Context: an optimization exercise on an open-source flow, tuned for small area. The choices shown serve that exercise and are no tape-out recipe. At most, simulation tests tie the RTL to the original design; equivalence was not proved. Some runs may be left out. An edit can pass the tests and still lose a function that they never use. The RTL of runs 1 and 6 was laid out without a check of its function.

<file path="flow/standard.sh">
#!/bin/bash
# synth_recipe.tcl (not shown) runs the flow's synth.tcl, then flattens the netlist and writes it again
# the make line also repeats each setting of config.mk as NAME=value (left out here)
make -C /OpenROAD-flow-scripts/flow DESIGN_CONFIG=/design/flow/config.mk WORK_HOME=/design/flow/orfs CLKGATE_MAP_FILE= SYNTH_SCRIPT=/design/flow/synth_recipe.tcl "${@:-finish}"
</file>
<file path="flow/constraint.sdc">
create_clock -name core_clock -period 9.5 [get_ports {sys_clk}]
set_input_delay 1.9000 -clock core_clock [delete_from_list [all_inputs] [get_ports {sys_clk}]]
set_output_delay 1.9000 -clock core_clock [all_outputs]
set_load 0.01 [all_outputs]
</file>
<file path="flow/config.mk">
export PLATFORM = sky130hd
export DESIGN_NAME = ws_conv5
export DESIGN_NICKNAME = ws_conv5
export VERILOG_FILES = /design/flow/design.v
export SDC_FILE = /design/flow/constraint.sdc
export NUM_CORES = 4
export LEC_CHECK = 0
export CAP_MARGIN = 0
export CORE_MARGIN = 2
export CORE_UTILIZATION = 60
export CTS_BUF_LIST = sky130_fd_sc_hd__clkbuf_16
export CTS_CLUSTER_DIAMETER = 120
export CTS_CLUSTER_SIZE = 25
export GPL_TIMING_DRIVEN = 0
export PLACE_DENSITY = 0.72
export SLEW_MARGIN = 0
export SYNTH_HIERARCHICAL = 1
</file>
<file path="flow/flow/run.sh">
#!/bin/bash
# Layout: the standard flow (standard.sh), except that the buffer put on
# every input and output port is the smallest buffer cell, and the buffers
# synthesis inserted are removed at floorplan (placement is not timing-driven;
# timing is repaired after clock tree synthesis and global routing).
# The whole output of the flow goes to standard.log; ORFS keeps each step's
# log under orfs/logs/.
set -euo pipefail
cd "$(dirname "$0")/.."
export BUFFER_PORTS_ARGS="-buffer_cell sky130_fd_sc_hd__buf_1"
export REMOVE_ABC_BUFFERS=1
bash standard.sh > standard.log 2>&1
</file>
<file path="flow/design.v">
`timescale 1ns / 1ps
module ws_conv5(
    input sys_clk,
    input en,
    input load_w,
    input clr,
    input [10:0] w11, w12, w13, w14, w15,
    input [10:0] w21, w22, w23, w24, w25,
    input [10:0] w31, w32, w33, w34, w35,
    input [10:0] w41, w42, w43, w44, w45,
    input [10:0] w51, w52, w53, w54, w55,
    input [10:0] bias,
    input [10:0] x1, x2, x3, x4, x5,
    output reg [10:0] acc_out
    );
    wire [10:0] win [0:24];
    assign win[0] = w11; assign win[1] = w12; assign win[2] = w13; assign win[3] = w14; assign win[4] = w15;
    assign win[5] = w21; assign win[6] = w22; assign win[7] = w23; assign win[8] = w24; assign win[9] = w25;
    assign win[10] = w31; assign win[11] = w32; assign win[12] = w33; assign win[13] = w34; assign win[14] = w35;
    assign win[15] = w41; assign win[16] = w42; assign win[17] = w43; assign win[18] = w44; assign win[19] = w45;
    assign win[20] = w51; assign win[21] = w52; assign win[22] = w53; assign win[23] = w54; assign win[24] = w55;
    wire [10:0] xin [0:4];
    assign xin[0] = x1; assign xin[1] = x2; assign xin[2] = x3; assign xin[3] = x4; assign xin[4] = x5;
    wire step = en & ~load_w;
    reg [10:0] wc [0:24];     
    reg [10:0] wt [0:24];     
    reg [10:0] b;             
    reg [10:0] f [0:4][0:3];  
    reg [10:0] sa [0:4];      
    reg [10:0] sb [0:4];      
    integer i, r, c;
    always @(posedge sys_clk) begin
        if (en) begin
            b <= bias;
            for (i = 0; i < 25; i = i + 1)
                wc[i] <= win[i][10] ? {1'b1, ~win[i][9:0] + 10'd1} : win[i];
        end
        if (load_w)
            for (i = 0; i < 25; i = i + 1)
                wt[i] <= wc[i];
    end
    wire [10:0] rsa [0:4];
    wire [10:0] rsb [0:4];
    genvar gr, gc;
    generate
        for (gr = 0; gr < 5; gr = gr + 1) begin : row
            wire [10:0] pc [0:4];    
            wire [4:0] pci;          
            for (gc = 0; gc < 5; gc = gc + 1) begin : col
                wire [10:0] wv = wt[gr*5+gc];
                wire [10:0] xv;
                wire [10:0] c;
                wire cin;
                assign pc[gc] = c;
                assign pci[gc] = cin;
                if (gc == 0) begin : p
                    assign xv = xin[gr];
                wire t1 = ~(wv[0] & xv[0]);
                wire t2 = ~(wv[0] & xv[1]);
                wire t3 = ~(wv[0] & xv[2]);
                wire t4 = ~(wv[0] & xv[3]);
                wire t5 = ~(wv[0] & xv[4]);
                wire t6 = ~(wv[0] & xv[5]);
                wire t7 = ~(wv[0] & xv[6]);
                wire t8 = ~(wv[0] & xv[7]);
                wire t9 = ~(wv[0] & xv[8]);
                wire t10 = ~(wv[0] & xv[9]);
                wire t11 = ~(wv[1] & xv[0]);
                wire t12 = ~(wv[1] & xv[1]);
                wire t13 = ~(wv[1] & xv[2]);
                wire t14 = ~(wv[1] & xv[3]);
                wire t15 = ~(wv[1] & xv[4]);
                wire t16 = ~(wv[1] & xv[5]);
                wire t17 = ~(wv[1] & xv[6]);
                wire t18 = ~(wv[1] & xv[7]);
                wire t19 = ~(wv[1] & xv[8]);
                wire t20 = ~(wv[1] & xv[9]);
                wire t21 = ~(wv[2] & xv[0]);
                wire t22 = ~(wv[2] & xv[1]);
                wire t23 = ~(wv[2] & xv[2]);
                wire t24 = ~(wv[2] & xv[3]);
                wire t25 = ~(wv[2] & xv[4]);
                wire t26 = ~(wv[2] & xv[5]);
                wire t27 = ~(wv[2] & xv[6]);
                wire t28 = ~(wv[2] & xv[7]);
                wire t29 = ~(wv[2] & xv[8]);
                wire t30 = ~(wv[2] & xv[9]);
                wire t31 = ~(wv[3] & xv[0]);
                wire t32 = ~(wv[3] & xv[1]);
                wire t33 = ~(wv[3] & xv[2]);
                wire t34 = ~(wv[3] & xv[3]);
                wire t35 = ~(wv[3] & xv[4]);
                wire t36 = ~(wv[3] & xv[5]);
                wire t37 = ~(wv[3] & xv[6]);
                wire t38 = ~(wv[3] & xv[7]);
                wire t39 = ~(wv[3] & xv[8]);
                wire t40 = ~(wv[3] & xv[9]);
                wire t41 = ~(wv[4] & xv[0]);
                wire t42 = ~(wv[4] & xv[1]);
                wire t43 = ~(wv[4] & xv[2]);
                wire t44 = ~(wv[4] & xv[3]);
                wire t45 = ~(wv[4] & xv[4]);
                wire t46 = ~(wv[4] & xv[5]);
                wire t47 = ~(wv[4] & xv[6]);
                wire t48 = ~(wv[4] & xv[7]);
                wire t49 = ~(wv[4] & xv[8]);
                wire t50 = ~(wv[4] & xv[9]);
                wire t51 = ~(wv[5] & xv[0]);
                wire t52 = ~(wv[5] & xv[1]);
                wire t53 = ~(wv[5] & xv[2]);
                wire t54 = ~(wv[5] & xv[3]);
                wire t55 = ~(wv[5] & xv[4]);
                wire t56 = ~(wv[5] & xv[5]);
                wire t57 = ~(wv[5] & xv[6]);
                wire t58 = ~(wv[5] & xv[7]);
                wire t59 = ~(wv[5] & xv[8]);
                wire t60 = ~(wv[5] & xv[9]);
                wire t61 = ~(wv[6] & xv[0]);
                wire t62 = ~(wv[6] & xv[1]);
                wire t63 = ~(wv[6] & xv[2]);
                wire t64 = ~(wv[6] & xv[3]);
                wire t65 = ~(wv[6] & xv[4]);
                wire t66 = ~(wv[6] & xv[5]);
                wire t67 = ~(wv[6] & xv[6]);
                wire t68 = ~(wv[6] & xv[7]);
                wire t69 = ~(wv[6] & xv[8]);
                wire t70 = ~(wv[6] & xv[9]);
                wire t71 = ~(wv[7] & xv[0]);
                wire t72 = ~(wv[7] & xv[1]);
                wire t73 = ~(wv[7] & xv[2]);
                wire t74 = ~(wv[7] & xv[3]);
                wire t75 = ~(wv[7] & xv[4]);
                wire t76 = ~(wv[7] & xv[5]);
                wire t77 = ~(wv[7] & xv[6]);
                wire t78 = ~(wv[7] & xv[7]);
                wire t79 = ~(wv[7] & xv[8]);
                wire t80 = ~(wv[7] & xv[9]);
                wire t81 = ~(wv[8] & xv[0]);
                wire t82 = ~(wv[8] & xv[1]);
                wire t83 = ~(wv[8] & xv[2]);
                wire t84 = ~(wv[8] & xv[3]);
                wire t85 = ~(wv[8] & xv[4]);
                wire t86 = ~(wv[8] & xv[5]);
                wire t87 = ~(wv[8] & xv[6]);
                wire t88 = ~(wv[8] & xv[7]);
                wire t89 = ~(wv[8] & xv[8]);
                wire t90 = ~(wv[9] & xv[0]);
                wire t91 = ~(wv[9] & xv[1]);
                wire t92 = ~(wv[9] & xv[2]);
                wire t93 = ~(wv[9] & xv[3]);
                wire t94 = ~(wv[9] & xv[4]);
                wire t95 = ~(wv[9] & xv[5]);
                wire t96 = ~(wv[9] & xv[6]);
                wire t97 = ~(wv[9] & xv[7]);
                wire t98, t99;
                xnor2m ut98(.a(t3), .b(t12), .y(t98));
                or2m ut99(.a(t3), .b(t12), .y(t99));
                wire t100, t101;
                fa ut100(.a(t4), .b(t13), .c(t22), .s(t100), .co(t101));
                wire t102, t103;
                xnor2m ut102(.a(t31), .b(t99), .y(t102));
                or2m ut103(.a(t31), .b(t99), .y(t103));
                wire t104, t105;
                fa ut104(.a(t5), .b(t14), .c(t23), .s(t104), .co(t105));
                wire t106, t107;
                fa ut106(.a(t32), .b(t41), .c(t101), .s(t106), .co(t107));
                wire t108, t109;
                xnor2m ut108(.a(t103), .b(t104), .y(t108));
                or2m ut109(.a(t103), .b(t104), .y(t109));
                wire t110, t111;
                fa ut110(.a(t6), .b(t15), .c(t24), .s(t110), .co(t111));
                wire t112, t113;
                fa ut112(.a(t33), .b(t42), .c(t51), .s(t112), .co(t113));
                wire t114, t115;
                fa ut114(.a(t105), .b(t110), .c(t112), .s(t114), .co(t115));
                wire t116, t117;
                xnor2m ut116(.a(t109), .b(t107), .y(t116));
                or2m ut117(.a(t109), .b(t107), .y(t117));
                wire t118, t119;
                fa ut118(.a(t7), .b(t16), .c(t25), .s(t118), .co(t119));
                wire t120, t121;
                fa ut120(.a(t34), .b(t43), .c(t52), .s(t120), .co(t121));
                wire t122, t123;
                fa ut122(.a(t61), .b(t111), .c(t113), .s(t122), .co(t123));
                wire t124, t125;
                fa ut124(.a(t118), .b(t120), .c(t115), .s(t124), .co(t125));
                wire t126, t127;
                xnor2m ut126(.a(t122), .b(t117), .y(t126));
                or2m ut127(.a(t122), .b(t117), .y(t127));
                wire t128, t129;
                fa ut128(.a(t8), .b(t17), .c(t26), .s(t128), .co(t129));
                wire t130, t131;
                fa ut130(.a(t35), .b(t44), .c(t53), .s(t130), .co(t131));
                wire t132, t133;
                fa ut132(.a(t62), .b(t71), .c(t119), .s(t132), .co(t133));
                wire t134, t135;
                fa ut134(.a(t121), .b(t128), .c(t130), .s(t134), .co(t135));
                wire t136, t137;
                fa ut136(.a(t123), .b(t132), .c(t134), .s(t136), .co(t137));
                wire t138, t139;
                xnor2m ut138(.a(t127), .b(t125), .y(t138));
                or2m ut139(.a(t127), .b(t125), .y(t139));
                wire t140, t141;
                fa ut140(.a(t9), .b(t18), .c(t27), .s(t140), .co(t141));
                wire t142, t143;
                fa ut142(.a(t36), .b(t45), .c(t54), .s(t142), .co(t143));
                wire t144, t145;
                fa ut144(.a(t63), .b(t72), .c(t81), .s(t144), .co(t145));
                wire t146, t147;
                fa ut146(.a(t129), .b(t131), .c(t140), .s(t146), .co(t147));
                wire t148, t149;
                fa ut148(.a(t142), .b(t144), .c(t133), .s(t148), .co(t149));
                wire t150, t151;
                fa ut150(.a(t135), .b(t146), .c(t148), .s(t150), .co(t151));
                wire t152, t153;
                xnor2m ut152(.a(t137), .b(t139), .y(t152));
                or2m ut153(.a(t137), .b(t139), .y(t153));
                wire t154, t155;
                fa ut154(.a(t10), .b(t19), .c(t28), .s(t154), .co(t155));
                wire t156, t157;
                fa ut156(.a(t37), .b(t46), .c(t55), .s(t156), .co(t157));
                wire t158, t159;
                fa ut158(.a(t64), .b(t73), .c(t82), .s(t158), .co(t159));
                wire t160, t161;
                fa ut160(.a(t90), .b(t141), .c(t143), .s(t160), .co(t161));
                wire t162, t163;
                fa ut162(.a(t145), .b(t154), .c(t156), .s(t162), .co(t163));
                wire t164, t165;
                fa ut164(.a(t158), .b(t147), .c(t160), .s(t164), .co(t165));
                wire t166, t167;
                fa ut166(.a(t162), .b(t149), .c(t164), .s(t166), .co(t167));
                wire t168, t169;
                xnor2m ut168(.a(t151), .b(t153), .y(t168));
                or2m ut169(.a(t151), .b(t153), .y(t169));
                wire t170, t171;
                fa ut170(.a(t20), .b(t29), .c(t38), .s(t170), .co(t171));
                wire t172, t173;
                fa ut172(.a(t47), .b(t56), .c(t65), .s(t172), .co(t173));
                wire t174, t175;
                fa ut174(.a(t74), .b(t83), .c(t91), .s(t174), .co(t175));
                wire t176, t177;
                fa ut176(.a(t155), .b(t157), .c(t159), .s(t176), .co(t177));
                wire t178, t179;
                fa ut178(.a(t170), .b(t172), .c(t174), .s(t178), .co(t179));
                wire t180, t181;
                fa ut180(.a(t161), .b(t163), .c(t176), .s(t180), .co(t181));
                wire t182, t183;
                fa ut182(.a(t178), .b(t165), .c(t180), .s(t182), .co(t183));
                wire t184, t185;
                xnor2m ut184(.a(t167), .b(t182), .y(t184));
                or2m ut185(.a(t167), .b(t182), .y(t185));
                wire t186, t187;
                fa ut186(.a(t30), .b(t39), .c(t48), .s(t186), .co(t187));
                wire t188, t189;
                fa ut188(.a(t57), .b(t66), .c(t75), .s(t188), .co(t189));
                wire t190, t191;
                fa ut190(.a(t84), .b(t92), .c(t171), .s(t190), .co(t191));
                wire t192, t193;
                fa ut192(.a(t173), .b(t175), .c(t186), .s(t192), .co(t193));
                wire t194, t195;
                fa ut194(.a(t188), .b(t177), .c(t179), .s(t194), .co(t195));
                wire t196, t197;
                fa ut196(.a(t190), .b(t192), .c(t181), .s(t196), .co(t197));
                wire t198, t199;
                fa ut198(.a(t194), .b(t183), .c(t196), .s(t198), .co(t199));
                wire t200, t201;
                fa ut200(.a(t40), .b(t49), .c(t58), .s(t200), .co(t201));
                wire t202, t203;
                fa ut202(.a(t67), .b(t76), .c(t85), .s(t202), .co(t203));
                wire t204, t205;
                fa ut204(.a(t93), .b(t187), .c(t189), .s(t204), .co(t205));
                wire t206, t207;
                fa ut206(.a(t200), .b(t202), .c(t191), .s(t206), .co(t207));
                wire t208, t209;
                fa ut208(.a(t193), .b(t204), .c(t195), .s(t208), .co(t209));
                wire t210, t211;
                fa ut210(.a(t206), .b(t197), .c(t208), .s(t210), .co(t211));
                wire t212, t213;
                fa ut212(.a(t50), .b(t59), .c(t68), .s(t212), .co(t213));
                wire t214, t215;
                fa ut214(.a(t77), .b(t86), .c(t94), .s(t214), .co(t215));
                wire t216, t217;
                fa ut216(.a(t201), .b(t203), .c(t212), .s(t216), .co(t217));
                wire t218, t219;
                fa ut218(.a(t214), .b(t205), .c(t216), .s(t218), .co(t219));
                wire t220, t221;
                fa ut220(.a(t207), .b(t218), .c(t209), .s(t220), .co(t221));
                wire t222, t223;
                fa ut222(.a(t60), .b(t69), .c(t78), .s(t222), .co(t223));
                wire t224, t225;
                fa ut224(.a(t87), .b(t95), .c(t213), .s(t224), .co(t225));
                wire t226, t227;
                fa ut226(.a(t215), .b(t222), .c(t217), .s(t226), .co(t227));
                wire t228, t229;
                fa ut228(.a(t224), .b(t219), .c(t226), .s(t228), .co(t229));
                wire t230, t231;
                fa ut230(.a(t70), .b(t79), .c(t88), .s(t230), .co(t231));
                wire t232, t233;
                fa ut232(.a(t96), .b(t223), .c(t230), .s(t232), .co(t233));
                wire t234, t235;
                fa ut234(.a(t225), .b(t232), .c(t227), .s(t234), .co(t235));
                wire t236, t237;
                fa ut236(.a(t80), .b(t89), .c(t97), .s(t236), .co(t237));
                wire t238, t239;
                fa ut238(.a(t231), .b(t236), .c(t233), .s(t238), .co(t239));
                wire t240, t241;
                xnor2m ut240(.a(t2), .b(t11), .y(t240));
                or2m ut241(.a(t2), .b(t11), .y(t241));
                wire t242, t243;
                fa ut242(.a(t21), .b(t241), .c(t98), .s(t242), .co(t243));
                wire t244, t245;
                fa ut244(.a(t100), .b(t102), .c(t243), .s(t244), .co(t245));
                wire t246, t247;
                fa ut246(.a(t108), .b(t106), .c(t245), .s(t246), .co(t247));
                wire t248, t249;
                fa ut248(.a(t114), .b(t116), .c(t247), .s(t248), .co(t249));
                wire t250, t251;
                fa ut250(.a(t126), .b(t124), .c(t249), .s(t250), .co(t251));
                wire t252, t253;
                fa ut252(.a(t136), .b(t138), .c(t251), .s(t252), .co(t253));
                wire t254, t255;
                fa ut254(.a(t150), .b(t152), .c(t253), .s(t254), .co(t255));
                wire t256, t257;
                fa ut256(.a(t166), .b(t168), .c(t255), .s(t256), .co(t257));
                wire t258, t259;
                fa ut258(.a(t169), .b(t184), .c(t257), .s(t258), .co(t259));
                wire t260, t261;
                fa ut260(.a(t185), .b(t198), .c(t259), .s(t260), .co(t261));
                wire t262, t263;
                fa ut262(.a(t199), .b(t210), .c(t261), .s(t262), .co(t263));
                wire t264, t265;
                fa ut264(.a(t211), .b(t220), .c(t263), .s(t264), .co(t265));
                wire t266, t267;
                fa ut266(.a(t228), .b(t221), .c(t265), .s(t266), .co(t267));
                wire t268, t269;
                xnor2m ut268(.a(t229), .b(t234), .y(t268));
                or2m ut269(.a(t229), .b(t234), .y(t269));
                wire t270 = t235 ^ t238 ^ t269;
                wire t271, t272;
                ha ut271(.a(t229), .b(t234), .s(t271), .co(t272));
                wire t273 = t235 ^ t238 ^ t272;
                wire t274 = t267 ? t268 : t271;
                wire t275 = t267 ? t270 : t273;
                wire [9:0] t = {~t275, ~t274, ~t266, ~t264, ~t262, ~t260, ~t258, ~t256, ~t254, ~t252};
                wire sg = wv[10] ^ xv[10];
                wire lowz = t1 & t240 & t242 & t244 & t246 & t248 & t250;
                assign cin = sg & (lowz | ~|t);
                assign c = {sg, t ^ {10{sg}}};
                end else begin : q
                    assign xv = f[gr][gc-1];
                wire t1 = ~(wv[0] & xv[0]);
                wire t2 = ~(wv[0] & xv[1]);
                wire t3 = ~(wv[0] & xv[2]);
                wire t4 = ~(wv[0] & xv[3]);
                wire t5 = ~(wv[0] & xv[4]);
                wire t6 = ~(wv[0] & xv[5]);
                wire t7 = ~(wv[0] & xv[6]);
                wire t8 = ~(wv[0] & xv[7]);
                wire t9 = ~(wv[0] & xv[8]);
                wire t10 = ~(wv[0] & xv[9]);
                wire t11 = ~(wv[1] & xv[0]);
                wire t12 = ~(wv[1] & xv[1]);
                wire t13 = ~(wv[1] & xv[2]);
                wire t14 = ~(wv[1] & xv[3]);
                wire t15 = ~(wv[1] & xv[4]);
                wire t16 = ~(wv[1] & xv[5]);
                wire t17 = ~(wv[1] & xv[6]);
                wire t18 = ~(wv[1] & xv[7]);
                wire t19 = ~(wv[1] & xv[8]);
                wire t20 = ~(wv[1] & xv[9]);
                wire t21 = ~(wv[2] & xv[0]);
                wire t22 = ~(wv[2] & xv[1]);
                wire t23 = ~(wv[2] & xv[2]);
                wire t24 = ~(wv[2] & xv[3]);
                wire t25 = ~(wv[2] & xv[4]);
                wire t26 = ~(wv[2] & xv[5]);
                wire t27 = ~(wv[2] & xv[6]);
                wire t28 = ~(wv[2] & xv[7]);
                wire t29 = ~(wv[2] & xv[8]);
                wire t30 = ~(wv[2] & xv[9]);
                wire t31 = ~(wv[3] & xv[0]);
                wire t32 = ~(wv[3] & xv[1]);
                wire t33 = ~(wv[3] & xv[2]);
                wire t34 = ~(wv[3] & xv[3]);
                wire t35 = ~(wv[3] & xv[4]);
                wire t36 = ~(wv[3] & xv[5]);
                wire t37 = ~(wv[3] & xv[6]);
                wire t38 = ~(wv[3] & xv[7]);
                wire t39 = ~(wv[3] & xv[8]);
                wire t40 = ~(wv[3] & xv[9]);
                wire t41 = ~(wv[4] & xv[0]);
                wire t42 = ~(wv[4] & xv[1]);
                wire t43 = ~(wv[4] & xv[2]);
                wire t44 = ~(wv[4] & xv[3]);
                wire t45 = ~(wv[4] & xv[4]);
                wire t46 = ~(wv[4] & xv[5]);
                wire t47 = ~(wv[4] & xv[6]);
                wire t48 = ~(wv[4] & xv[7]);
                wire t49 = ~(wv[4] & xv[8]);
                wire t50 = ~(wv[4] & xv[9]);
                wire t51 = ~(wv[5] & xv[0]);
                wire t52 = ~(wv[5] & xv[1]);
                wire t53 = ~(wv[5] & xv[2]);
                wire t54 = ~(wv[5] & xv[3]);
                wire t55 = ~(wv[5] & xv[4]);
                wire t56 = ~(wv[5] & xv[5]);
                wire t57 = ~(wv[5] & xv[6]);
                wire t58 = ~(wv[5] & xv[7]);
                wire t59 = ~(wv[5] & xv[8]);
                wire t60 = ~(wv[5] & xv[9]);
                wire t61 = ~(wv[6] & xv[0]);
                wire t62 = ~(wv[6] & xv[1]);
                wire t63 = ~(wv[6] & xv[2]);
                wire t64 = ~(wv[6] & xv[3]);
                wire t65 = ~(wv[6] & xv[4]);
                wire t66 = ~(wv[6] & xv[5]);
                wire t67 = ~(wv[6] & xv[6]);
                wire t68 = ~(wv[6] & xv[7]);
                wire t69 = ~(wv[6] & xv[8]);
                wire t70 = ~(wv[6] & xv[9]);
                wire t71 = ~(wv[7] & xv[0]);
                wire t72 = ~(wv[7] & xv[1]);
                wire t73 = ~(wv[7] & xv[2]);
                wire t74 = ~(wv[7] & xv[3]);
                wire t75 = ~(wv[7] & xv[4]);
                wire t76 = ~(wv[7] & xv[5]);
                wire t77 = ~(wv[7] & xv[6]);
                wire t78 = ~(wv[7] & xv[7]);
                wire t79 = ~(wv[7] & xv[8]);
                wire t80 = ~(wv[7] & xv[9]);
                wire t81 = ~(wv[8] & xv[0]);
                wire t82 = ~(wv[8] & xv[1]);
                wire t83 = ~(wv[8] & xv[2]);
                wire t84 = ~(wv[8] & xv[3]);
                wire t85 = ~(wv[8] & xv[4]);
                wire t86 = ~(wv[8] & xv[5]);
                wire t87 = ~(wv[8] & xv[6]);
                wire t88 = ~(wv[8] & xv[7]);
                wire t89 = ~(wv[8] & xv[8]);
                wire t90 = ~(wv[9] & xv[0]);
                wire t91 = ~(wv[9] & xv[1]);
                wire t92 = ~(wv[9] & xv[2]);
                wire t93 = ~(wv[9] & xv[3]);
                wire t94 = ~(wv[9] & xv[4]);
                wire t95 = ~(wv[9] & xv[5]);
                wire t96 = ~(wv[9] & xv[6]);
                wire t97 = ~(wv[9] & xv[7]);
                wire t98, t99;
                xnor2m ut98(.a(t2), .b(t11), .y(t98));
                or2m ut99(.a(t2), .b(t11), .y(t99));
                wire t100, t101;
                fa ut100(.a(t3), .b(t12), .c(t21), .s(t100), .co(t101));
                wire t102, t103;
                xnor2m ut102(.a(t99), .b(t100), .y(t102));
                or2m ut103(.a(t99), .b(t100), .y(t103));
                wire t104, t105;
                fa ut104(.a(t4), .b(t13), .c(t22), .s(t104), .co(t105));
                wire t106, t107;
                fa ut106(.a(t31), .b(t101), .c(t104), .s(t106), .co(t107));
                wire t108, t109;
                xnor2m ut108(.a(t103), .b(t106), .y(t108));
                or2m ut109(.a(t103), .b(t106), .y(t109));
                wire t110, t111;
                fa ut110(.a(t5), .b(t14), .c(t23), .s(t110), .co(t111));
                wire t112, t113;
                fa ut112(.a(t32), .b(t41), .c(t105), .s(t112), .co(t113));
                wire t114, t115;
                fa ut114(.a(t110), .b(t112), .c(t107), .s(t114), .co(t115));
                wire t116, t117;
                xnor2m ut116(.a(t109), .b(t114), .y(t116));
                or2m ut117(.a(t109), .b(t114), .y(t117));
                wire t118, t119;
                fa ut118(.a(t6), .b(t15), .c(t24), .s(t118), .co(t119));
                wire t120, t121;
                fa ut120(.a(t33), .b(t42), .c(t51), .s(t120), .co(t121));
                wire t122, t123;
                fa ut122(.a(t111), .b(t118), .c(t120), .s(t122), .co(t123));
                wire t124, t125;
                fa ut124(.a(t113), .b(t122), .c(t115), .s(t124), .co(t125));
                wire t126, t127;
                xnor2m ut126(.a(t117), .b(t124), .y(t126));
                or2m ut127(.a(t117), .b(t124), .y(t127));
                wire t128, t129;
                fa ut128(.a(t7), .b(t16), .c(t25), .s(t128), .co(t129));
                wire t130, t131;
                fa ut130(.a(t34), .b(t43), .c(t52), .s(t130), .co(t131));
                wire t132, t133;
                fa ut132(.a(t61), .b(t119), .c(t121), .s(t132), .co(t133));
                wire t134, t135;
                fa ut134(.a(t128), .b(t130), .c(t132), .s(t134), .co(t135));
                wire t136, t137;
                fa ut136(.a(t123), .b(t134), .c(t125), .s(t136), .co(t137));
                wire t138, t139;
                xnor2m ut138(.a(t127), .b(t136), .y(t138));
                or2m ut139(.a(t127), .b(t136), .y(t139));
                wire t140, t141;
                fa ut140(.a(t8), .b(t17), .c(t26), .s(t140), .co(t141));
                wire t142, t143;
                fa ut142(.a(t35), .b(t44), .c(t53), .s(t142), .co(t143));
                wire t144, t145;
                fa ut144(.a(t62), .b(t71), .c(t129), .s(t144), .co(t145));
                wire t146, t147;
                fa ut146(.a(t131), .b(t140), .c(t142), .s(t146), .co(t147));
                wire t148, t149;
                fa ut148(.a(t133), .b(t144), .c(t146), .s(t148), .co(t149));
                wire t150, t151;
                fa ut150(.a(t135), .b(t148), .c(t137), .s(t150), .co(t151));
                wire t152, t153;
                xnor2m ut152(.a(t139), .b(t150), .y(t152));
                or2m ut153(.a(t139), .b(t150), .y(t153));
                wire t154, t155;
                fa ut154(.a(t9), .b(t18), .c(t27), .s(t154), .co(t155));
                wire t156, t157;
                fa ut156(.a(t36), .b(t45), .c(t54), .s(t156), .co(t157));
                wire t158, t159;
                fa ut158(.a(t63), .b(t72), .c(t81), .s(t158), .co(t159));
                wire t160, t161;
                fa ut160(.a(t141), .b(t143), .c(t154), .s(t160), .co(t161));
                wire t162, t163;
                fa ut162(.a(t156), .b(t158), .c(t145), .s(t162), .co(t163));
                wire t164, t165;
                fa ut164(.a(t147), .b(t160), .c(t162), .s(t164), .co(t165));
                wire t166, t167;
                fa ut166(.a(t149), .b(t164), .c(t151), .s(t166), .co(t167));
                wire t168, t169;
                xnor2m ut168(.a(t153), .b(t166), .y(t168));
                or2m ut169(.a(t153), .b(t166), .y(t169));
                wire t170, t171;
                fa ut170(.a(t10), .b(t19), .c(t28), .s(t170), .co(t171));
                wire t172, t173;
                fa ut172(.a(t37), .b(t46), .c(t55), .s(t172), .co(t173));
                wire t174, t175;
                fa ut174(.a(t64), .b(t73), .c(t82), .s(t174), .co(t175));
                wire t176, t177;
                fa ut176(.a(t90), .b(t155), .c(t157), .s(t176), .co(t177));
                wire t178, t179;
                fa ut178(.a(t159), .b(t170), .c(t172), .s(t178), .co(t179));
                wire t180, t181;
                fa ut180(.a(t174), .b(t176), .c(t161), .s(t180), .co(t181));
                wire t182, t183;
                fa ut182(.a(t178), .b(t163), .c(t180), .s(t182), .co(t183));
                wire t184, t185;
                fa ut184(.a(t165), .b(t182), .c(t167), .s(t184), .co(t185));
                wire t186, t187;
                xnor2m ut186(.a(t169), .b(t184), .y(t186));
                or2m ut187(.a(t169), .b(t184), .y(t187));
                wire t188, t189;
                fa ut188(.a(t20), .b(t29), .c(t38), .s(t188), .co(t189));
                wire t190, t191;
                fa ut190(.a(t47), .b(t56), .c(t65), .s(t190), .co(t191));
                wire t192, t193;
                fa ut192(.a(t74), .b(t83), .c(t91), .s(t192), .co(t193));
                wire t194, t195;
                fa ut194(.a(t171), .b(t173), .c(t175), .s(t194), .co(t195));
                wire t196, t197;
                fa ut196(.a(t188), .b(t190), .c(t192), .s(t196), .co(t197));
                wire t198, t199;
                fa ut198(.a(t177), .b(t194), .c(t179), .s(t198), .co(t199));
                wire t200, t201;
                fa ut200(.a(t196), .b(t181), .c(t198), .s(t200), .co(t201));
                wire t202, t203;
                fa ut202(.a(t183), .b(t200), .c(t185), .s(t202), .co(t203));
                wire t204, t205;
                xnor2m ut204(.a(t187), .b(t202), .y(t204));
                or2m ut205(.a(t187), .b(t202), .y(t205));
                wire t206, t207;
                fa ut206(.a(t30), .b(t39), .c(t48), .s(t206), .co(t207));
                wire t208, t209;
                fa ut208(.a(t57), .b(t66), .c(t75), .s(t208), .co(t209));
                wire t210, t211;
                fa ut210(.a(t84), .b(t92), .c(t189), .s(t210), .co(t211));
                wire t212, t213;
                fa ut212(.a(t191), .b(t193), .c(t206), .s(t212), .co(t213));
                wire t214, t215;
                fa ut214(.a(t208), .b(t195), .c(t210), .s(t214), .co(t215));
                wire t216, t217;
                fa ut216(.a(t197), .b(t212), .c(t199), .s(t216), .co(t217));
                wire t218, t219;
                fa ut218(.a(t214), .b(t201), .c(t216), .s(t218), .co(t219));
                wire t220, t221;
                fa ut220(.a(t218), .b(t203), .c(t205), .s(t220), .co(t221));
                wire t222, t223;
                fa ut222(.a(t40), .b(t49), .c(t58), .s(t222), .co(t223));
                wire t224, t225;
                fa ut224(.a(t67), .b(t76), .c(t85), .s(t224), .co(t225));
                wire t226, t227;
                fa ut226(.a(t93), .b(t207), .c(t209), .s(t226), .co(t227));
                wire t228, t229;
                fa ut228(.a(t222), .b(t224), .c(t211), .s(t228), .co(t229));
                wire t230, t231;
                fa ut230(.a(t226), .b(t213), .c(t215), .s(t230), .co(t231));
                wire t232, t233;
                fa ut232(.a(t228), .b(t217), .c(t230), .s(t232), .co(t233));
                wire t234, t235;
                fa ut234(.a(t219), .b(t232), .c(t221), .s(t234), .co(t235));
                wire t236, t237;
                fa ut236(.a(t50), .b(t59), .c(t68), .s(t236), .co(t237));
                wire t238, t239;
                fa ut238(.a(t77), .b(t86), .c(t94), .s(t238), .co(t239));
                wire t240, t241;
                fa ut240(.a(t223), .b(t225), .c(t236), .s(t240), .co(t241));
                wire t242, t243;
                fa ut242(.a(t238), .b(t227), .c(t240), .s(t242), .co(t243));
                wire t244, t245;
                fa ut244(.a(t229), .b(t242), .c(t231), .s(t244), .co(t245));
                wire t246, t247;
                fa ut246(.a(t233), .b(t244), .c(t235), .s(t246), .co(t247));
                wire t248, t249;
                fa ut248(.a(t60), .b(t69), .c(t78), .s(t248), .co(t249));
                wire t250, t251;
                fa ut250(.a(t87), .b(t95), .c(t237), .s(t250), .co(t251));
                wire t252, t253;
                fa ut252(.a(t239), .b(t248), .c(t250), .s(t252), .co(t253));
                wire t254, t255;
                fa ut254(.a(t241), .b(t243), .c(t252), .s(t254), .co(t255));
                wire t256, t257;
                fa ut256(.a(t254), .b(t245), .c(t247), .s(t256), .co(t257));
                wire t258, t259;
                fa ut258(.a(t70), .b(t79), .c(t88), .s(t258), .co(t259));
                wire t260, t261;
                fa ut260(.a(t96), .b(t249), .c(t258), .s(t260), .co(t261));
                wire t262, t263;
                fa ut262(.a(t251), .b(t260), .c(t253), .s(t262), .co(t263));
                wire t264, t265;
                fa ut264(.a(t255), .b(t262), .c(t257), .s(t264), .co(t265));
                wire t266, t267;
                fa ut266(.a(t80), .b(t89), .c(t97), .s(t266), .co(t267));
                wire t268, t269;
                fa ut268(.a(t259), .b(t266), .c(t261), .s(t268), .co(t269));
                wire t270, t271;
                fa ut270(.a(t268), .b(t263), .c(t265), .s(t270), .co(t271));
                wire [9:0] t = {~t270, ~t264, ~t256, ~t246, ~t234, ~t220, ~t204, ~t186, ~t168, ~t152};
                wire sg = wv[10] ^ xv[10];
                wire lowz = t1 & t98 & t102 & t108 & t116 & t126 & t138;
                assign cin = sg & (lowz | ~|t);
                assign c = {sg, t ^ {10{sg}}};
                end
            end
            if (gr == 0) begin : r0
            wire t1, t2;
            fa ut1(.a(b[0]), .b(pc[1][0]), .c(pc[2][0]), .s(t1), .co(t2));
            wire t3, t4;
            fa ut3(.a(pc[3][0]), .b(pc[4][0]), .c(t1), .s(t3), .co(t4));
            wire t5, t6;
            fa ut5(.a(t3), .b(pc[0][0]), .c(pci[1]), .s(t5), .co(t6));
            wire t7, t8;
            fa ut7(.a(pci[2]), .b(pci[3]), .c(pci[4]), .s(t7), .co(t8));
            wire t9, t10;
            ha ut9(.a(t5), .b(t7), .s(t9), .co(t10));
            wire t11, t12;
            fa ut11(.a(b[1]), .b(pc[1][1]), .c(pc[2][1]), .s(t11), .co(t12));
            wire t13, t14;
            fa ut13(.a(pc[3][1]), .b(pc[4][1]), .c(t2), .s(t13), .co(t14));
            wire t15, t16;
            fa ut15(.a(t11), .b(t4), .c(t13), .s(t15), .co(t16));
            wire t17, t18;
            fa ut17(.a(t15), .b(pc[0][1]), .c(t6), .s(t17), .co(t18));
            wire t19, t20;
            ha ut19(.a(t8), .b(t10), .s(t19), .co(t20));
            wire t21, t22;
            fa ut21(.a(b[2]), .b(pc[1][2]), .c(pc[2][2]), .s(t21), .co(t22));
            wire t23, t24;
            fa ut23(.a(pc[3][2]), .b(pc[4][2]), .c(t12), .s(t23), .co(t24));
            wire t25, t26;
            fa ut25(.a(t14), .b(t21), .c(t23), .s(t25), .co(t26));
            wire t27, t28;
            fa ut27(.a(t16), .b(t25), .c(pc[0][2]), .s(t27), .co(t28));
            wire t29, t30;
            ha ut29(.a(t27), .b(t18), .s(t29), .co(t30));
            wire t31, t32;
            fa ut31(.a(b[3]), .b(pc[1][3]), .c(pc[2][3]), .s(t31), .co(t32));
            wire t33, t34;
            fa ut33(.a(pc[3][3]), .b(pc[4][3]), .c(t22), .s(t33), .co(t34));
            wire t35, t36;
            fa ut35(.a(t24), .b(t26), .c(t31), .s(t35), .co(t36));
            wire t37, t38;
            fa ut37(.a(t33), .b(t35), .c(pc[0][3]), .s(t37), .co(t38));
            wire t39, t40;
            ha ut39(.a(t28), .b(t37), .s(t39), .co(t40));
            wire t41, t42;
            fa ut41(.a(b[4]), .b(pc[1][4]), .c(pc[2][4]), .s(t41), .co(t42));
            wire t43, t44;
            fa ut43(.a(pc[3][4]), .b(pc[4][4]), .c(t32), .s(t43), .co(t44));
            wire t45, t46;
            fa ut45(.a(t34), .b(t36), .c(t41), .s(t45), .co(t46));
            wire t47, t48;
            fa ut47(.a(t43), .b(t45), .c(pc[0][4]), .s(t47), .co(t48));
            wire t49, t50;
            ha ut49(.a(t38), .b(t40), .s(t49), .co(t50));
            wire t51, t52;
            fa ut51(.a(b[5]), .b(pc[1][5]), .c(pc[2][5]), .s(t51), .co(t52));
            wire t53, t54;
            fa ut53(.a(pc[3][5]), .b(pc[4][5]), .c(t42), .s(t53), .co(t54));
            wire t55, t56;
            fa ut55(.a(t44), .b(t46), .c(t51), .s(t55), .co(t56));
            wire t57, t58;
            fa ut57(.a(t53), .b(t55), .c(pc[0][5]), .s(t57), .co(t58));
            wire t59, t60;
            ha ut59(.a(t48), .b(t50), .s(t59), .co(t60));
            wire t61, t62;
            fa ut61(.a(b[6]), .b(pc[1][6]), .c(pc[2][6]), .s(t61), .co(t62));
            wire t63, t64;
            fa ut63(.a(pc[3][6]), .b(pc[4][6]), .c(t52), .s(t63), .co(t64));
            wire t65, t66;
            fa ut65(.a(t54), .b(t56), .c(t61), .s(t65), .co(t66));
            wire t67, t68;
            fa ut67(.a(t63), .b(t65), .c(t60), .s(t67), .co(t68));
            wire t69, t70;
            ha ut69(.a(pc[0][6]), .b(t58), .s(t69), .co(t70));
            wire t71, t72;
            fa ut71(.a(b[7]), .b(pc[1][7]), .c(pc[2][7]), .s(t71), .co(t72));
            wire t73, t74;
            fa ut73(.a(pc[3][7]), .b(pc[4][7]), .c(t62), .s(t73), .co(t74));
            wire t75, t76;
            fa ut75(.a(t64), .b(t66), .c(t71), .s(t75), .co(t76));
            wire t77, t78;
            fa ut77(.a(t73), .b(t75), .c(t70), .s(t77), .co(t78));
            wire t79, t80;
            ha ut79(.a(t68), .b(pc[0][7]), .s(t79), .co(t80));
            wire t81, t82;
            fa ut81(.a(b[8]), .b(pc[1][8]), .c(pc[2][8]), .s(t81), .co(t82));
            wire t83, t84;
            fa ut83(.a(pc[3][8]), .b(pc[4][8]), .c(t72), .s(t83), .co(t84));
            wire t85, t86;
            fa ut85(.a(t74), .b(t76), .c(t81), .s(t85), .co(t86));
            wire t87, t88;
            fa ut87(.a(t83), .b(t85), .c(t78), .s(t87), .co(t88));
            wire t89, t90;
            ha ut89(.a(t80), .b(pc[0][8]), .s(t89), .co(t90));
            wire t91, t92;
            fa ut91(.a(b[9]), .b(pc[1][9]), .c(pc[2][9]), .s(t91), .co(t92));
            wire t93, t94;
            fa ut93(.a(pc[3][9]), .b(pc[4][9]), .c(t82), .s(t93), .co(t94));
            wire t95, t96;
            fa ut95(.a(t84), .b(t86), .c(t91), .s(t95), .co(t96));
            wire t97, t98;
            fa ut97(.a(t93), .b(t95), .c(pc[0][9]), .s(t97), .co(t98));
            wire t99, t100;
            ha ut99(.a(t90), .b(t88), .s(t99), .co(t100));
            wire t101, t102;
            fa ut101(.a(b[10]), .b(pc[0][10]), .c(pc[1][10]), .s(t101), .co(t102));
            wire t103, t104;
            fa ut103(.a(pc[2][10]), .b(pc[3][10]), .c(pc[4][10]), .s(t103), .co(t104));
            wire t105, t106;
            fa ut105(.a(t101), .b(t103), .c(t92), .s(t105), .co(t106));
            wire t107, t108;
            fa ut107(.a(t94), .b(t96), .c(t105), .s(t107), .co(t108));
            wire t109, t110;
            ha ut109(.a(t107), .b(t98), .s(t109), .co(t110));
            assign rsa[gr] = {t100, t97, t87, t77, t67, t57, t47, t30, t20, t17, pci[0]};
            assign rsb[gr] = {t109, t99, t89, t79, t69, t59, t49, t39, t29, t19, t9};
            end else begin : rn
            wire t1, t2;
            fa ut1(.a(sa[gr-1][0]), .b(sb[gr-1][0]), .c(pc[1][0]), .s(t1), .co(t2));
            wire t3, t4;
            fa ut3(.a(pc[2][0]), .b(pc[3][0]), .c(pc[4][0]), .s(t3), .co(t4));
            wire t5, t6;
            fa ut5(.a(t1), .b(t3), .c(pc[0][0]), .s(t5), .co(t6));
            wire t7, t8;
            fa ut7(.a(t5), .b(pci[1]), .c(pci[2]), .s(t7), .co(t8));
            wire t9, t10;
            fa ut9(.a(pci[3]), .b(pci[4]), .c(t7), .s(t9), .co(t10));
            wire t11, t12;
            fa ut11(.a(sa[gr-1][1]), .b(sb[gr-1][1]), .c(pc[1][1]), .s(t11), .co(t12));
            wire t13, t14;
            fa ut13(.a(pc[2][1]), .b(pc[3][1]), .c(pc[4][1]), .s(t13), .co(t14));
            wire t15, t16;
            fa ut15(.a(t2), .b(t4), .c(t11), .s(t15), .co(t16));
            wire t17, t18;
            fa ut17(.a(t13), .b(t15), .c(pc[0][1]), .s(t17), .co(t18));
            wire t19, t20;
            fa ut19(.a(t6), .b(t17), .c(t8), .s(t19), .co(t20));
            wire t21, t22;
            fa ut21(.a(sa[gr-1][2]), .b(sb[gr-1][2]), .c(pc[1][2]), .s(t21), .co(t22));
            wire t23, t24;
            fa ut23(.a(pc[2][2]), .b(pc[3][2]), .c(pc[4][2]), .s(t23), .co(t24));
            wire t25, t26;
            fa ut25(.a(t12), .b(t14), .c(t16), .s(t25), .co(t26));
            wire t27, t28;
            fa ut27(.a(t21), .b(t23), .c(t25), .s(t27), .co(t28));
            wire t29, t30;
            fa ut29(.a(t27), .b(pc[0][2]), .c(t18), .s(t29), .co(t30));
            wire t31, t32;
            fa ut31(.a(sa[gr-1][3]), .b(sb[gr-1][3]), .c(pc[1][3]), .s(t31), .co(t32));
            wire t33, t34;
            fa ut33(.a(pc[2][3]), .b(pc[3][3]), .c(pc[4][3]), .s(t33), .co(t34));
            wire t35, t36;
            fa ut35(.a(t22), .b(t24), .c(t26), .s(t35), .co(t36));
            wire t37, t38;
            fa ut37(.a(t31), .b(t33), .c(t28), .s(t37), .co(t38));
            wire t39, t40;
            fa ut39(.a(t35), .b(t37), .c(pc[0][3]), .s(t39), .co(t40));
            wire t41, t42;
            fa ut41(.a(sa[gr-1][4]), .b(sb[gr-1][4]), .c(pc[1][4]), .s(t41), .co(t42));
            wire t43, t44;
            fa ut43(.a(pc[2][4]), .b(pc[3][4]), .c(pc[4][4]), .s(t43), .co(t44));
            wire t45, t46;
            fa ut45(.a(t32), .b(t34), .c(t36), .s(t45), .co(t46));
            wire t47, t48;
            fa ut47(.a(t41), .b(t43), .c(t38), .s(t47), .co(t48));
            wire t49, t50;
            fa ut49(.a(t45), .b(t47), .c(pc[0][4]), .s(t49), .co(t50));
            wire t51, t52;
            fa ut51(.a(sa[gr-1][5]), .b(sb[gr-1][5]), .c(pc[1][5]), .s(t51), .co(t52));
            wire t53, t54;
            fa ut53(.a(pc[2][5]), .b(pc[3][5]), .c(pc[4][5]), .s(t53), .co(t54));
            wire t55, t56;
            fa ut55(.a(t42), .b(t44), .c(t46), .s(t55), .co(t56));
            wire t57, t58;
            fa ut57(.a(t51), .b(t53), .c(t48), .s(t57), .co(t58));
            wire t59, t60;
            fa ut59(.a(t55), .b(t57), .c(pc[0][5]), .s(t59), .co(t60));
            wire t61, t62;
            fa ut61(.a(sa[gr-1][6]), .b(sb[gr-1][6]), .c(pc[1][6]), .s(t61), .co(t62));
            wire t63, t64;
            fa ut63(.a(pc[2][6]), .b(pc[3][6]), .c(pc[4][6]), .s(t63), .co(t64));
            wire t65, t66;
            fa ut65(.a(t52), .b(t54), .c(t56), .s(t65), .co(t66));
            wire t67, t68;
            fa ut67(.a(t61), .b(t63), .c(t58), .s(t67), .co(t68));
            wire t69, t70;
            fa ut69(.a(t65), .b(t67), .c(pc[0][6]), .s(t69), .co(t70));
            wire t71, t72;
            fa ut71(.a(sa[gr-1][7]), .b(sb[gr-1][7]), .c(pc[1][7]), .s(t71), .co(t72));
            wire t73, t74;
            fa ut73(.a(pc[2][7]), .b(pc[3][7]), .c(pc[4][7]), .s(t73), .co(t74));
            wire t75, t76;
            fa ut75(.a(t62), .b(t64), .c(t66), .s(t75), .co(t76));
            wire t77, t78;
            fa ut77(.a(t71), .b(t73), .c(t68), .s(t77), .co(t78));
            wire t79, t80;
            fa ut79(.a(t75), .b(t77), .c(t70), .s(t79), .co(t80));
            wire t81, t82;
            fa ut81(.a(sa[gr-1][8]), .b(sb[gr-1][8]), .c(pc[1][8]), .s(t81), .co(t82));
            wire t83, t84;
            fa ut83(.a(pc[2][8]), .b(pc[3][8]), .c(pc[4][8]), .s(t83), .co(t84));
            wire t85, t86;
            fa ut85(.a(t72), .b(t74), .c(t76), .s(t85), .co(t86));
            wire t87, t88;
            fa ut87(.a(t81), .b(t83), .c(t78), .s(t87), .co(t88));
            wire t89, t90;
            fa ut89(.a(t85), .b(pc[0][8]), .c(t87), .s(t89), .co(t90));
            wire t91, t92;
            fa ut91(.a(sa[gr-1][9]), .b(sb[gr-1][9]), .c(pc[1][9]), .s(t91), .co(t92));
            wire t93, t94;
            fa ut93(.a(pc[2][9]), .b(pc[3][9]), .c(pc[4][9]), .s(t93), .co(t94));
            wire t95, t96;
            fa ut95(.a(t82), .b(t84), .c(t86), .s(t95), .co(t96));
            wire t97, t98;
            fa ut97(.a(t91), .b(t93), .c(t88), .s(t97), .co(t98));
            wire t99, t100;
            fa ut99(.a(t95), .b(pc[0][9]), .c(t97), .s(t99), .co(t100));
            wire t101, t102;
            fa ut101(.a(sa[gr-1][10]), .b(sb[gr-1][10]), .c(pc[0][10]), .s(t101), .co(t102));
            wire t103, t104;
            fa ut103(.a(pc[1][10]), .b(pc[2][10]), .c(pc[3][10]), .s(t103), .co(t104));
            wire t105, t106;
            fa ut105(.a(pc[4][10]), .b(t101), .c(t103), .s(t105), .co(t106));
            wire t107, t108;
            fa ut107(.a(t105), .b(t92), .c(t94), .s(t107), .co(t108));
            wire t109, t110;
            fa ut109(.a(t96), .b(t107), .c(t98), .s(t109), .co(t110));
            assign rsa[gr] = {t100, t90, t80, pc[0][7], t60, t50, t40, t30, t20, t10, pci[0]};
            assign rsb[gr] = {t109, t99, t89, t79, t69, t59, t49, t39, t29, t19, t9};
            end
        end
    endgenerate
    wire [10:0] acc_d;
    wire t1, t2;
    ha ut1(.a(sa[4][0]), .b(sb[4][0]), .s(t1), .co(t2));
    wire t3, t4;
    fa ut3(.a(sa[4][1]), .b(sb[4][1]), .c(t2), .s(t3), .co(t4));
    wire t5, t6;
    fa ut5(.a(sa[4][2]), .b(sb[4][2]), .c(t4), .s(t5), .co(t6));
    wire t7, t8;
    fa ut7(.a(sa[4][3]), .b(sb[4][3]), .c(t6), .s(t7), .co(t8));
    wire t9, t10;
    fa ut9(.a(sa[4][4]), .b(sb[4][4]), .c(t8), .s(t9), .co(t10));
    wire t11, t12;
    fa ut11(.a(sa[4][5]), .b(sb[4][5]), .c(t10), .s(t11), .co(t12));
    wire t13, t14;
    fa ut13(.a(sa[4][6]), .b(sb[4][6]), .c(t12), .s(t13), .co(t14));
    wire t15, t16;
    fa ut15(.a(sa[4][7]), .b(sb[4][7]), .c(t14), .s(t15), .co(t16));
    wire t17, t18;
    fa ut17(.a(sa[4][8]), .b(sb[4][8]), .c(t16), .s(t17), .co(t18));
    wire t19, t20;
    fa ut19(.a(sa[4][9]), .b(sb[4][9]), .c(t18), .s(t19), .co(t20));
    wire t21, t22;
    fa ut21(.a(sa[4][10]), .b(sb[4][10]), .c(t20), .s(t21), .co(t22));
    assign acc_d = {t21, t19, t17, t15, t13, t11, t9, t7, t5, t3, t1};
    always @(posedge sys_clk) begin
        if (step) begin
            for (r = 0; r < 5; r = r + 1) begin
                sa[r] <= rsa[r];
                sb[r] <= rsb[r];
                f[r][0] <= xin[r];
                for (c = 1; c < 4; c = c + 1)
                    f[r][c] <= f[r][c-1];
            end
        end
        acc_out <= clr ? 11'd0 : acc_d;
    end
endmodule
module fa(input a, input b, input c, output s, output co);
    assign s = a ^ b ^ c;
    assign co = (a & b) | (a & c) | (b & c);
endmodule
module xnor2m(input a, input b, output y);
    assign y = ~(a ^ b);
endmodule
module or2m(input a, input b, output y);
    assign y = a | b;
endmodule
module ha(input a, input b, output s, output co);
    assign s = a ^ b;
    assign co = a & b;
endmodule
</file>
==> impl_metrics.toml, run 1 <==
[status]
status = "timing/DRC/antenna clean"

[worst_setup_path]
path_common_cell = "fa_1"
path_cells = "nand2_1 > fa_1 > fa_1 > fa_1 > fa_1 > fa_1 > fa_1 > fa_1 > fa_1 > fa_1 > or2_1 > fa_1 > fa_1 > fa_1 > fa_1 > fa_1 > xnor2_1 > fa_1 > fa_2 > fa_1 > fa_1"
critPathSlowestCell = "edfxtp_1"
critPathKind = "flop to flop"
cp-end-kind = "flop"
slowest_delay_ns = 0.58
path_delay_family = "adder cells"

[global_route]
grt_max_degree = 42
use_met3_pct = 5.196
grt_pass1_wl_um = 343900
grt.total_usage_pct = 27.50

[route]
dr.pass1.iters = 9
dr_wl_met2_um = 110100
top_layer_used = "met5"
routed_wl_um = 215500
wl_per_cell_um = 21.87

[clock_network]
cts_buffers = 46
cts_tree = "yes"
clk_path_buf_depth = 3
h-tree-depth = 2

[yosys]
synthAdderAreaFrac_pct = 46.96
synth-xor-area-share_pct = 6.864
synth_compound_area_share_pct = 1.921
synth_edf_count = 891
yosysMostFrequentCell = "nand2_1"
synth.distinct_cells = 31
yosysWarningCount = 17
yosys-top-cells-count = "2,496 x nand2_1, 2,189 x fa_1, 891 x edfxtp_1, 702 x xnor2_1, 469 x clkbuf_1"
synth-seq-cells = 902
synthSimpleGateAreaFrac_pct = 13.14
synth_top_family_by_area = "adder cells"

[layout]
regArea_mm2 = 0.02698
design_area_mm2 = 0.1002
fill_cells = 11510
area_growth_pct = 6.154
post-route-util_pct = 64.17
nNetsFinal = 10340

[run]
max-cap-violations = 0

[place]
routabilityCongestion = 0.9171
dpl.hpwl_um = 169500
dp.cells = 9568
place_area_mm2 = 0.09691
place_ws_ns = -0.3583

[sta]
fin_worst_skew_ns = 0.03477
hold_slack_ns = 0.4071
min_period_ns = 9.333
slew_headroom_pct = 8.215
finalCritPeriodShare_pct = 98.25
max_freq_ghz = 0.1071
worst_slack_ns = 0.1666
tightest_slew_ns = 1.372

[hold_path]
min_path_type = "flop to flop"

[die]
die_h_um = 400.7
rows = 145
-- run 1: logic make-up after synthesis --
logic type | Yosys count
compound gates | 228
xor+xnor | 740
simple gates | 2960
mux | 10
fa+ha+maj | 2231
flops | 902
buf+inv | 605
-- run 1: flip-flops by register name, summed over array words and instances, names as in the netlist --
signal / flops
b: 11
f: 220
sb: 55
wt: 275
sa: 55
acc_out: 11
wc: 275
-- run 1: Yosys stat by module, one instance, submodules excluded --
module / area [µm²] / cells inside / flip-flops and latches / copies in the design
ws_conv5: 46560 / 4960 / 902 / 1
fa: 20.02 / 1 / 0 / 2189
ha: 12.51 / 1 / 0 / 17
xnor2m: 8.758 / 1 / 0 / 255
or2m: 6.256 / 1 / 0 / 255
-- run 1: what timing repair did --
item                                   CTS  global route
endpoints found under the hold margin    0             0
setup endpoints to repair               12            13
buffers inserted                        75           127
hold buffers                             0             0
resized for setup                       13            45
pin swaps                                9            30
-- run 1: worst reg2reg max path, cell delays in order (launching register included) --
cell,delay [ns]
edfxtp_1,0.58
nand2_1,0.14
fa_1,0.42
fa_1,0.48
fa_1,0.42
fa_1,0.39
fa_1,0.41
fa_1,0.39
fa_1,0.41
fa_1,0.39
fa_1,0.50
or2_1,0.27
fa_1,0.39
fa_1,0.39
fa_1,0.38
fa_1,0.39
fa_1,0.50
xnor2_1,0.32
fa_1,0.52
fa_2,0.38
fa_1,0.58
fa_1,0.42
-- run 1: final cells by class --
| class | instances | share of cell area (%) |
|---|---|---|
| multi-input combinational | 6169 | 65.41 |
| timing repair buffer | 587 | 3.470 |
| tap | 2058 | 2.569 |
| sequential | 902 | 26.91 |
| clock buffer | 48 | 1.198 |
| clock inverter | 21 | 0.2010 |
| antenna | 17 | 0.04244 |
| inverter | 54 | 0.2022 |
-- run 1: path summary, 6_finish.rpt --
check | startpoint | endpoint | cells past startpoint
max | wt[14][1] | sb[2][9] | 21
min | wc[15][4] | wt[15][4] | 0
max reg2reg | wt[14][1] | sb[2][9] | 21
min reg2reg | wc[15][4] | wt[15][4] | 0
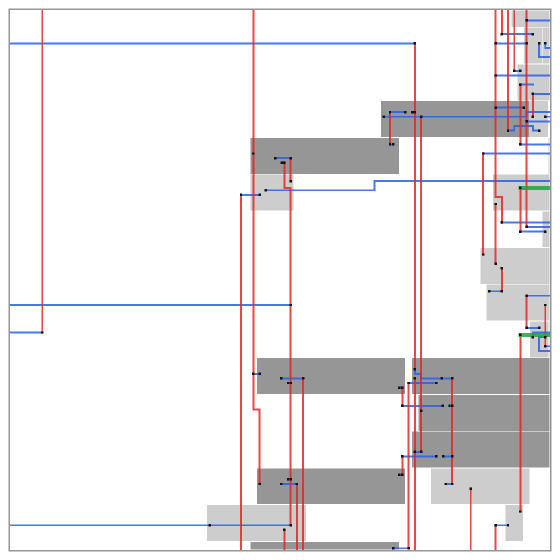
Fig. 1. Layout detail (run 1).
Window x 180 to 220, y 100 to 140 µm. Cells in grey, sequential cells in the stronger grey; small squares are vias.
- metal 2: red
- metal 1: blue
- metal 3: green
- cells with their middle in the window: 17
- netlist names of flops here include: wt (4), wc (3)
- sequential cells in the window: 7
- most frequent: edfxtp_1 (7), nand2_1 (3), fa_1 (3)

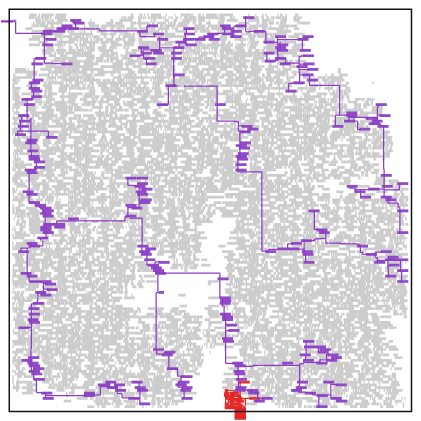
Fig. 2. Wires at chosen ports, followed through buffers (run 1).
Drawn at 1 px/µm.
- w52: red (direction input; edge south; end cells 25; buffers 11; wire 382 µm)
- load_w: purple (direction input; edge west; end cells 276; buffers 8; wire 3,640 µm)
IO Count: 356
buffers added on ports: 355

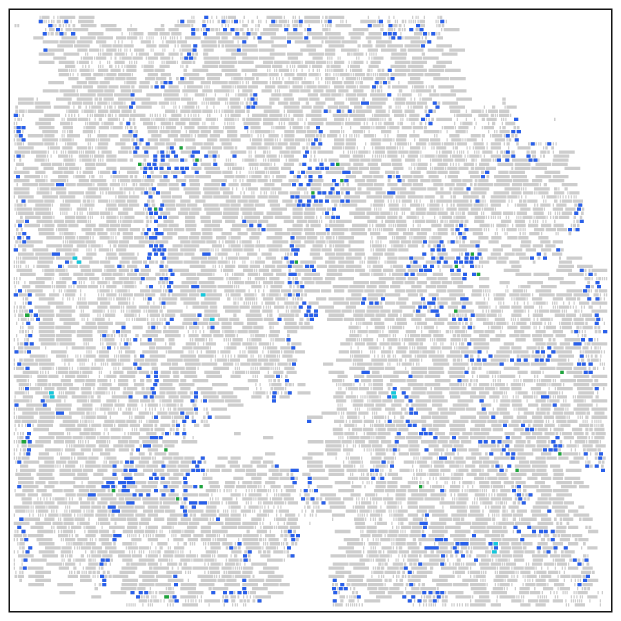
Fig. 3. Selected gate families (run 1).
Drawn at 1.5 px/µm.
- multiplexers: cyan (cells 10)
- AND-OR and OR-AND gates: green (cells 23)
- XOR/XNOR gates: blue (cells 740; where spread over the die)
multi-input combinational area share: 65.41%
commonest non-fill, non-tap cell in the layout: nand2_1
Post-Layout Cell Count: 9,856

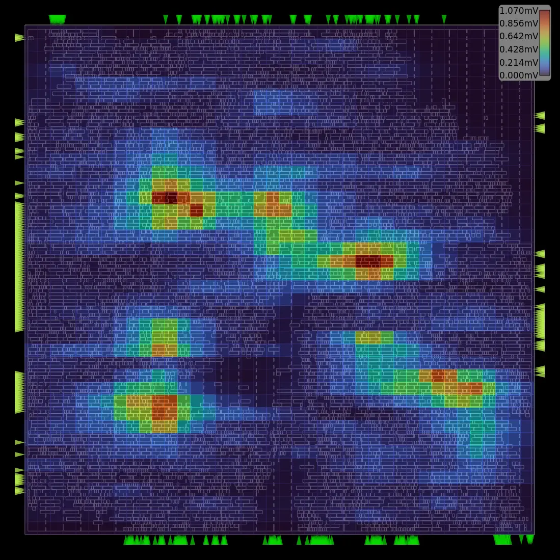
Fig. 4. Supply voltage drop heat map (run 1).

Fig. 5: run 1, PDN straps and rails
Drawn at 1 px/µm. Pins as bars on the die edge. Tap cells in grey.
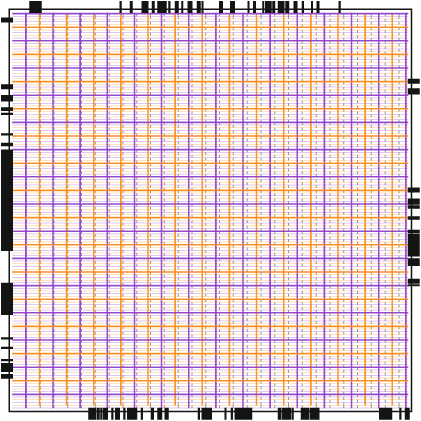

## Run 2: what changed since run 1
--- a/flow/design.v
+++ b/flow/design.v
@@ -29,4 +29,48 @@
     reg [10:0] sa [0:4];      
     reg [10:0] sb [0:4];      
+    wire [10:0] wsm [0:24];
+    genvar gi;
+    generate
+        for (gi = 0; gi < 25; gi = gi + 1) begin : cv
+            wire [10:0] v = win[gi];
+            wire [9:1] tk;
+            nand2m n1(.a(v[10]), .b(v[0]), .y(tk[1]));
+            wire m2;
+            nand2m a2(.a(v[10]), .b(v[1]), .y(m2));
+            nand2m b2(.a(tk[1]), .b(m2), .y(tk[2]));
+            a21oim a3(.a(v[10]), .b(v[2]), .c(tk[2]), .y(tk[3]));
+            wire m4;
+            nand2m a4(.a(v[10]), .b(v[3]), .y(m4));
+            nand2m b4(.a(tk[3]), .b(m4), .y(tk[4]));
+            a21oim a5(.a(v[10]), .b(v[4]), .c(tk[4]), .y(tk[5]));
+            wire m6;
+            nand2m a6(.a(v[10]), .b(v[5]), .y(m6));
+            nand2m b6(.a(tk[5]), .b(m6), .y(tk[6]));
+            a21oim a7(.a(v[10]), .b(v[6]), .c(tk[6]), .y(tk[7]));
+            wire m8;
+            nand2m a8(.a(v[10]), .b(v[7]), .y(m8));
+            nand2m b8(.a(tk[7]), .b(m8), .y(tk[8]));
+            a21oim a9(.a(v[10]), .b(v[8]), .c(tk[8]), .y(tk[9]));
+            wire r1;
+            xnor2m x1(.a(v[1]), .b(tk[1]), .y(r1));
+            wire r2;
+            xor2m x2(.a(v[2]), .b(tk[2]), .y(r2));
+            wire r3;
+            xnor2m x3(.a(v[3]), .b(tk[3]), .y(r3));
+            wire r4;
+            xor2m x4(.a(v[4]), .b(tk[4]), .y(r4));
+            wire r5;
+            xnor2m x5(.a(v[5]), .b(tk[5]), .y(r5));
+            wire r6;
+            xor2m x6(.a(v[6]), .b(tk[6]), .y(r6));
+            wire r7;
+            xnor2m x7(.a(v[7]), .b(tk[7]), .y(r7));
+            wire r8;
+            xor2m x8(.a(v[8]), .b(tk[8]), .y(r8));
+            wire r9;
+            xnor2m x9(.a(v[9]), .b(tk[9]), .y(r9));
+            assign wsm[gi] = {v[10], r9, r8, r7, r6, r5, r4, r3, r2, r1, v[0]};
+        end
+    endgenerate
     integer i, r, c;
     always @(posedge sys_clk) begin
@@ -34,5 +78,5 @@
             b <= bias;
             for (i = 0; i < 25; i = i + 1)
-                wc[i] <= win[i][10] ? {1'b1, ~win[i][9:0] + 10'd1} : win[i];
+                wc[i] <= wsm[i];
         end
         if (load_w)
@@ -903,4 +947,13 @@
     end
 endmodule
+module nand2m(input a, input b, output y);
+    assign y = ~(a & b);
+endmodule
+module a21oim(input a, input b, input c, output y);
+    assign y = ~((a & b) | c);
+endmodule
+module xor2m(input a, input b, output y);
+    assign y = a ^ b;
+endmodule
 module fa(input a, input b, input c, output s, output co);
     assign s = a ^ b ^ c;
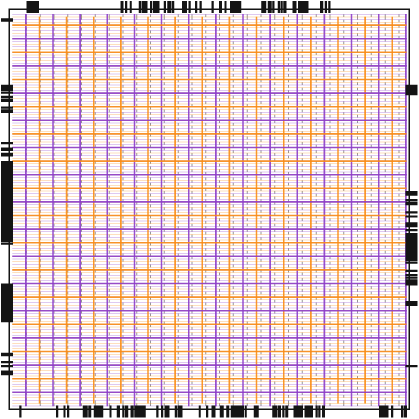
Fig. 6. PDN straps and rails (run 2).
Drawn at 1 px/µm. Pins as bars on the die edge. Tap cells in grey.
- VDD: orange
- VSS: purple
- rows: 144
- tap cells: 2,044
- signal pins: 356
- met1 rails: 145
die width: 398.6 µm
Die H: 398.6 µm

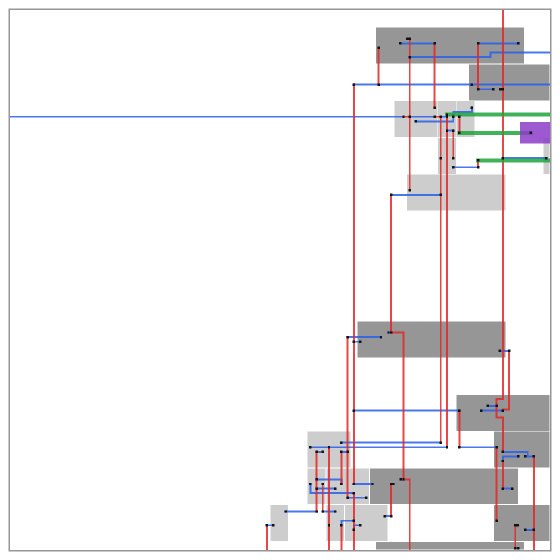
Fig. 7. Layout detail (run 2).
Window x 179 to 219, y 100 to 140 µm. Cells in grey, sequential cells in the stronger grey; small squares are vias.
- metal 5: purple
- metal 2: red
- metal 1: blue
- metal 3: green
- sequential cells in the window: 5
- most frequent: edfxtp_1 (5), nand2_1 (4)
- netlist names of flops here include: wc (3), wt (2)
- cells with their middle in the window: 16

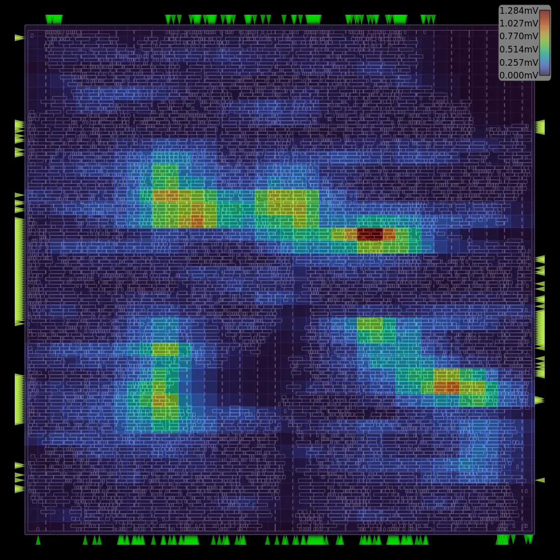
Fig. 8. Supply voltage drop heat map (run 2).

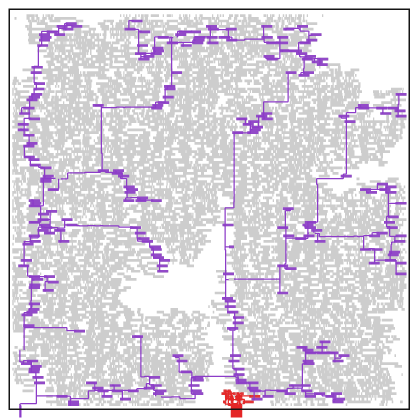
Fig. 9. Wires at chosen ports, followed through buffers (run 2).
Drawn at 1 px/µm.
- w52: red (direction input; edge south; end cells 20; buffers 11; wire 270 µm)
- load_w: purple (direction input; edge south; end cells 276; buffers 9; wire 3,810 µm)

==> impl_metrics.toml, run 2 <==
[layout]
fill_cells = 11360
nNetsFinal = 10300
design_area_mm2 = 0.09962
largest_registers = "wc: 275 flops, wt: 275 flops, f: 220 flops"
stdcell_count = 9830

[sta]
worst_slack_ns = 0.1705
max_freq_ghz = 0.1072
fin_worst_skew_ns = 0.04459
slew_headroom_pct = 10.42
min_period_ns = 9.329
tightest_slew_ns = 1.339
finalCritPeriodShare_pct = 98.20

[clock_network]
clk_path_buf_depth = 3
cts_buffers = 46
clkTransAtPathRegs_ns = 0.11
h-tree-depth = 2
cts_hold_buf = 0

[worst_setup_path]
path_common_cell = "fa_1"
path_cells = "nand2_2 > fa_1 > fa_1 > fa_2 > fa_1 > fa_1 > fa_1 > fa_1 > xnor2_2 > xnor2_2 > fa_1 > fa_1 > fa_1 > fa_2 > fa_1 > fa_1 > fa_1 > fa_1 > fa_1 > fa_1 > fa_1 > fa_1"
cp-end-kind = "flop"
critPathKind = "flop to flop"
reg2reg_depth = 22
critPathSlowestCell = "fa_1"
cp_num_cells = 22

[global_route]
grt.total_usage_pct = 27.65

[yosys]
synth-seq-cells = 902
synth.distinct_cells = 20
synth_edf_count = 891
yosysMostFrequentCell = "nand2_1"
yosysWarningCount = 17

[status]
status = "timing/DRC/antenna clean"

[die]
rows = 144
pin_count = 356

[route]
routed_wl_um = 212700
wl_per_cell_um = 21.64
dr.pass1.iters = 6

[hold_path]
min_path_type = "flop to flop"
min_path_cells = 0

[place]
routabilityCongestion = 0.9191
dpl.hpwl_um = 166400
place_ws_ns = -0.3223
dp.cells = 9500
## run 2: cell families after synthesis
family | Yosys count | share of synthesized area (%)
AND/OR/NAND/NOR | 3037 | 13.17
adder cells (fa/ha/maj) | 2206 | 47.13
flip-flops | 902 | 28.87
XOR/XNOR | 765 | 7.171
buffers and inverters | 526 | 2.214
AO/OA/AOI/OAI | 150 | 1.339
multiplexers | 10 | 0.1071
## run 2: final cells by class
cell class | count | area share (%)
well taps | 2044 | 2.567
repair buffers | 635 | 3.931
flip-flops and latches | 902 | 27.08
diodes | 13 | 0.03265
clock buffers | 47 | 1.181
clock inverters | 21 | 0.2035
multi-input cells | 6168 | 65.01
## run 2: final timing paths
check                              start        to
worst min register to register  wc[7][8]  wt[7][8]
worst max register to register  wt[6][0]  sb[1][9]
worst max-delay path            wt[6][0]  sb[1][9]
worst min-delay path            wc[7][8]  wt[7][8]
## run 2: timing repair
item,CTS,global route
setup endpoints to repair,10,14
resized for setup,8,44
setup buffers,80,168
pin swaps,0,20
## run 2: metrics by stage
step / hold WS (ns) / setup TNS [ns] / utilization [%]
2_1_floorplan: 0.4003 / -2657.11 / -
3_3_place_gp: 0.4003 / - / 61.69
3_5_place_dp: 0.4045 / -1.455 / 62.11
4_1_cts: 0.4136 / 0 / 63.43
5_1_grt: 0.4196 / -0.04538 / 64.51
6_report: 0.4083 / 0 / 64.52
## run 2: modules after synthesis (local to each module, per instance)
module | flops+latches | times used | cells | area [µm²]
fa | 0 | 2189 | 1 | 20.02
nand2m | 0 | 225 | 1 | 3.754
ws_conv5 | 902 | 1 | 4330 | 41880
xnor2m | 0 | 380 | 1 | 8.758
ha | 0 | 17 | 1 | 12.51
a21oim | 0 | 100 | 1 | 8.758
xor2m | 0 | 100 | 1 | 8.758
or2m | 0 | 255 | 1 | 6.256
## run 2: layer usage
layer  part of all wire, %  global-route usage, %  vias up
li1                      -                      -    23850
met1                    37                  36.66    29850
met2                    51                  46.58     2484
met3                   7.5                  4.347      413
met4                   4.2                  10.44       24
met5                 0.077                      0        -
Fig. 10: run 2, selected gate families
Drawn at 1.5 px/µm.
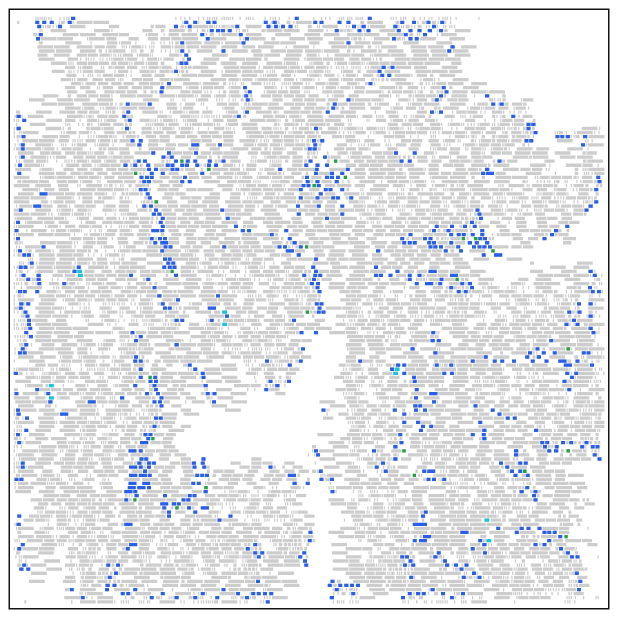

--- run 3: outline of the changes from run 2 ---
flow/design.v: 971 -> 976 lines; modules unchanged: 7
  ws_conv5: edited, 947 -> 952 lines
--- a/flow/config.mk
+++ b/flow/config.mk
@@ -8,10 +8,10 @@
 export CAP_MARGIN = 0
 export CORE_MARGIN = 2
-export CORE_UTILIZATION = 60
+export CORE_UTILIZATION = 70
 export CTS_BUF_LIST = sky130_fd_sc_hd__clkbuf_16
 export CTS_CLUSTER_DIAMETER = 120
 export CTS_CLUSTER_SIZE = 25
 export GPL_TIMING_DRIVEN = 0
-export PLACE_DENSITY = 0.72
+export PLACE_DENSITY = 0.8
 export SLEW_MARGIN = 0
 export SYNTH_HIERARCHICAL = 1
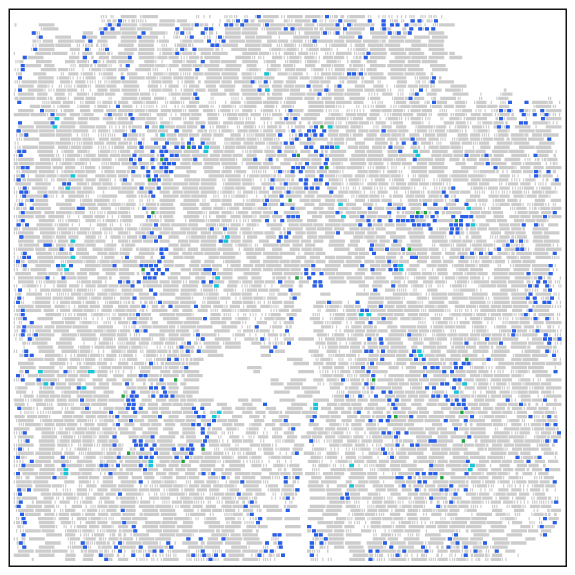
Fig. 11. Selected gate families (run 3).
Drawn at 1.5 px/µm.
- AND-OR and OR-AND gates: green (cells 25)
- XOR/XNOR gates: blue (cells 825; where spread over the die)
- multiplexers: cyan (cells 50; where spread over the die)
multi-input combinational area share: 66.64%
Post-Layout Cell Count: 9,389

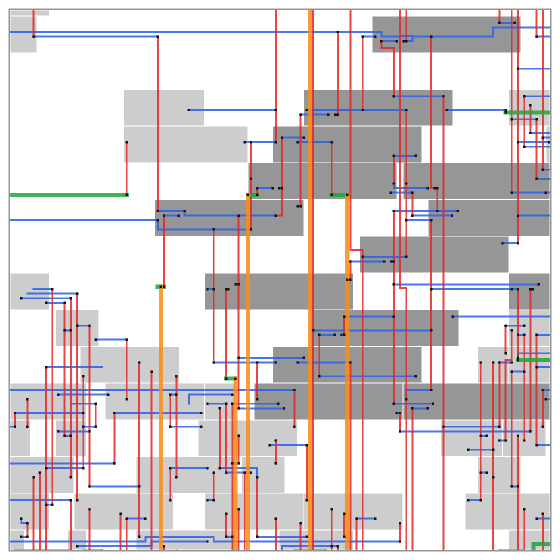
Fig. 12. Layout detail (run 3).
Window x 165 to 205, y 91 to 131 µm. Cells in grey, sequential cells in the stronger grey; small squares are vias.
- metal 2: red
- metal 3: green
- metal 4: orange
- metal 1: blue
- most frequent: edfxtp_1 (13), fa_1 (11), xnor2_1 (5)
- sequential cells in the window: 13
- cells with their middle in the window: 39
- netlist names of flops here include: wt (7), wc (6)

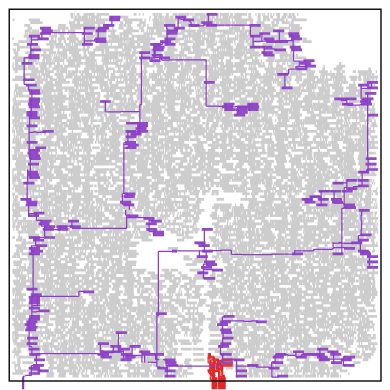
Fig. 13. Wires at chosen ports, followed through buffers (run 3).
Drawn at 1 px/µm.
- load_w: purple (direction input; edge south; end cells 276; buffers 8; wire 3,390 µm)
- w52: red (direction input; edge south; end cells 20; buffers 11; wire 300 µm)

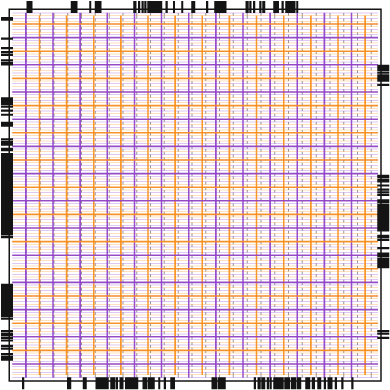
Fig. 14. PDN straps and rails (run 3).
Drawn at 1 px/µm. Pins as bars on the die edge. Tap cells in grey.
- VSS: purple
- VDD: orange
- met5 straps: 26
- met1 rails: 135
die width: 370.3 µm
Core ar.: 0.1333 mm²
Die H: 370.3 µm

==> impl_metrics.toml, run 3 <==
[sta]
finalCritPeriodShare_pct = 97.46
worst_slack_ns = 0.2416
max_freq_ghz = 0.1080
min_period_ns = 9.258
tightest_slew_ns = 1.368

[layout]
design_area_mm2 = 0.09745
nNetsFinal = 10120
regArea_mm2 = 0.02698

[place]
place_ws_ns = -0.08758
dpl.hpwl_um = 167500
io_buffers = 355
dp.cells = 9299

[worst_setup_path]
cp-end-kind = "flop"
reg2reg_depth = 22
reg2reg_to = "sb[0][10]"
r2r_start = "wt[2][1]"

[route]
wl_per_cell_um = 22.55

[yosys]
synthSimpleGateAreaFrac_pct = 13.22
synthAdderAreaFrac_pct = 46.30
synth_top_family_by_area = "adder cells"
synth-seq-cells = 902
synth-xor-area-share_pct = 7.693

[clock_network]
cts_hold_buf = 0
post_cts_buffers = 0
clk_path_buf_depth = 3
cts_tree = "yes"
h-tree-depth = 2
cts_resized = 0

[hold_path]
min_path_type = "flop to flop"
hold-path-endpoint = "wt[21][3]"
min_path_cells = 0

[global_route]
grt_pass1_wl_um = 342500
grt_max_degree = 44

[status]
status = "timing/DRC/antenna clean"
## run 3: changes by cell type after synthesis, sizes merged
| cell | change |
|---|---|
| mux2i | +40 |
| clkbuf | -4 |
| nor4 | +3 |
| buf | +4 |
| xnor2 | +20 |
| or2 | +20 |
| nor4b | +17 |
| xor2 | +40 |
| fa | -40 |
| nor3 | -20 |
| ha | +20 |
| nand2 | -20 |
## run 3: cell families after synthesis
| family | count (synthesis) |
|---|---|
| flops | 902 |
| compound gates | 150 |
| xor+xnor | 825 |
| fa+ha+maj | 2186 |
| buf+inv | 526 |
| mux | 50 |
| simple gates | 3037 |
## run 3: critical path: stages (launching register included)
cell      delay [ns]
edfxtp_1        0.61
nand2_1         0.14
or2_1           0.26
fa_1            0.41
fa_1            0.39
fa_1            0.39
fa_1            0.42
fa_1            0.42
fa_1            0.40
fa_1            0.40
fa_1            0.40
fa_1            0.41
fa_1            0.40
fa_1            0.39
fa_1            0.38
fa_1            0.42
mux2i_1         0.37
xor2_1          0.19
fa_1            0.48
fa_1            0.51
fa_1            0.45
fa_1            0.41
ha_1            0.35
## run 3: layout make-up
| type | instances | area share [%] |
|---|---|---|
| Multi-Input combinational cell | 6248 | 66.64 |
| Timing Repair Buffer | 393 | 1.991 |
| Sequential cell | 902 | 27.68 |
| Antenna cell | 11 | 0.02825 |
| Clock inverter | 20 | 0.1836 |
| Tap cell | 1768 | 2.270 |
| Clock buffer | 47 | 1.207 |
## run 3: worst max path at each step
| stage | start | cells past startpoint | end |
|---|---|---|---|
| 3_3_place_gp | load_w | 2 | f[16][5] |
| 3_5_place_dp | x1[3] | 20 | sb[0][10] |
| 4_1_cts | f[0][0] | 22 | sb[0][10] |
| 6_report | wt[2][1] | 22 | sb[0][10] |
| 5_1_grt | wt[2][0] | 21 | sb[0][9] |
| 2_1_floorplan | load_w | 1 | f[0][0] |
## run 3: per-stage QoR
stage,utilization [%],TNS [ns]
final,73.11,0
after global routing,73.10,0
after CTS,72.99,0
after detailed placement,71.97,-0.2367
after global placement,71.57,-
after floorplan,-,-2657.11
## run 3: routing by layer
metal,vias to the layer above,GRT usage [%],routed length [µm]
li1,23730,-,-
met1,30150,43.60,75600
met2,3044,54.51,108000
met3,556,5.556,18780
met4,34,11.73,9102
met5,-,0,259
Fig. 15: run 3, supply voltage drop heat map
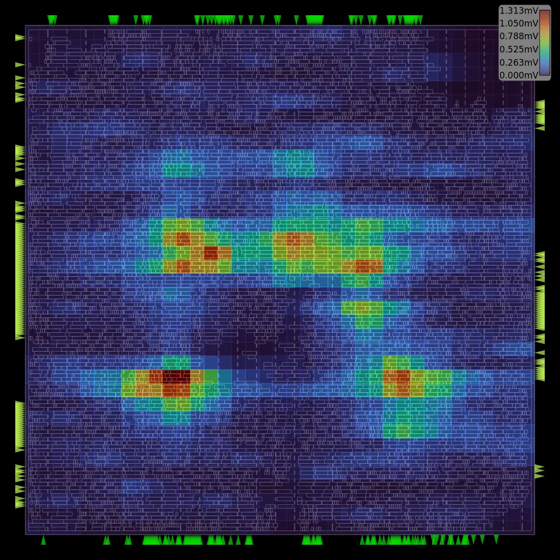

## Run 4: what changed since run 3
--- a/flow/design.v
+++ b/flow/design.v
@@ -671,13 +671,9 @@
                 fa ut266(.a(t228), .b(t221), .c(t265), .s(t266), .co(t267));
                 wire t268, t269;
-                xnor2m ut268(.a(t229), .b(t234), .y(t268));
-                or2m ut269(.a(t229), .b(t234), .y(t269));
-                wire t270 = t235 ^ t238 ^ t269;
-                wire t271, t272;
-                ha ut271(.a(t229), .b(t234), .s(t271), .co(t272));
-                wire t273 = t235 ^ t238 ^ t272;
-                wire t274 = t267 ? t268 : t271;
-                wire t275 = t267 ? t270 : t273;
-                wire [9:0] t = {~t275, ~t274, ~t266, ~t264, ~t262, ~t260, ~t258, ~t256, ~t254, ~t252};
+                fa ut268(.a(t229), .b(t234), .c(t267), .s(t268), .co(t269));
+                wire t270 = t235 ^ t238 ^ 1'b1;
+                wire t271 = t235 ^ t238 ^ 1'b0;
+                wire t272 = t269 ? t270 : t271;
+                wire [9:0] t = {~t272, ~t268, ~t266, ~t264, ~t262, ~t260, ~t258, ~t256, ~t254, ~t252};
                 wire sg = wv[10] ^ xv[10];
                 wire lowz = t1 & t240 & t242 & t244 & t246 & t248 & t250;
@@ -772,5 +768,5 @@
             fa ut83(.a(pc[3][8]), .b(pc[4][8]), .c(t72), .s(t83), .co(t84));
             wire t85, t86;
-            fa ut85(.a(t74), .b(t81), .c(t76), .s(t85), .co(t86));
+            fa ut85(.a(t74), .b(t76), .c(t81), .s(t85), .co(t86));
             wire t87, t88;
             fa ut87(.a(t83), .b(t85), .c(t78), .s(t87), .co(t88));
@@ -782,7 +778,7 @@
             fa ut93(.a(pc[3][9]), .b(pc[4][9]), .c(t82), .s(t93), .co(t94));
             wire t95, t96;
-            fa ut95(.a(t91), .b(t84), .c(t93), .s(t95), .co(t96));
+            fa ut95(.a(t84), .b(t91), .c(t86), .s(t95), .co(t96));
             wire t97, t98;
-            fa ut97(.a(t86), .b(t95), .c(pc[0][9]), .s(t97), .co(t98));
+            fa ut97(.a(t93), .b(t95), .c(pc[0][9]), .s(t97), .co(t98));
             wire t99, t100;
             ha ut99(.a(t90), .b(t88), .s(t99), .co(t100));
@@ -885,9 +881,9 @@
             fa ut83(.a(pc[2][8]), .b(pc[3][8]), .c(pc[4][8]), .s(t83), .co(t84));
             wire t85, t86;
-            fa ut85(.a(t72), .b(t74), .c(t81), .s(t85), .co(t86));
+            fa ut85(.a(t72), .b(t74), .c(t76), .s(t85), .co(t86));
             wire t87, t88;
-            fa ut87(.a(t83), .b(t76), .c(t85), .s(t87), .co(t88));
+            fa ut87(.a(t81), .b(t83), .c(t78), .s(t87), .co(t88));
             wire t89, t90;
-            fa ut89(.a(t78), .b(t87), .c(pc[0][8]), .s(t89), .co(t90));
+            fa ut89(.a(t85), .b(t87), .c(pc[0][8]), .s(t89), .co(t90));
             wire t91, t92;
             fa ut91(.a(sa[gr-1][9]), .b(sb[gr-1][9]), .c(pc[1][9]), .s(t91), .co(t92));
@@ -899,5 +895,5 @@
             fa ut97(.a(t93), .b(t86), .c(t95), .s(t97), .co(t98));
             wire t99, t100;
-            fa ut99(.a(t88), .b(t97), .c(pc[0][9]), .s(t99), .co(t100));
+            fa ut99(.a(t88), .b(pc[0][9]), .c(t97), .s(t99), .co(t100));
             wire t101, t102;
             fa ut101(.a(sa[gr-1][10]), .b(sb[gr-1][10]), .c(pc[0][10]), .s(t101), .co(t102));
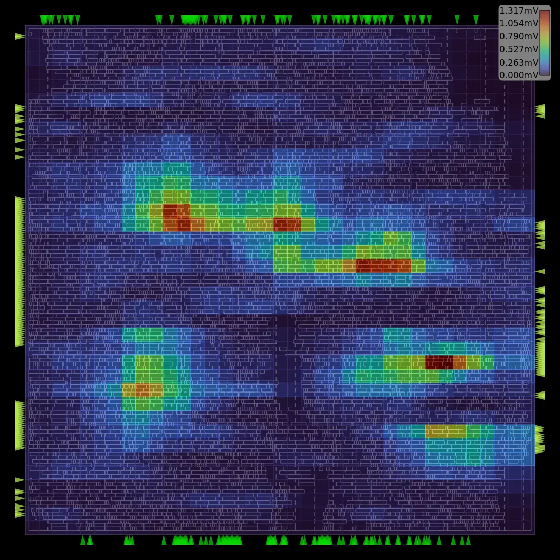
Fig. 16. Supply voltage drop heat map (run 4).

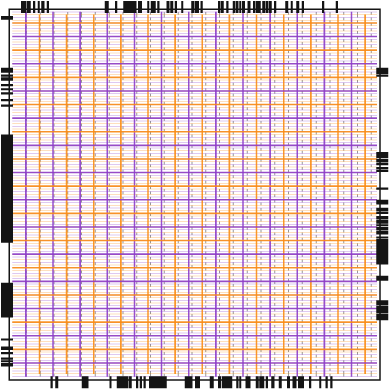
Fig. 17. PDN straps and rails (run 4).
Drawn at 1 px/µm. Pins as bars on the die edge. Tap cells in grey.
- VSS: purple
- VDD: orange
- signal pins: 356
- tap cells: 1,768
- met4 straps: 26
- met5 straps: 26
Die H: 369.3 µm
Core ar.: 0.1330 mm²

==> impl_metrics.toml, run 4 <==
[status]
status = "timing/DRC/antenna clean"

[place]
dp.cells = 9240
routabilityCongestion = 0.9366
dpl.hpwl_um = 165200
place_ws_ns = -0.2567

[clock_network]
clk_path_buf_depth = 3
h-tree-depth = 2
cts_hold_buf = 0
clkTransAtPathRegs_ns = 0.11
cts_tree = "yes"
cts_buffers = 45

[yosys]
synth.distinct_cells = 22
synth_top_family_by_area = "adder cells"
yosysMostFrequentCell = "nand2_1"
synthSimpleGateAreaFrac_pct = 13.17
yosys-top-cells-count = "2,670 x nand2_1, 2,169 x fa_1, 891 x edfxtp_1, 662 x xnor2_1, 451 x clkbuf_1"
synth-xor-area-share_pct = 7.549
yosysWarningCount = 17
synth-seq-cells = 902
synthMuxAreaShare_pct = 0.1072
synth_edf_count = 891

[layout]
largest_registers = "wc: 275 flops, wt: 275 flops, f: 220 flops"
area_growth_pct = 4.821
fill_cells = 8390
design_area_mm2 = 0.09790
regArea_mm2 = 0.02698
final_common_cell = "nand2_1"
nNetsFinal = 10170

[global_route]
grt_pass1_wl_um = 336200
use_met3_pct = 6.051
grt_busiest_layer = "met2"
grt.total_usage_pct = 32.01
grt_max_degree = 42
use_met2_pct = 53.59

[route]
dr.pass1.iters = 6
routed_wl_um = 210300
wl_per_cell_um = 22.28

[worst_setup_path]
path_delay_family = "adder cells"
critPathKind = "flop to flop"
reg2reg_to = "sb[4][9]"
slowest_delay_ns = 0.57
worst-path-buf-inv = 0
path_common_cell = "fa_1"
critPathSlowestCell = "fa_1"
cp-end-kind = "flop"
r2r_start = "wt[21][1]"

[hold_path]
hold-path-endpoint = "wt[16][4]"
min_path_cells = 0
min_path_type = "flop to flop"
hp-start = "wc[16][4]"

[sta]
max_freq_ghz = 0.1070
tightest_slew_ns = 1.338
worst_slack_ns = 0.1573
hold_slack_ns = 0.4096
final.setup.tns_ns = 0
finalCritPeriodShare_pct = 98.34

[die]
rows = 134
pin_count = 356

[run]
max-cap-violations = 0
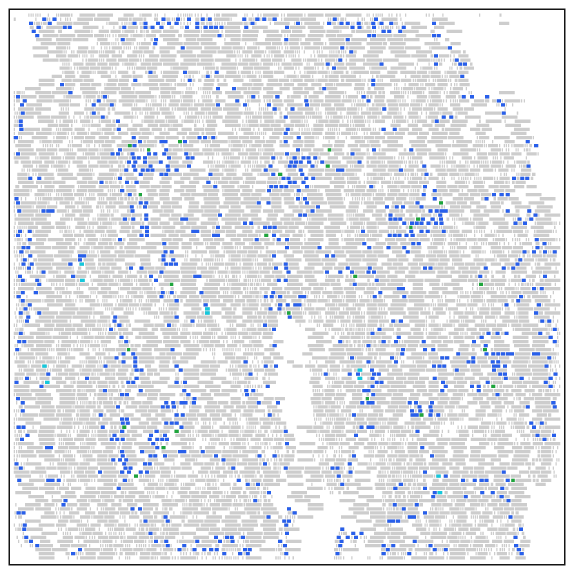
Fig. 18. Selected gate families (run 4).
Drawn at 1.5 px/µm.
- AND-OR and OR-AND gates: green (cells 25)
- XOR/XNOR gates: blue (cells 805; where spread over the die)
- multiplexers: cyan (cells 10)
multi-input combinational area share: 65.97%
Post-Layout Cell Count: 9,438

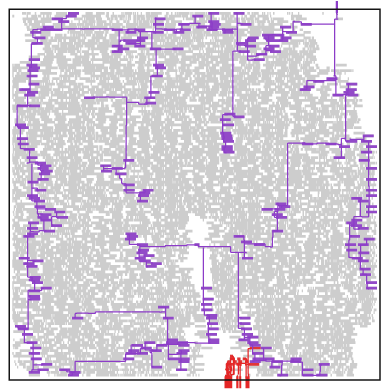
Fig. 19. Wires at chosen ports, followed through buffers (run 4).
Drawn at 1 px/µm.
- w52: red (direction input; edge south; end cells 20; buffers 11; wire 268 µm)
- load_w: purple (direction input; edge north; end cells 276; buffers 9; wire 3,630 µm)

## run 4: cell count changes after synthesis, moves of 16 or more
cell / change
nand2_1: +20
or2_1: -20
a22o_1: +16
fa_1: +20
xor2_1: -32
mux2i_1: -40
o21a_1: -16
nor4b_1: -17
ha_1: -20
nor3_1: +16
## run 4: final cells by class
| type | instances | area share (%) |
|---|---|---|
| repair buffers | 497 | 2.814 |
| flip-flops and latches | 902 | 27.55 |
| diodes | 16 | 0.04090 |
| clock buffers | 47 | 1.201 |
| well taps | 1768 | 2.259 |
| clock inverters | 20 | 0.1636 |
| multi-input cells | 6188 | 65.97 |
## run 4: how the worst max path moves through the flow
stage | slack (ns) | cells after the start | startpoint | to
6_report | 0.16 | 23 | wt[21][1] | sb[4][9]
5_1_grt | -0.11 | 22 | f[2][2] | sb[0][10]
4_1_cts | 0.002 | 22 | wt[2][1] | sb[0][10]
3_5_place_dp | -0.26 | 21 | x1[0] | sb[0][10]
3_3_place_gp | -84.54 | 2 | load_w | f[6][9]
2_1_floorplan | -8.05 | 1 | load_w | f[0][0]
## run 4: what timing repair did
item                                   in CTS  in global routing
gates resized for setup                     3                 20
pin swaps                                   0                 11
endpoints found under the hold margin       0                  0
cloned                                      0                  0
setup endpoints to repair                   8                 15
buffers inserted                           33                 79
## run 4: routing by layer
layer / part of all wire [%] / vias up
met5: 0.056 / -
met4: 5.2 / 20
met3: 9.3 / 693
met2: 51 / 3310
met1: 35 / 29960
li1: - / 23690
## run 4: cells by family (layout without fill, tap and decap cells)
| family | Yosys count | in the layout |
|---|---|---|
| muxes | 10 | 10 |
| AOI/OAI and AO/OA | 150 | 150 |
| adders and majority gates | 2186 | 2186 |
| and+or+nand+nor | 3037 | 3037 |
| other | 0 | 16 |
| xor gates and xnor gates | 805 | 805 |
| buffers and inverters | 526 | 564 |
| DFF | 902 | 902 |
Fig. 20: run 4, layout detail
Window x 165 to 205, y 91 to 131 µm. Cells in grey, sequential cells in the stronger grey; small squares are vias.
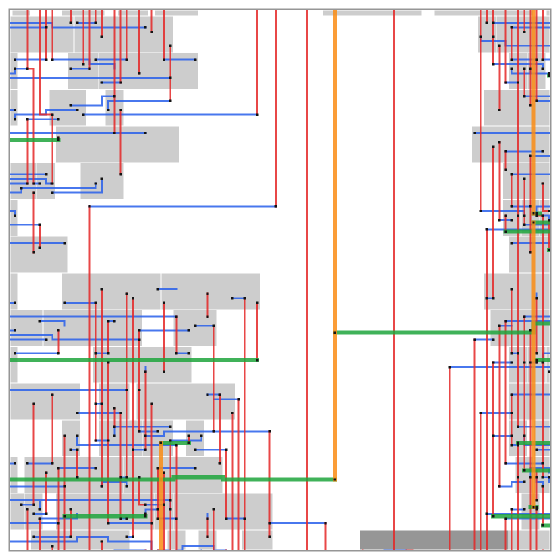

## Run 5: what changed since run 4
--- a/flow/design.v
+++ b/flow/design.v
@@ -378,13 +378,9 @@
                 fa ut266(.a(t228), .b(t221), .c(t265), .s(t266), .co(t267));
                 wire t268, t269;
-                xnor2m ut268(.a(t229), .b(t234), .y(t268));
-                or2m ut269(.a(t229), .b(t234), .y(t269));
-                wire t270 = t235 ^ t238 ^ t269;
-                wire t271, t272;
-                ha ut271(.a(t229), .b(t234), .s(t271), .co(t272));
-                wire t273 = t235 ^ t238 ^ t272;
-                wire t274 = t267 ? t268 : t271;
-                wire t275 = t267 ? t270 : t273;
-                wire [9:0] t = {~t275, ~t274, ~t266, ~t264, ~t262, ~t260, ~t258, ~t256, ~t254, ~t252};
+                fa ut268(.a(t229), .b(t234), .c(t267), .s(t268), .co(t269));
+                wire t270 = t235 ^ t238 ^ 1'b1;
+                wire t271 = t235 ^ t238 ^ 1'b0;
+                wire t272 = t269 ? t270 : t271;
+                wire [9:0] t = {~t272, ~t268, ~t266, ~t264, ~t262, ~t260, ~t258, ~t256, ~t254, ~t252};
                 wire sg = wv[10] ^ xv[10];
                 wire lowz = t1 & t240 & t242 & t244 & t246 & t248 & t250;
@@ -780,7 +776,7 @@
             fa ut95(.a(t84), .b(t91), .c(t86), .s(t95), .co(t96));
             wire t97, t98;
-            fa ut97(.a(t93), .b(t95), .c(pc[0][9]), .s(t97), .co(t98));
+            fa ut97(.a(t93), .b(t95), .c(t88), .s(t97), .co(t98));
             wire t99, t100;
-            ha ut99(.a(t90), .b(t88), .s(t99), .co(t100));
+            ha ut99(.a(t90), .b(pc[0][9]), .s(t99), .co(t100));
             wire t101, t102;
             fa ut101(.a(b[10]), .b(pc[0][10]), .c(pc[1][10]), .s(t101), .co(t102));
@@ -792,6 +788,6 @@
             fa ut107(.a(t94), .b(t105), .c(t96), .s(t107), .co(t108));
             wire t109, t110;
-            ha ut109(.a(t107), .b(t98), .s(t109), .co(t110));
-            assign rsa[gr] = {t100, t97, t87, t77, t67, t57, t47, t30, t20, t17, pci[0]};
+            ha ut109(.a(t107), .b(t100), .s(t109), .co(t110));
+            assign rsa[gr] = {t98, t97, t87, t77, t67, t57, t47, t30, t20, t17, pci[0]};
             assign rsb[gr] = {t109, t99, t89, t79, t69, t59, t49, t39, t29, t19, t9};
             end else begin : rn
@@ -885,5 +881,5 @@
             fa ut87(.a(t81), .b(t83), .c(t78), .s(t87), .co(t88));
             wire t89, t90;
-            fa ut89(.a(t85), .b(t87), .c(pc[0][8]), .s(t89), .co(t90));
+            fa ut89(.a(t85), .b(t87), .c(t80), .s(t89), .co(t90));
             wire t91, t92;
             fa ut91(.a(sa[gr-1][9]), .b(sb[gr-1][9]), .c(pc[1][9]), .s(t91), .co(t92));
@@ -895,5 +891,5 @@
             fa ut97(.a(t93), .b(t86), .c(t95), .s(t97), .co(t98));
             wire t99, t100;
-            fa ut99(.a(t88), .b(pc[0][9]), .c(t97), .s(t99), .co(t100));
+            fa ut99(.a(t88), .b(t97), .c(pc[0][9]), .s(t99), .co(t100));
             wire t101, t102;
             fa ut101(.a(sa[gr-1][10]), .b(sb[gr-1][10]), .c(pc[0][10]), .s(t101), .co(t102));
@@ -906,5 +902,5 @@
             wire t109, t110;
             fa ut109(.a(t96), .b(t107), .c(t98), .s(t109), .co(t110));
-            assign rsa[gr] = {t100, t90, t80, pc[0][7], t60, t50, t40, t30, t20, t10, pci[0]};
+            assign rsa[gr] = {t100, t90, pc[0][8], pc[0][7], t60, t50, t40, t30, t20, t10, pci[0]};
             assign rsb[gr] = {t109, t99, t89, t79, t69, t59, t49, t39, t29, t19, t9};
             end
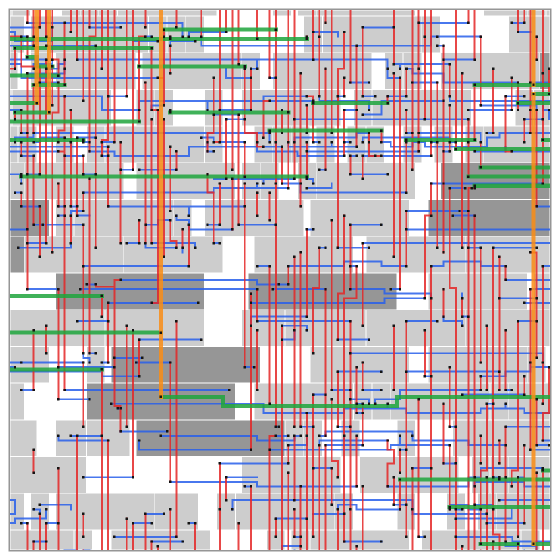
Fig. 21. Layout detail (run 5).
Window x 165 to 205, y 91 to 131 µm. Cells in grey, sequential cells in the stronger grey; small squares are vias.
- metal 3: green
- metal 1: blue
- metal 2: red
- metal 4: orange
- cells with their middle in the window: 111
- netlist names of flops here include: f (7)
- most frequent: nand2_1 (56), fa_1 (41), edfxtp_1 (7)
- sequential cells in the window: 7

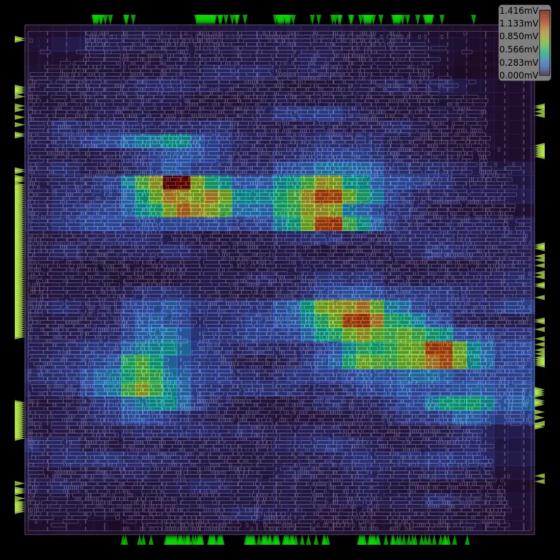
Fig. 22. Supply voltage drop heat map (run 5).

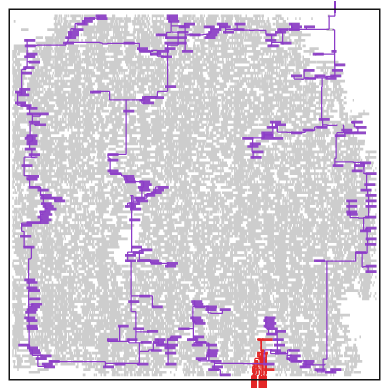
Fig. 23. Wires at chosen ports, followed through buffers (run 5).
Drawn at 1 px/µm.
- w52: red (direction input; edge south; end cells 20; buffers 11; wire 316 µm)
- load_w: purple (direction input; edge north; end cells 276; buffers 8; wire 3,370 µm)

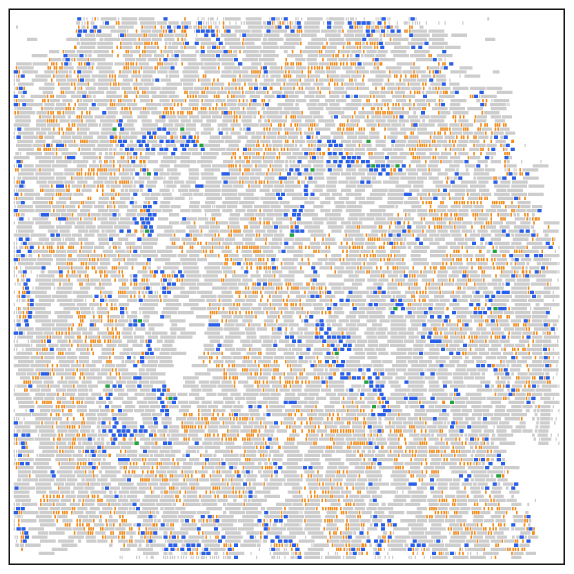
Fig. 24. Selected gate families (run 5).
Drawn at 1.5 px/µm.
- AND-OR and OR-AND gates: green (cells 22)
- NAND gates: orange (cells 2,749; where spread over the die)
- XOR/XNOR gates: blue (cells 797; where spread over the die)
Post-Layout Cell Count: 9,407
multi-input combinational area share: 65.93%

==> impl_metrics.toml, run 5 <==
[place]
io_buffers = 355
routabilityCongestion = 0.9463

[sta]
finalCritPeriodShare_pct = 98.93
max_freq_ghz = 0.1064

[global_route]
grt_use_met1_pct = 42.04
use_met3_pct = 5.615
grt_pass1_wl_um = 332600

[route]
wl_met3_um = 18200
dr_wl_met2_um = 105100
dr.pass1.iters = 8
routed_wl_um = 206500
wl_met1_um = 73570

[die]
die_h_um = 369.1

[yosys]
yosys-top-cells-count = "2,675 x nand2_1, 2,174 x fa_1, 891 x edfxtp_1, 666 x xnor2_1, 450 x clkbuf_1"
synth-seq-cells = 902
synth_compound_area_share_pct = 1.348
yosysMostFrequentCell = "nand2_1"

[clock_network]
clk_path_buf_depth = 3
cts_resized = 2
cts_buffers = 43
h-tree-depth = 2

[layout]
final_common_cell = "nand2_1"
nNetsFinal = 10160
largest_registers = "wc: 275 flops, wt: 275 flops, f: 220 flops"

[status]
status = "timing/DRC/antenna clean"

[run]
max-cap-violations = 0

[worst_setup_path]
critPathSlowestCell = "edfxtp_1"
path_cells = "nand2_1 > fa_1 > fa_1 > fa_1 > fa_1 > fa_1 > fa_1 > fa_1 > fa_1 > fa_1 > xnor2_1 > fa_1 > fa_1 > fa_1 > fa_1 > fa_1 > fa_1 > fa_1 > fa_1 > fa_1 > ha_1"
==> run 5: cell types whose count changed in the layout (fill, tap and decap cells not counted), moves of 9 or more <==
cell and delta:
xor2_1 -12, nand4_1 -21, nor4b_1 +18, mux2i_1 -10
nand3_1 +20, o21a_1 -9, nor3_1 -16, fa_1 +13
==> run 5: per-module statistics from Yosys (local to each module, per instance), a selection <==
module    flip-flops and latches  area [µm²]
a21oim                         0       8.758
ws_conv5                     902       42170
fa                             0       20.02
xor2m                          0       8.758
ha                             0       12.51
xnor2m                         0       8.758
==> run 5: cell type report <==
class / count / area [µm²] / share of cell area, %
multi-input combinational: 6170 / 64480 / 65.93
sequential: 902 / 26980 / 27.58
timing repair buffer: 510 / 2897 / 2.962
tap: 1755 / 2196 / 2.245
clock buffer: 43 / 1076 / 1.100
clock inverter: 16 / 142.6 / 0.1459
antenna: 11 / 27.53 / 0.02815
==> run 5: worst register-to-register path, stage by stage (launching register included) <==
cell,delay [ns]
edfxtp_1,0.61
nand2_1,0.15
fa_1,0.52
fa_1,0.45
fa_1,0.40
fa_1,0.40
fa_1,0.41
fa_1,0.39
fa_1,0.38
fa_1,0.39
fa_1,0.54
xnor2_1,0.31
fa_1,0.48
fa_1,0.41
fa_1,0.43
fa_1,0.42
fa_1,0.44
fa_1,0.43
fa_1,0.42
fa_1,0.39
fa_1,0.48
ha_1,0.31
==> run 5: per-stage QoR <==
stage | instance area, µm² | TNS, ns | worst slack [ns] | hold slack, ns
6_report | 97800 | 0 | 0.1015 | 0.3991
5_1_grt | 97780 | -0.2105 | -0.1388 | 0.3989
4_1_cts | 96750 | 0 | 0.002033 | 0.4009
3_5_place_dp | 95410 | -3.348 | -0.4338 | 0.4045
3_3_place_gp | 94810 | - | -83.69 | 0.4002
2_1_floorplan | 91290 | -2657.11 | -8.052 | 0.4003
==> run 5: final timing paths <==
kind | from | endpoint | slack, ns | cells past startpoint
worst max-delay path | f[3][2] | sb[0][10] | 0.10 | 21
worst min-delay path | wc[1][2] | wt[1][2] | 0.40 | 0
worst max register to register | f[3][2] | sb[0][10] | 0.10 | 21
worst min register to register | wc[1][2] | wt[1][2] | 0.40 | 0
Fig. 25: run 5, PDN straps and rails
Drawn at 1 px/µm. Pins as bars on the die edge. Tap cells in grey.
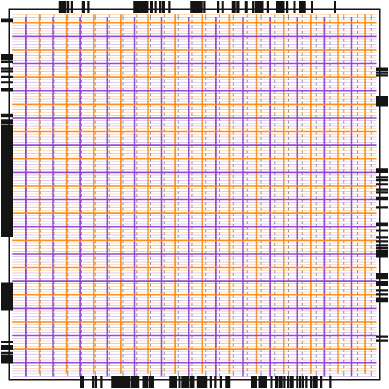

--- run 6: outline of the changes from run 5 ---
flow/design.v: 968 -> 913 lines; modules unchanged: 4
  ws_conv5: edited, 944 -> 898 lines
  removed: nand2m, a21oim, xor2m
==> flow/flow/run.sh (replaced) <==
#!/bin/bash
# Layout: the standard flow (standard.sh), except that the buffer put on
# every input and output port is the smallest buffer cell. The whole output of
# the flow goes to standard.log; ORFS keeps each step's log under orfs/logs/.
set -euo pipefail
cd "$(dirname "$0")/.."
export BUFFER_PORTS_ARGS="-buffer_cell sky130_fd_sc_hd__buf_1"
bash standard.sh > standard.log 2>&1
--- a/flow/config.mk
+++ b/flow/config.mk
@@ -8,10 +8,9 @@
 export CAP_MARGIN = 0
 export CORE_MARGIN = 2
-export CORE_UTILIZATION = 70
+export CORE_UTILIZATION = 60
 export CTS_BUF_LIST = sky130_fd_sc_hd__clkbuf_16
-export CTS_CLUSTER_DIAMETER = 120
-export CTS_CLUSTER_SIZE = 25
-export GPL_TIMING_DRIVEN = 0
-export PLACE_DENSITY = 0.8
+export CTS_CLUSTER_DIAMETER = 100
+export CTS_CLUSTER_SIZE = 20
+export PLACE_DENSITY = 0.72
 export SLEW_MARGIN = 0
 export SYNTH_HIERARCHICAL = 1
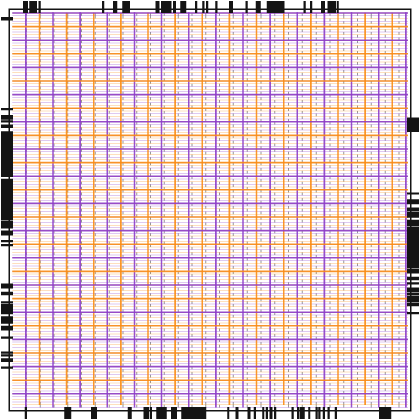
Fig. 26. PDN straps and rails (run 6).
Drawn at 1 px/µm. Pins as bars on the die edge. Tap cells in grey.
- VSS: purple
- VDD: orange
- met4 straps: 29
- rows: 145
- met5 straps: 29
die width: 400.1 µm
Core ar.: 0.1560 mm²
Die H: 400.1 µm

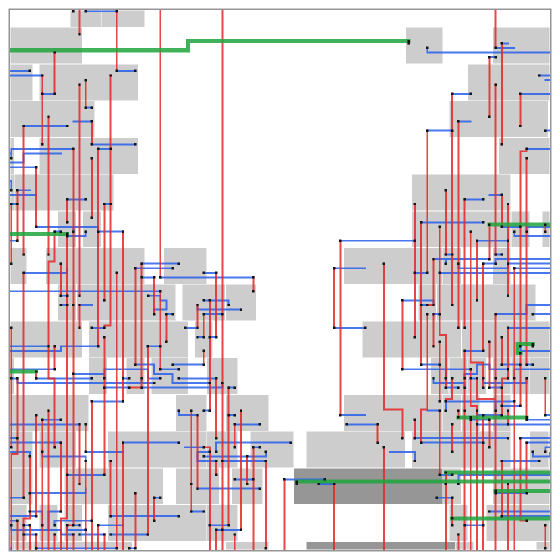
Fig. 27. Layout detail (run 6).
Window x 180 to 220, y 100 to 140 µm. Cells in grey, sequential cells in the stronger grey; small squares are vias.
- metal 1: blue
- metal 2: red
- metal 3: green
- sequential cells in the window: 1
- netlist names of flops here include: wt (1)
- most frequent: fa_1 (28), nand2_1 (24)
- cells with their middle in the window: 68

==> impl_metrics.toml, run 6 <==
[layout]
stdcell_count = 10080
largest_registers = "wc: 275 flops, wt: 275 flops, f: 220 flops"
final_common_cell = "nand2_1"
nNetsFinal = 10570

[worst_setup_path]
reg2reg_slack_ns = 0.18
reg2reg_to = "sb[3][9]"
slowest_delay_ns = 0.57
path_delay_family = "adder cells"
critPathSlowestCell = "fa_1"
critPathKind = "flop to flop"
worst-path-buf-inv = 0
path_common_cell = "fa_1"

[hold_path]
min_path_cells = 0
hold-path-endpoint = "wt[21][3]"
hp-start = "wc[21][3]"

[clock_network]
clk_path_buf_depth = 3
clkTransAtPathRegs_ns = 0.09

[status]
status = "timing/DRC/antenna clean"

[yosys]
synth_edf_count = 891
yosys-top-cells-count = "2,477 x nand2_1, 2,199 x fa_1, 891 x edfxtp_1, 612 x xnor2_1, 444 x clkbuf_1"
yosysMostFrequentCell = "nand2_1"

[place]
dp.cells = 9954
io_buffers = 355
dpl.hpwl_um = 178400

[global_route]
grt_pass1_wl_um = 352300
grt.total_usage_pct = 28.58

[sta]
slew_headroom_pct = 23.95
min_period_ns = 9.317
finalCritPeriodShare_pct = 98.08

[die]
pin_count = 356

[route]
routed_wl_um = 221100

[run]
max-cap-violations = 0
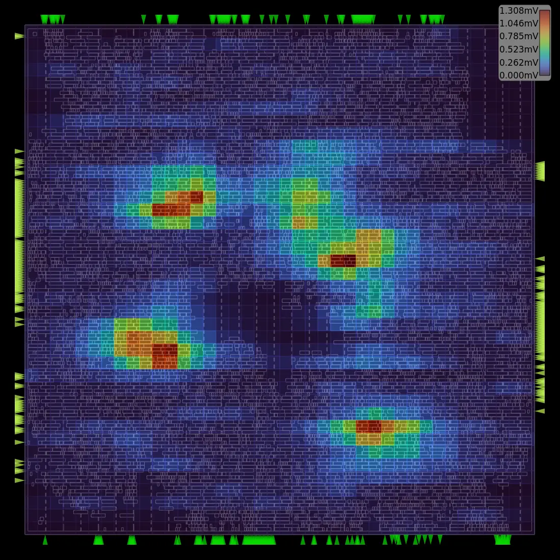
Fig. 28. Supply voltage drop heat map (run 6).

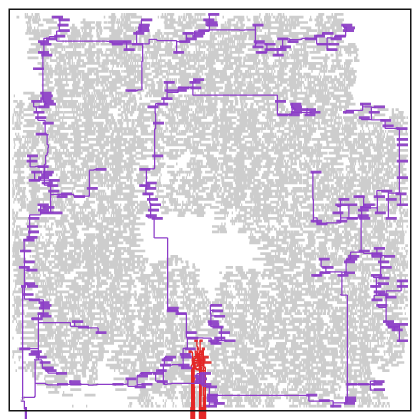
Fig. 29. Wires at chosen ports, followed through buffers (run 6).
Drawn at 1 px/µm.
- load_w: purple (direction input; edge south; end cells 276; buffers 6; wire 3,840 µm)
- w52: red (direction input; edge south; end cells 24; buffers 11; wire 730 µm)

## run 6: changes by cell type in the layout (fill, tap and decap cells not counted), moves of 28 or more
cell / change
buf_4: +261
nor3_1: +69
nor2_1: +43
a21oi_2: -100
inv_1: +73
nand2_1: -196
nand2b_1: +28
a21oi_1: +44
o21ai_0: +54
xnor2_1: -73
a31oi_1: +44
## run 6: stage by stage
stage                     util, %  setup slack, ns  instance area, µm²
after global routing        64.75         -0.02228              101000
after floorplan                 -           0.1058               94150
after detailed placement    63.28          -0.1704               98730
after CTS                   64.45          0.06542              100600
after global placement      63.28          -0.1280               98730
final                       64.76           0.1829              101000
## run 6: area by class of cell
class,count,area [µm²]
Fill cell,11640,54990
Multi-Input combinational cell,6215,65120
Tap cell,2058,2575
Inverter,73,274.0
Timing Repair Buffer,738,4253
Clock inverter,32,399.1
Clock buffer,57,1426
Antenna cell,6,15.01
Sequential cell,902,26980
## run 6: how the worst max path moves through the flow
stage,end,slack [ns],cells after the start
floorplan,sb[1][9],0.11,20
global placement,sb[0][10],-0.13,21
detailed placement,sb[0][10],-0.17,21
CTS,sb[0][10],0.07,22
global route,sb[3][9],-0.02,22
finish,sb[3][9],0.18,22
## run 6: cells by family (layout without fill, tap and decap cells)
| family | count (synthesis) | after routing | synth area share, % |
|---|---|---|---|
| buf+inv | 602 | 900 | 2.434 |
| fa+ha+maj | 2236 | 2236 | 47.25 |
| simple gates | 3006 | 3006 | 13.23 |
| xor+xnor | 725 | 725 | 6.745 |
| other cells | 0 | 6 | 0 |
| compound gates | 248 | 248 | 1.685 |
| flops | 902 | 902 | 28.65 |
## run 6: metal layers
layer  vias to the layer above  wire length (µm)  part of all wire (%)  track usage [%]
met1                     30940             86120                    39            39.98
met4                         6              8737                   4.0            9.644
li1                      24720                 -                     -                -
met3                       500             17870                   8.1            4.530
met2                      2880            108300                    49            46.37
met5                         -                25                 0.011                0
## run 6: per-module statistics from Yosys (local to each module, per instance)
module	cell area, µm²	times used
xnor2m	8.758	250
fa	20.02	2199
ws_conv5	46210	1
or2m	6.256	250
ha	12.51	12
## run 6: what timing repair did
item                                    in CTS  in global routing
gates resized for setup                      0                 37
buffers inserted                             1                 31
hold buffers                                 0                  0
hold endpoints to repair                     0                  0
cloned                                       0                  0
endpoints found under the setup margin       1                 14
pin swaps                                    0                 18

separate check: timing with driven ports:
No port has a modelled driver above. Below, the same layouts with a new extraction and two added sets of constraints. Step 1 (the two cells are an assumption about what drives the block):
set clk [get_ports {sys_clk}]
set_driving_cell -lib_cell sky130_fd_sc_hd__clkbuf_16 $clk
set_driving_cell -lib_cell sky130_fd_sc_hd__buf_2 [delete_from_list [all_inputs] $clk]
Step 2 times the ports against the registers' clock, not the clock port: input delays grow and output delays shrink by t, the midpoint of the rising clock arrivals with the driver on. Slacks: ideal / step 1 / step 2; pairs: ideal / step 1.
run	t (ns)	slack for setup (ns)	pins driven straight from the clock port
run 1	0.768	0.167 / 0.167 / -0.446	1
run 2	0.772	0.171 / 0.171 / -0.373	1
run 3	0.771	0.242 / 0.242 / -0.214	1
run 4	0.759	0.157 / 0.157 / -0.326	1
run 5	0.771	0.101 / 0.101 / -0.564	1
run 6	0.804	0.183 / 0.183 / -0.221	1
Met with ideal ports but missed after step 2: setup timing in every run listed. For run 5, which loses most, drivers alone change the setup slack by 0.000 ns; drivers and shift together by -0.665 ns.
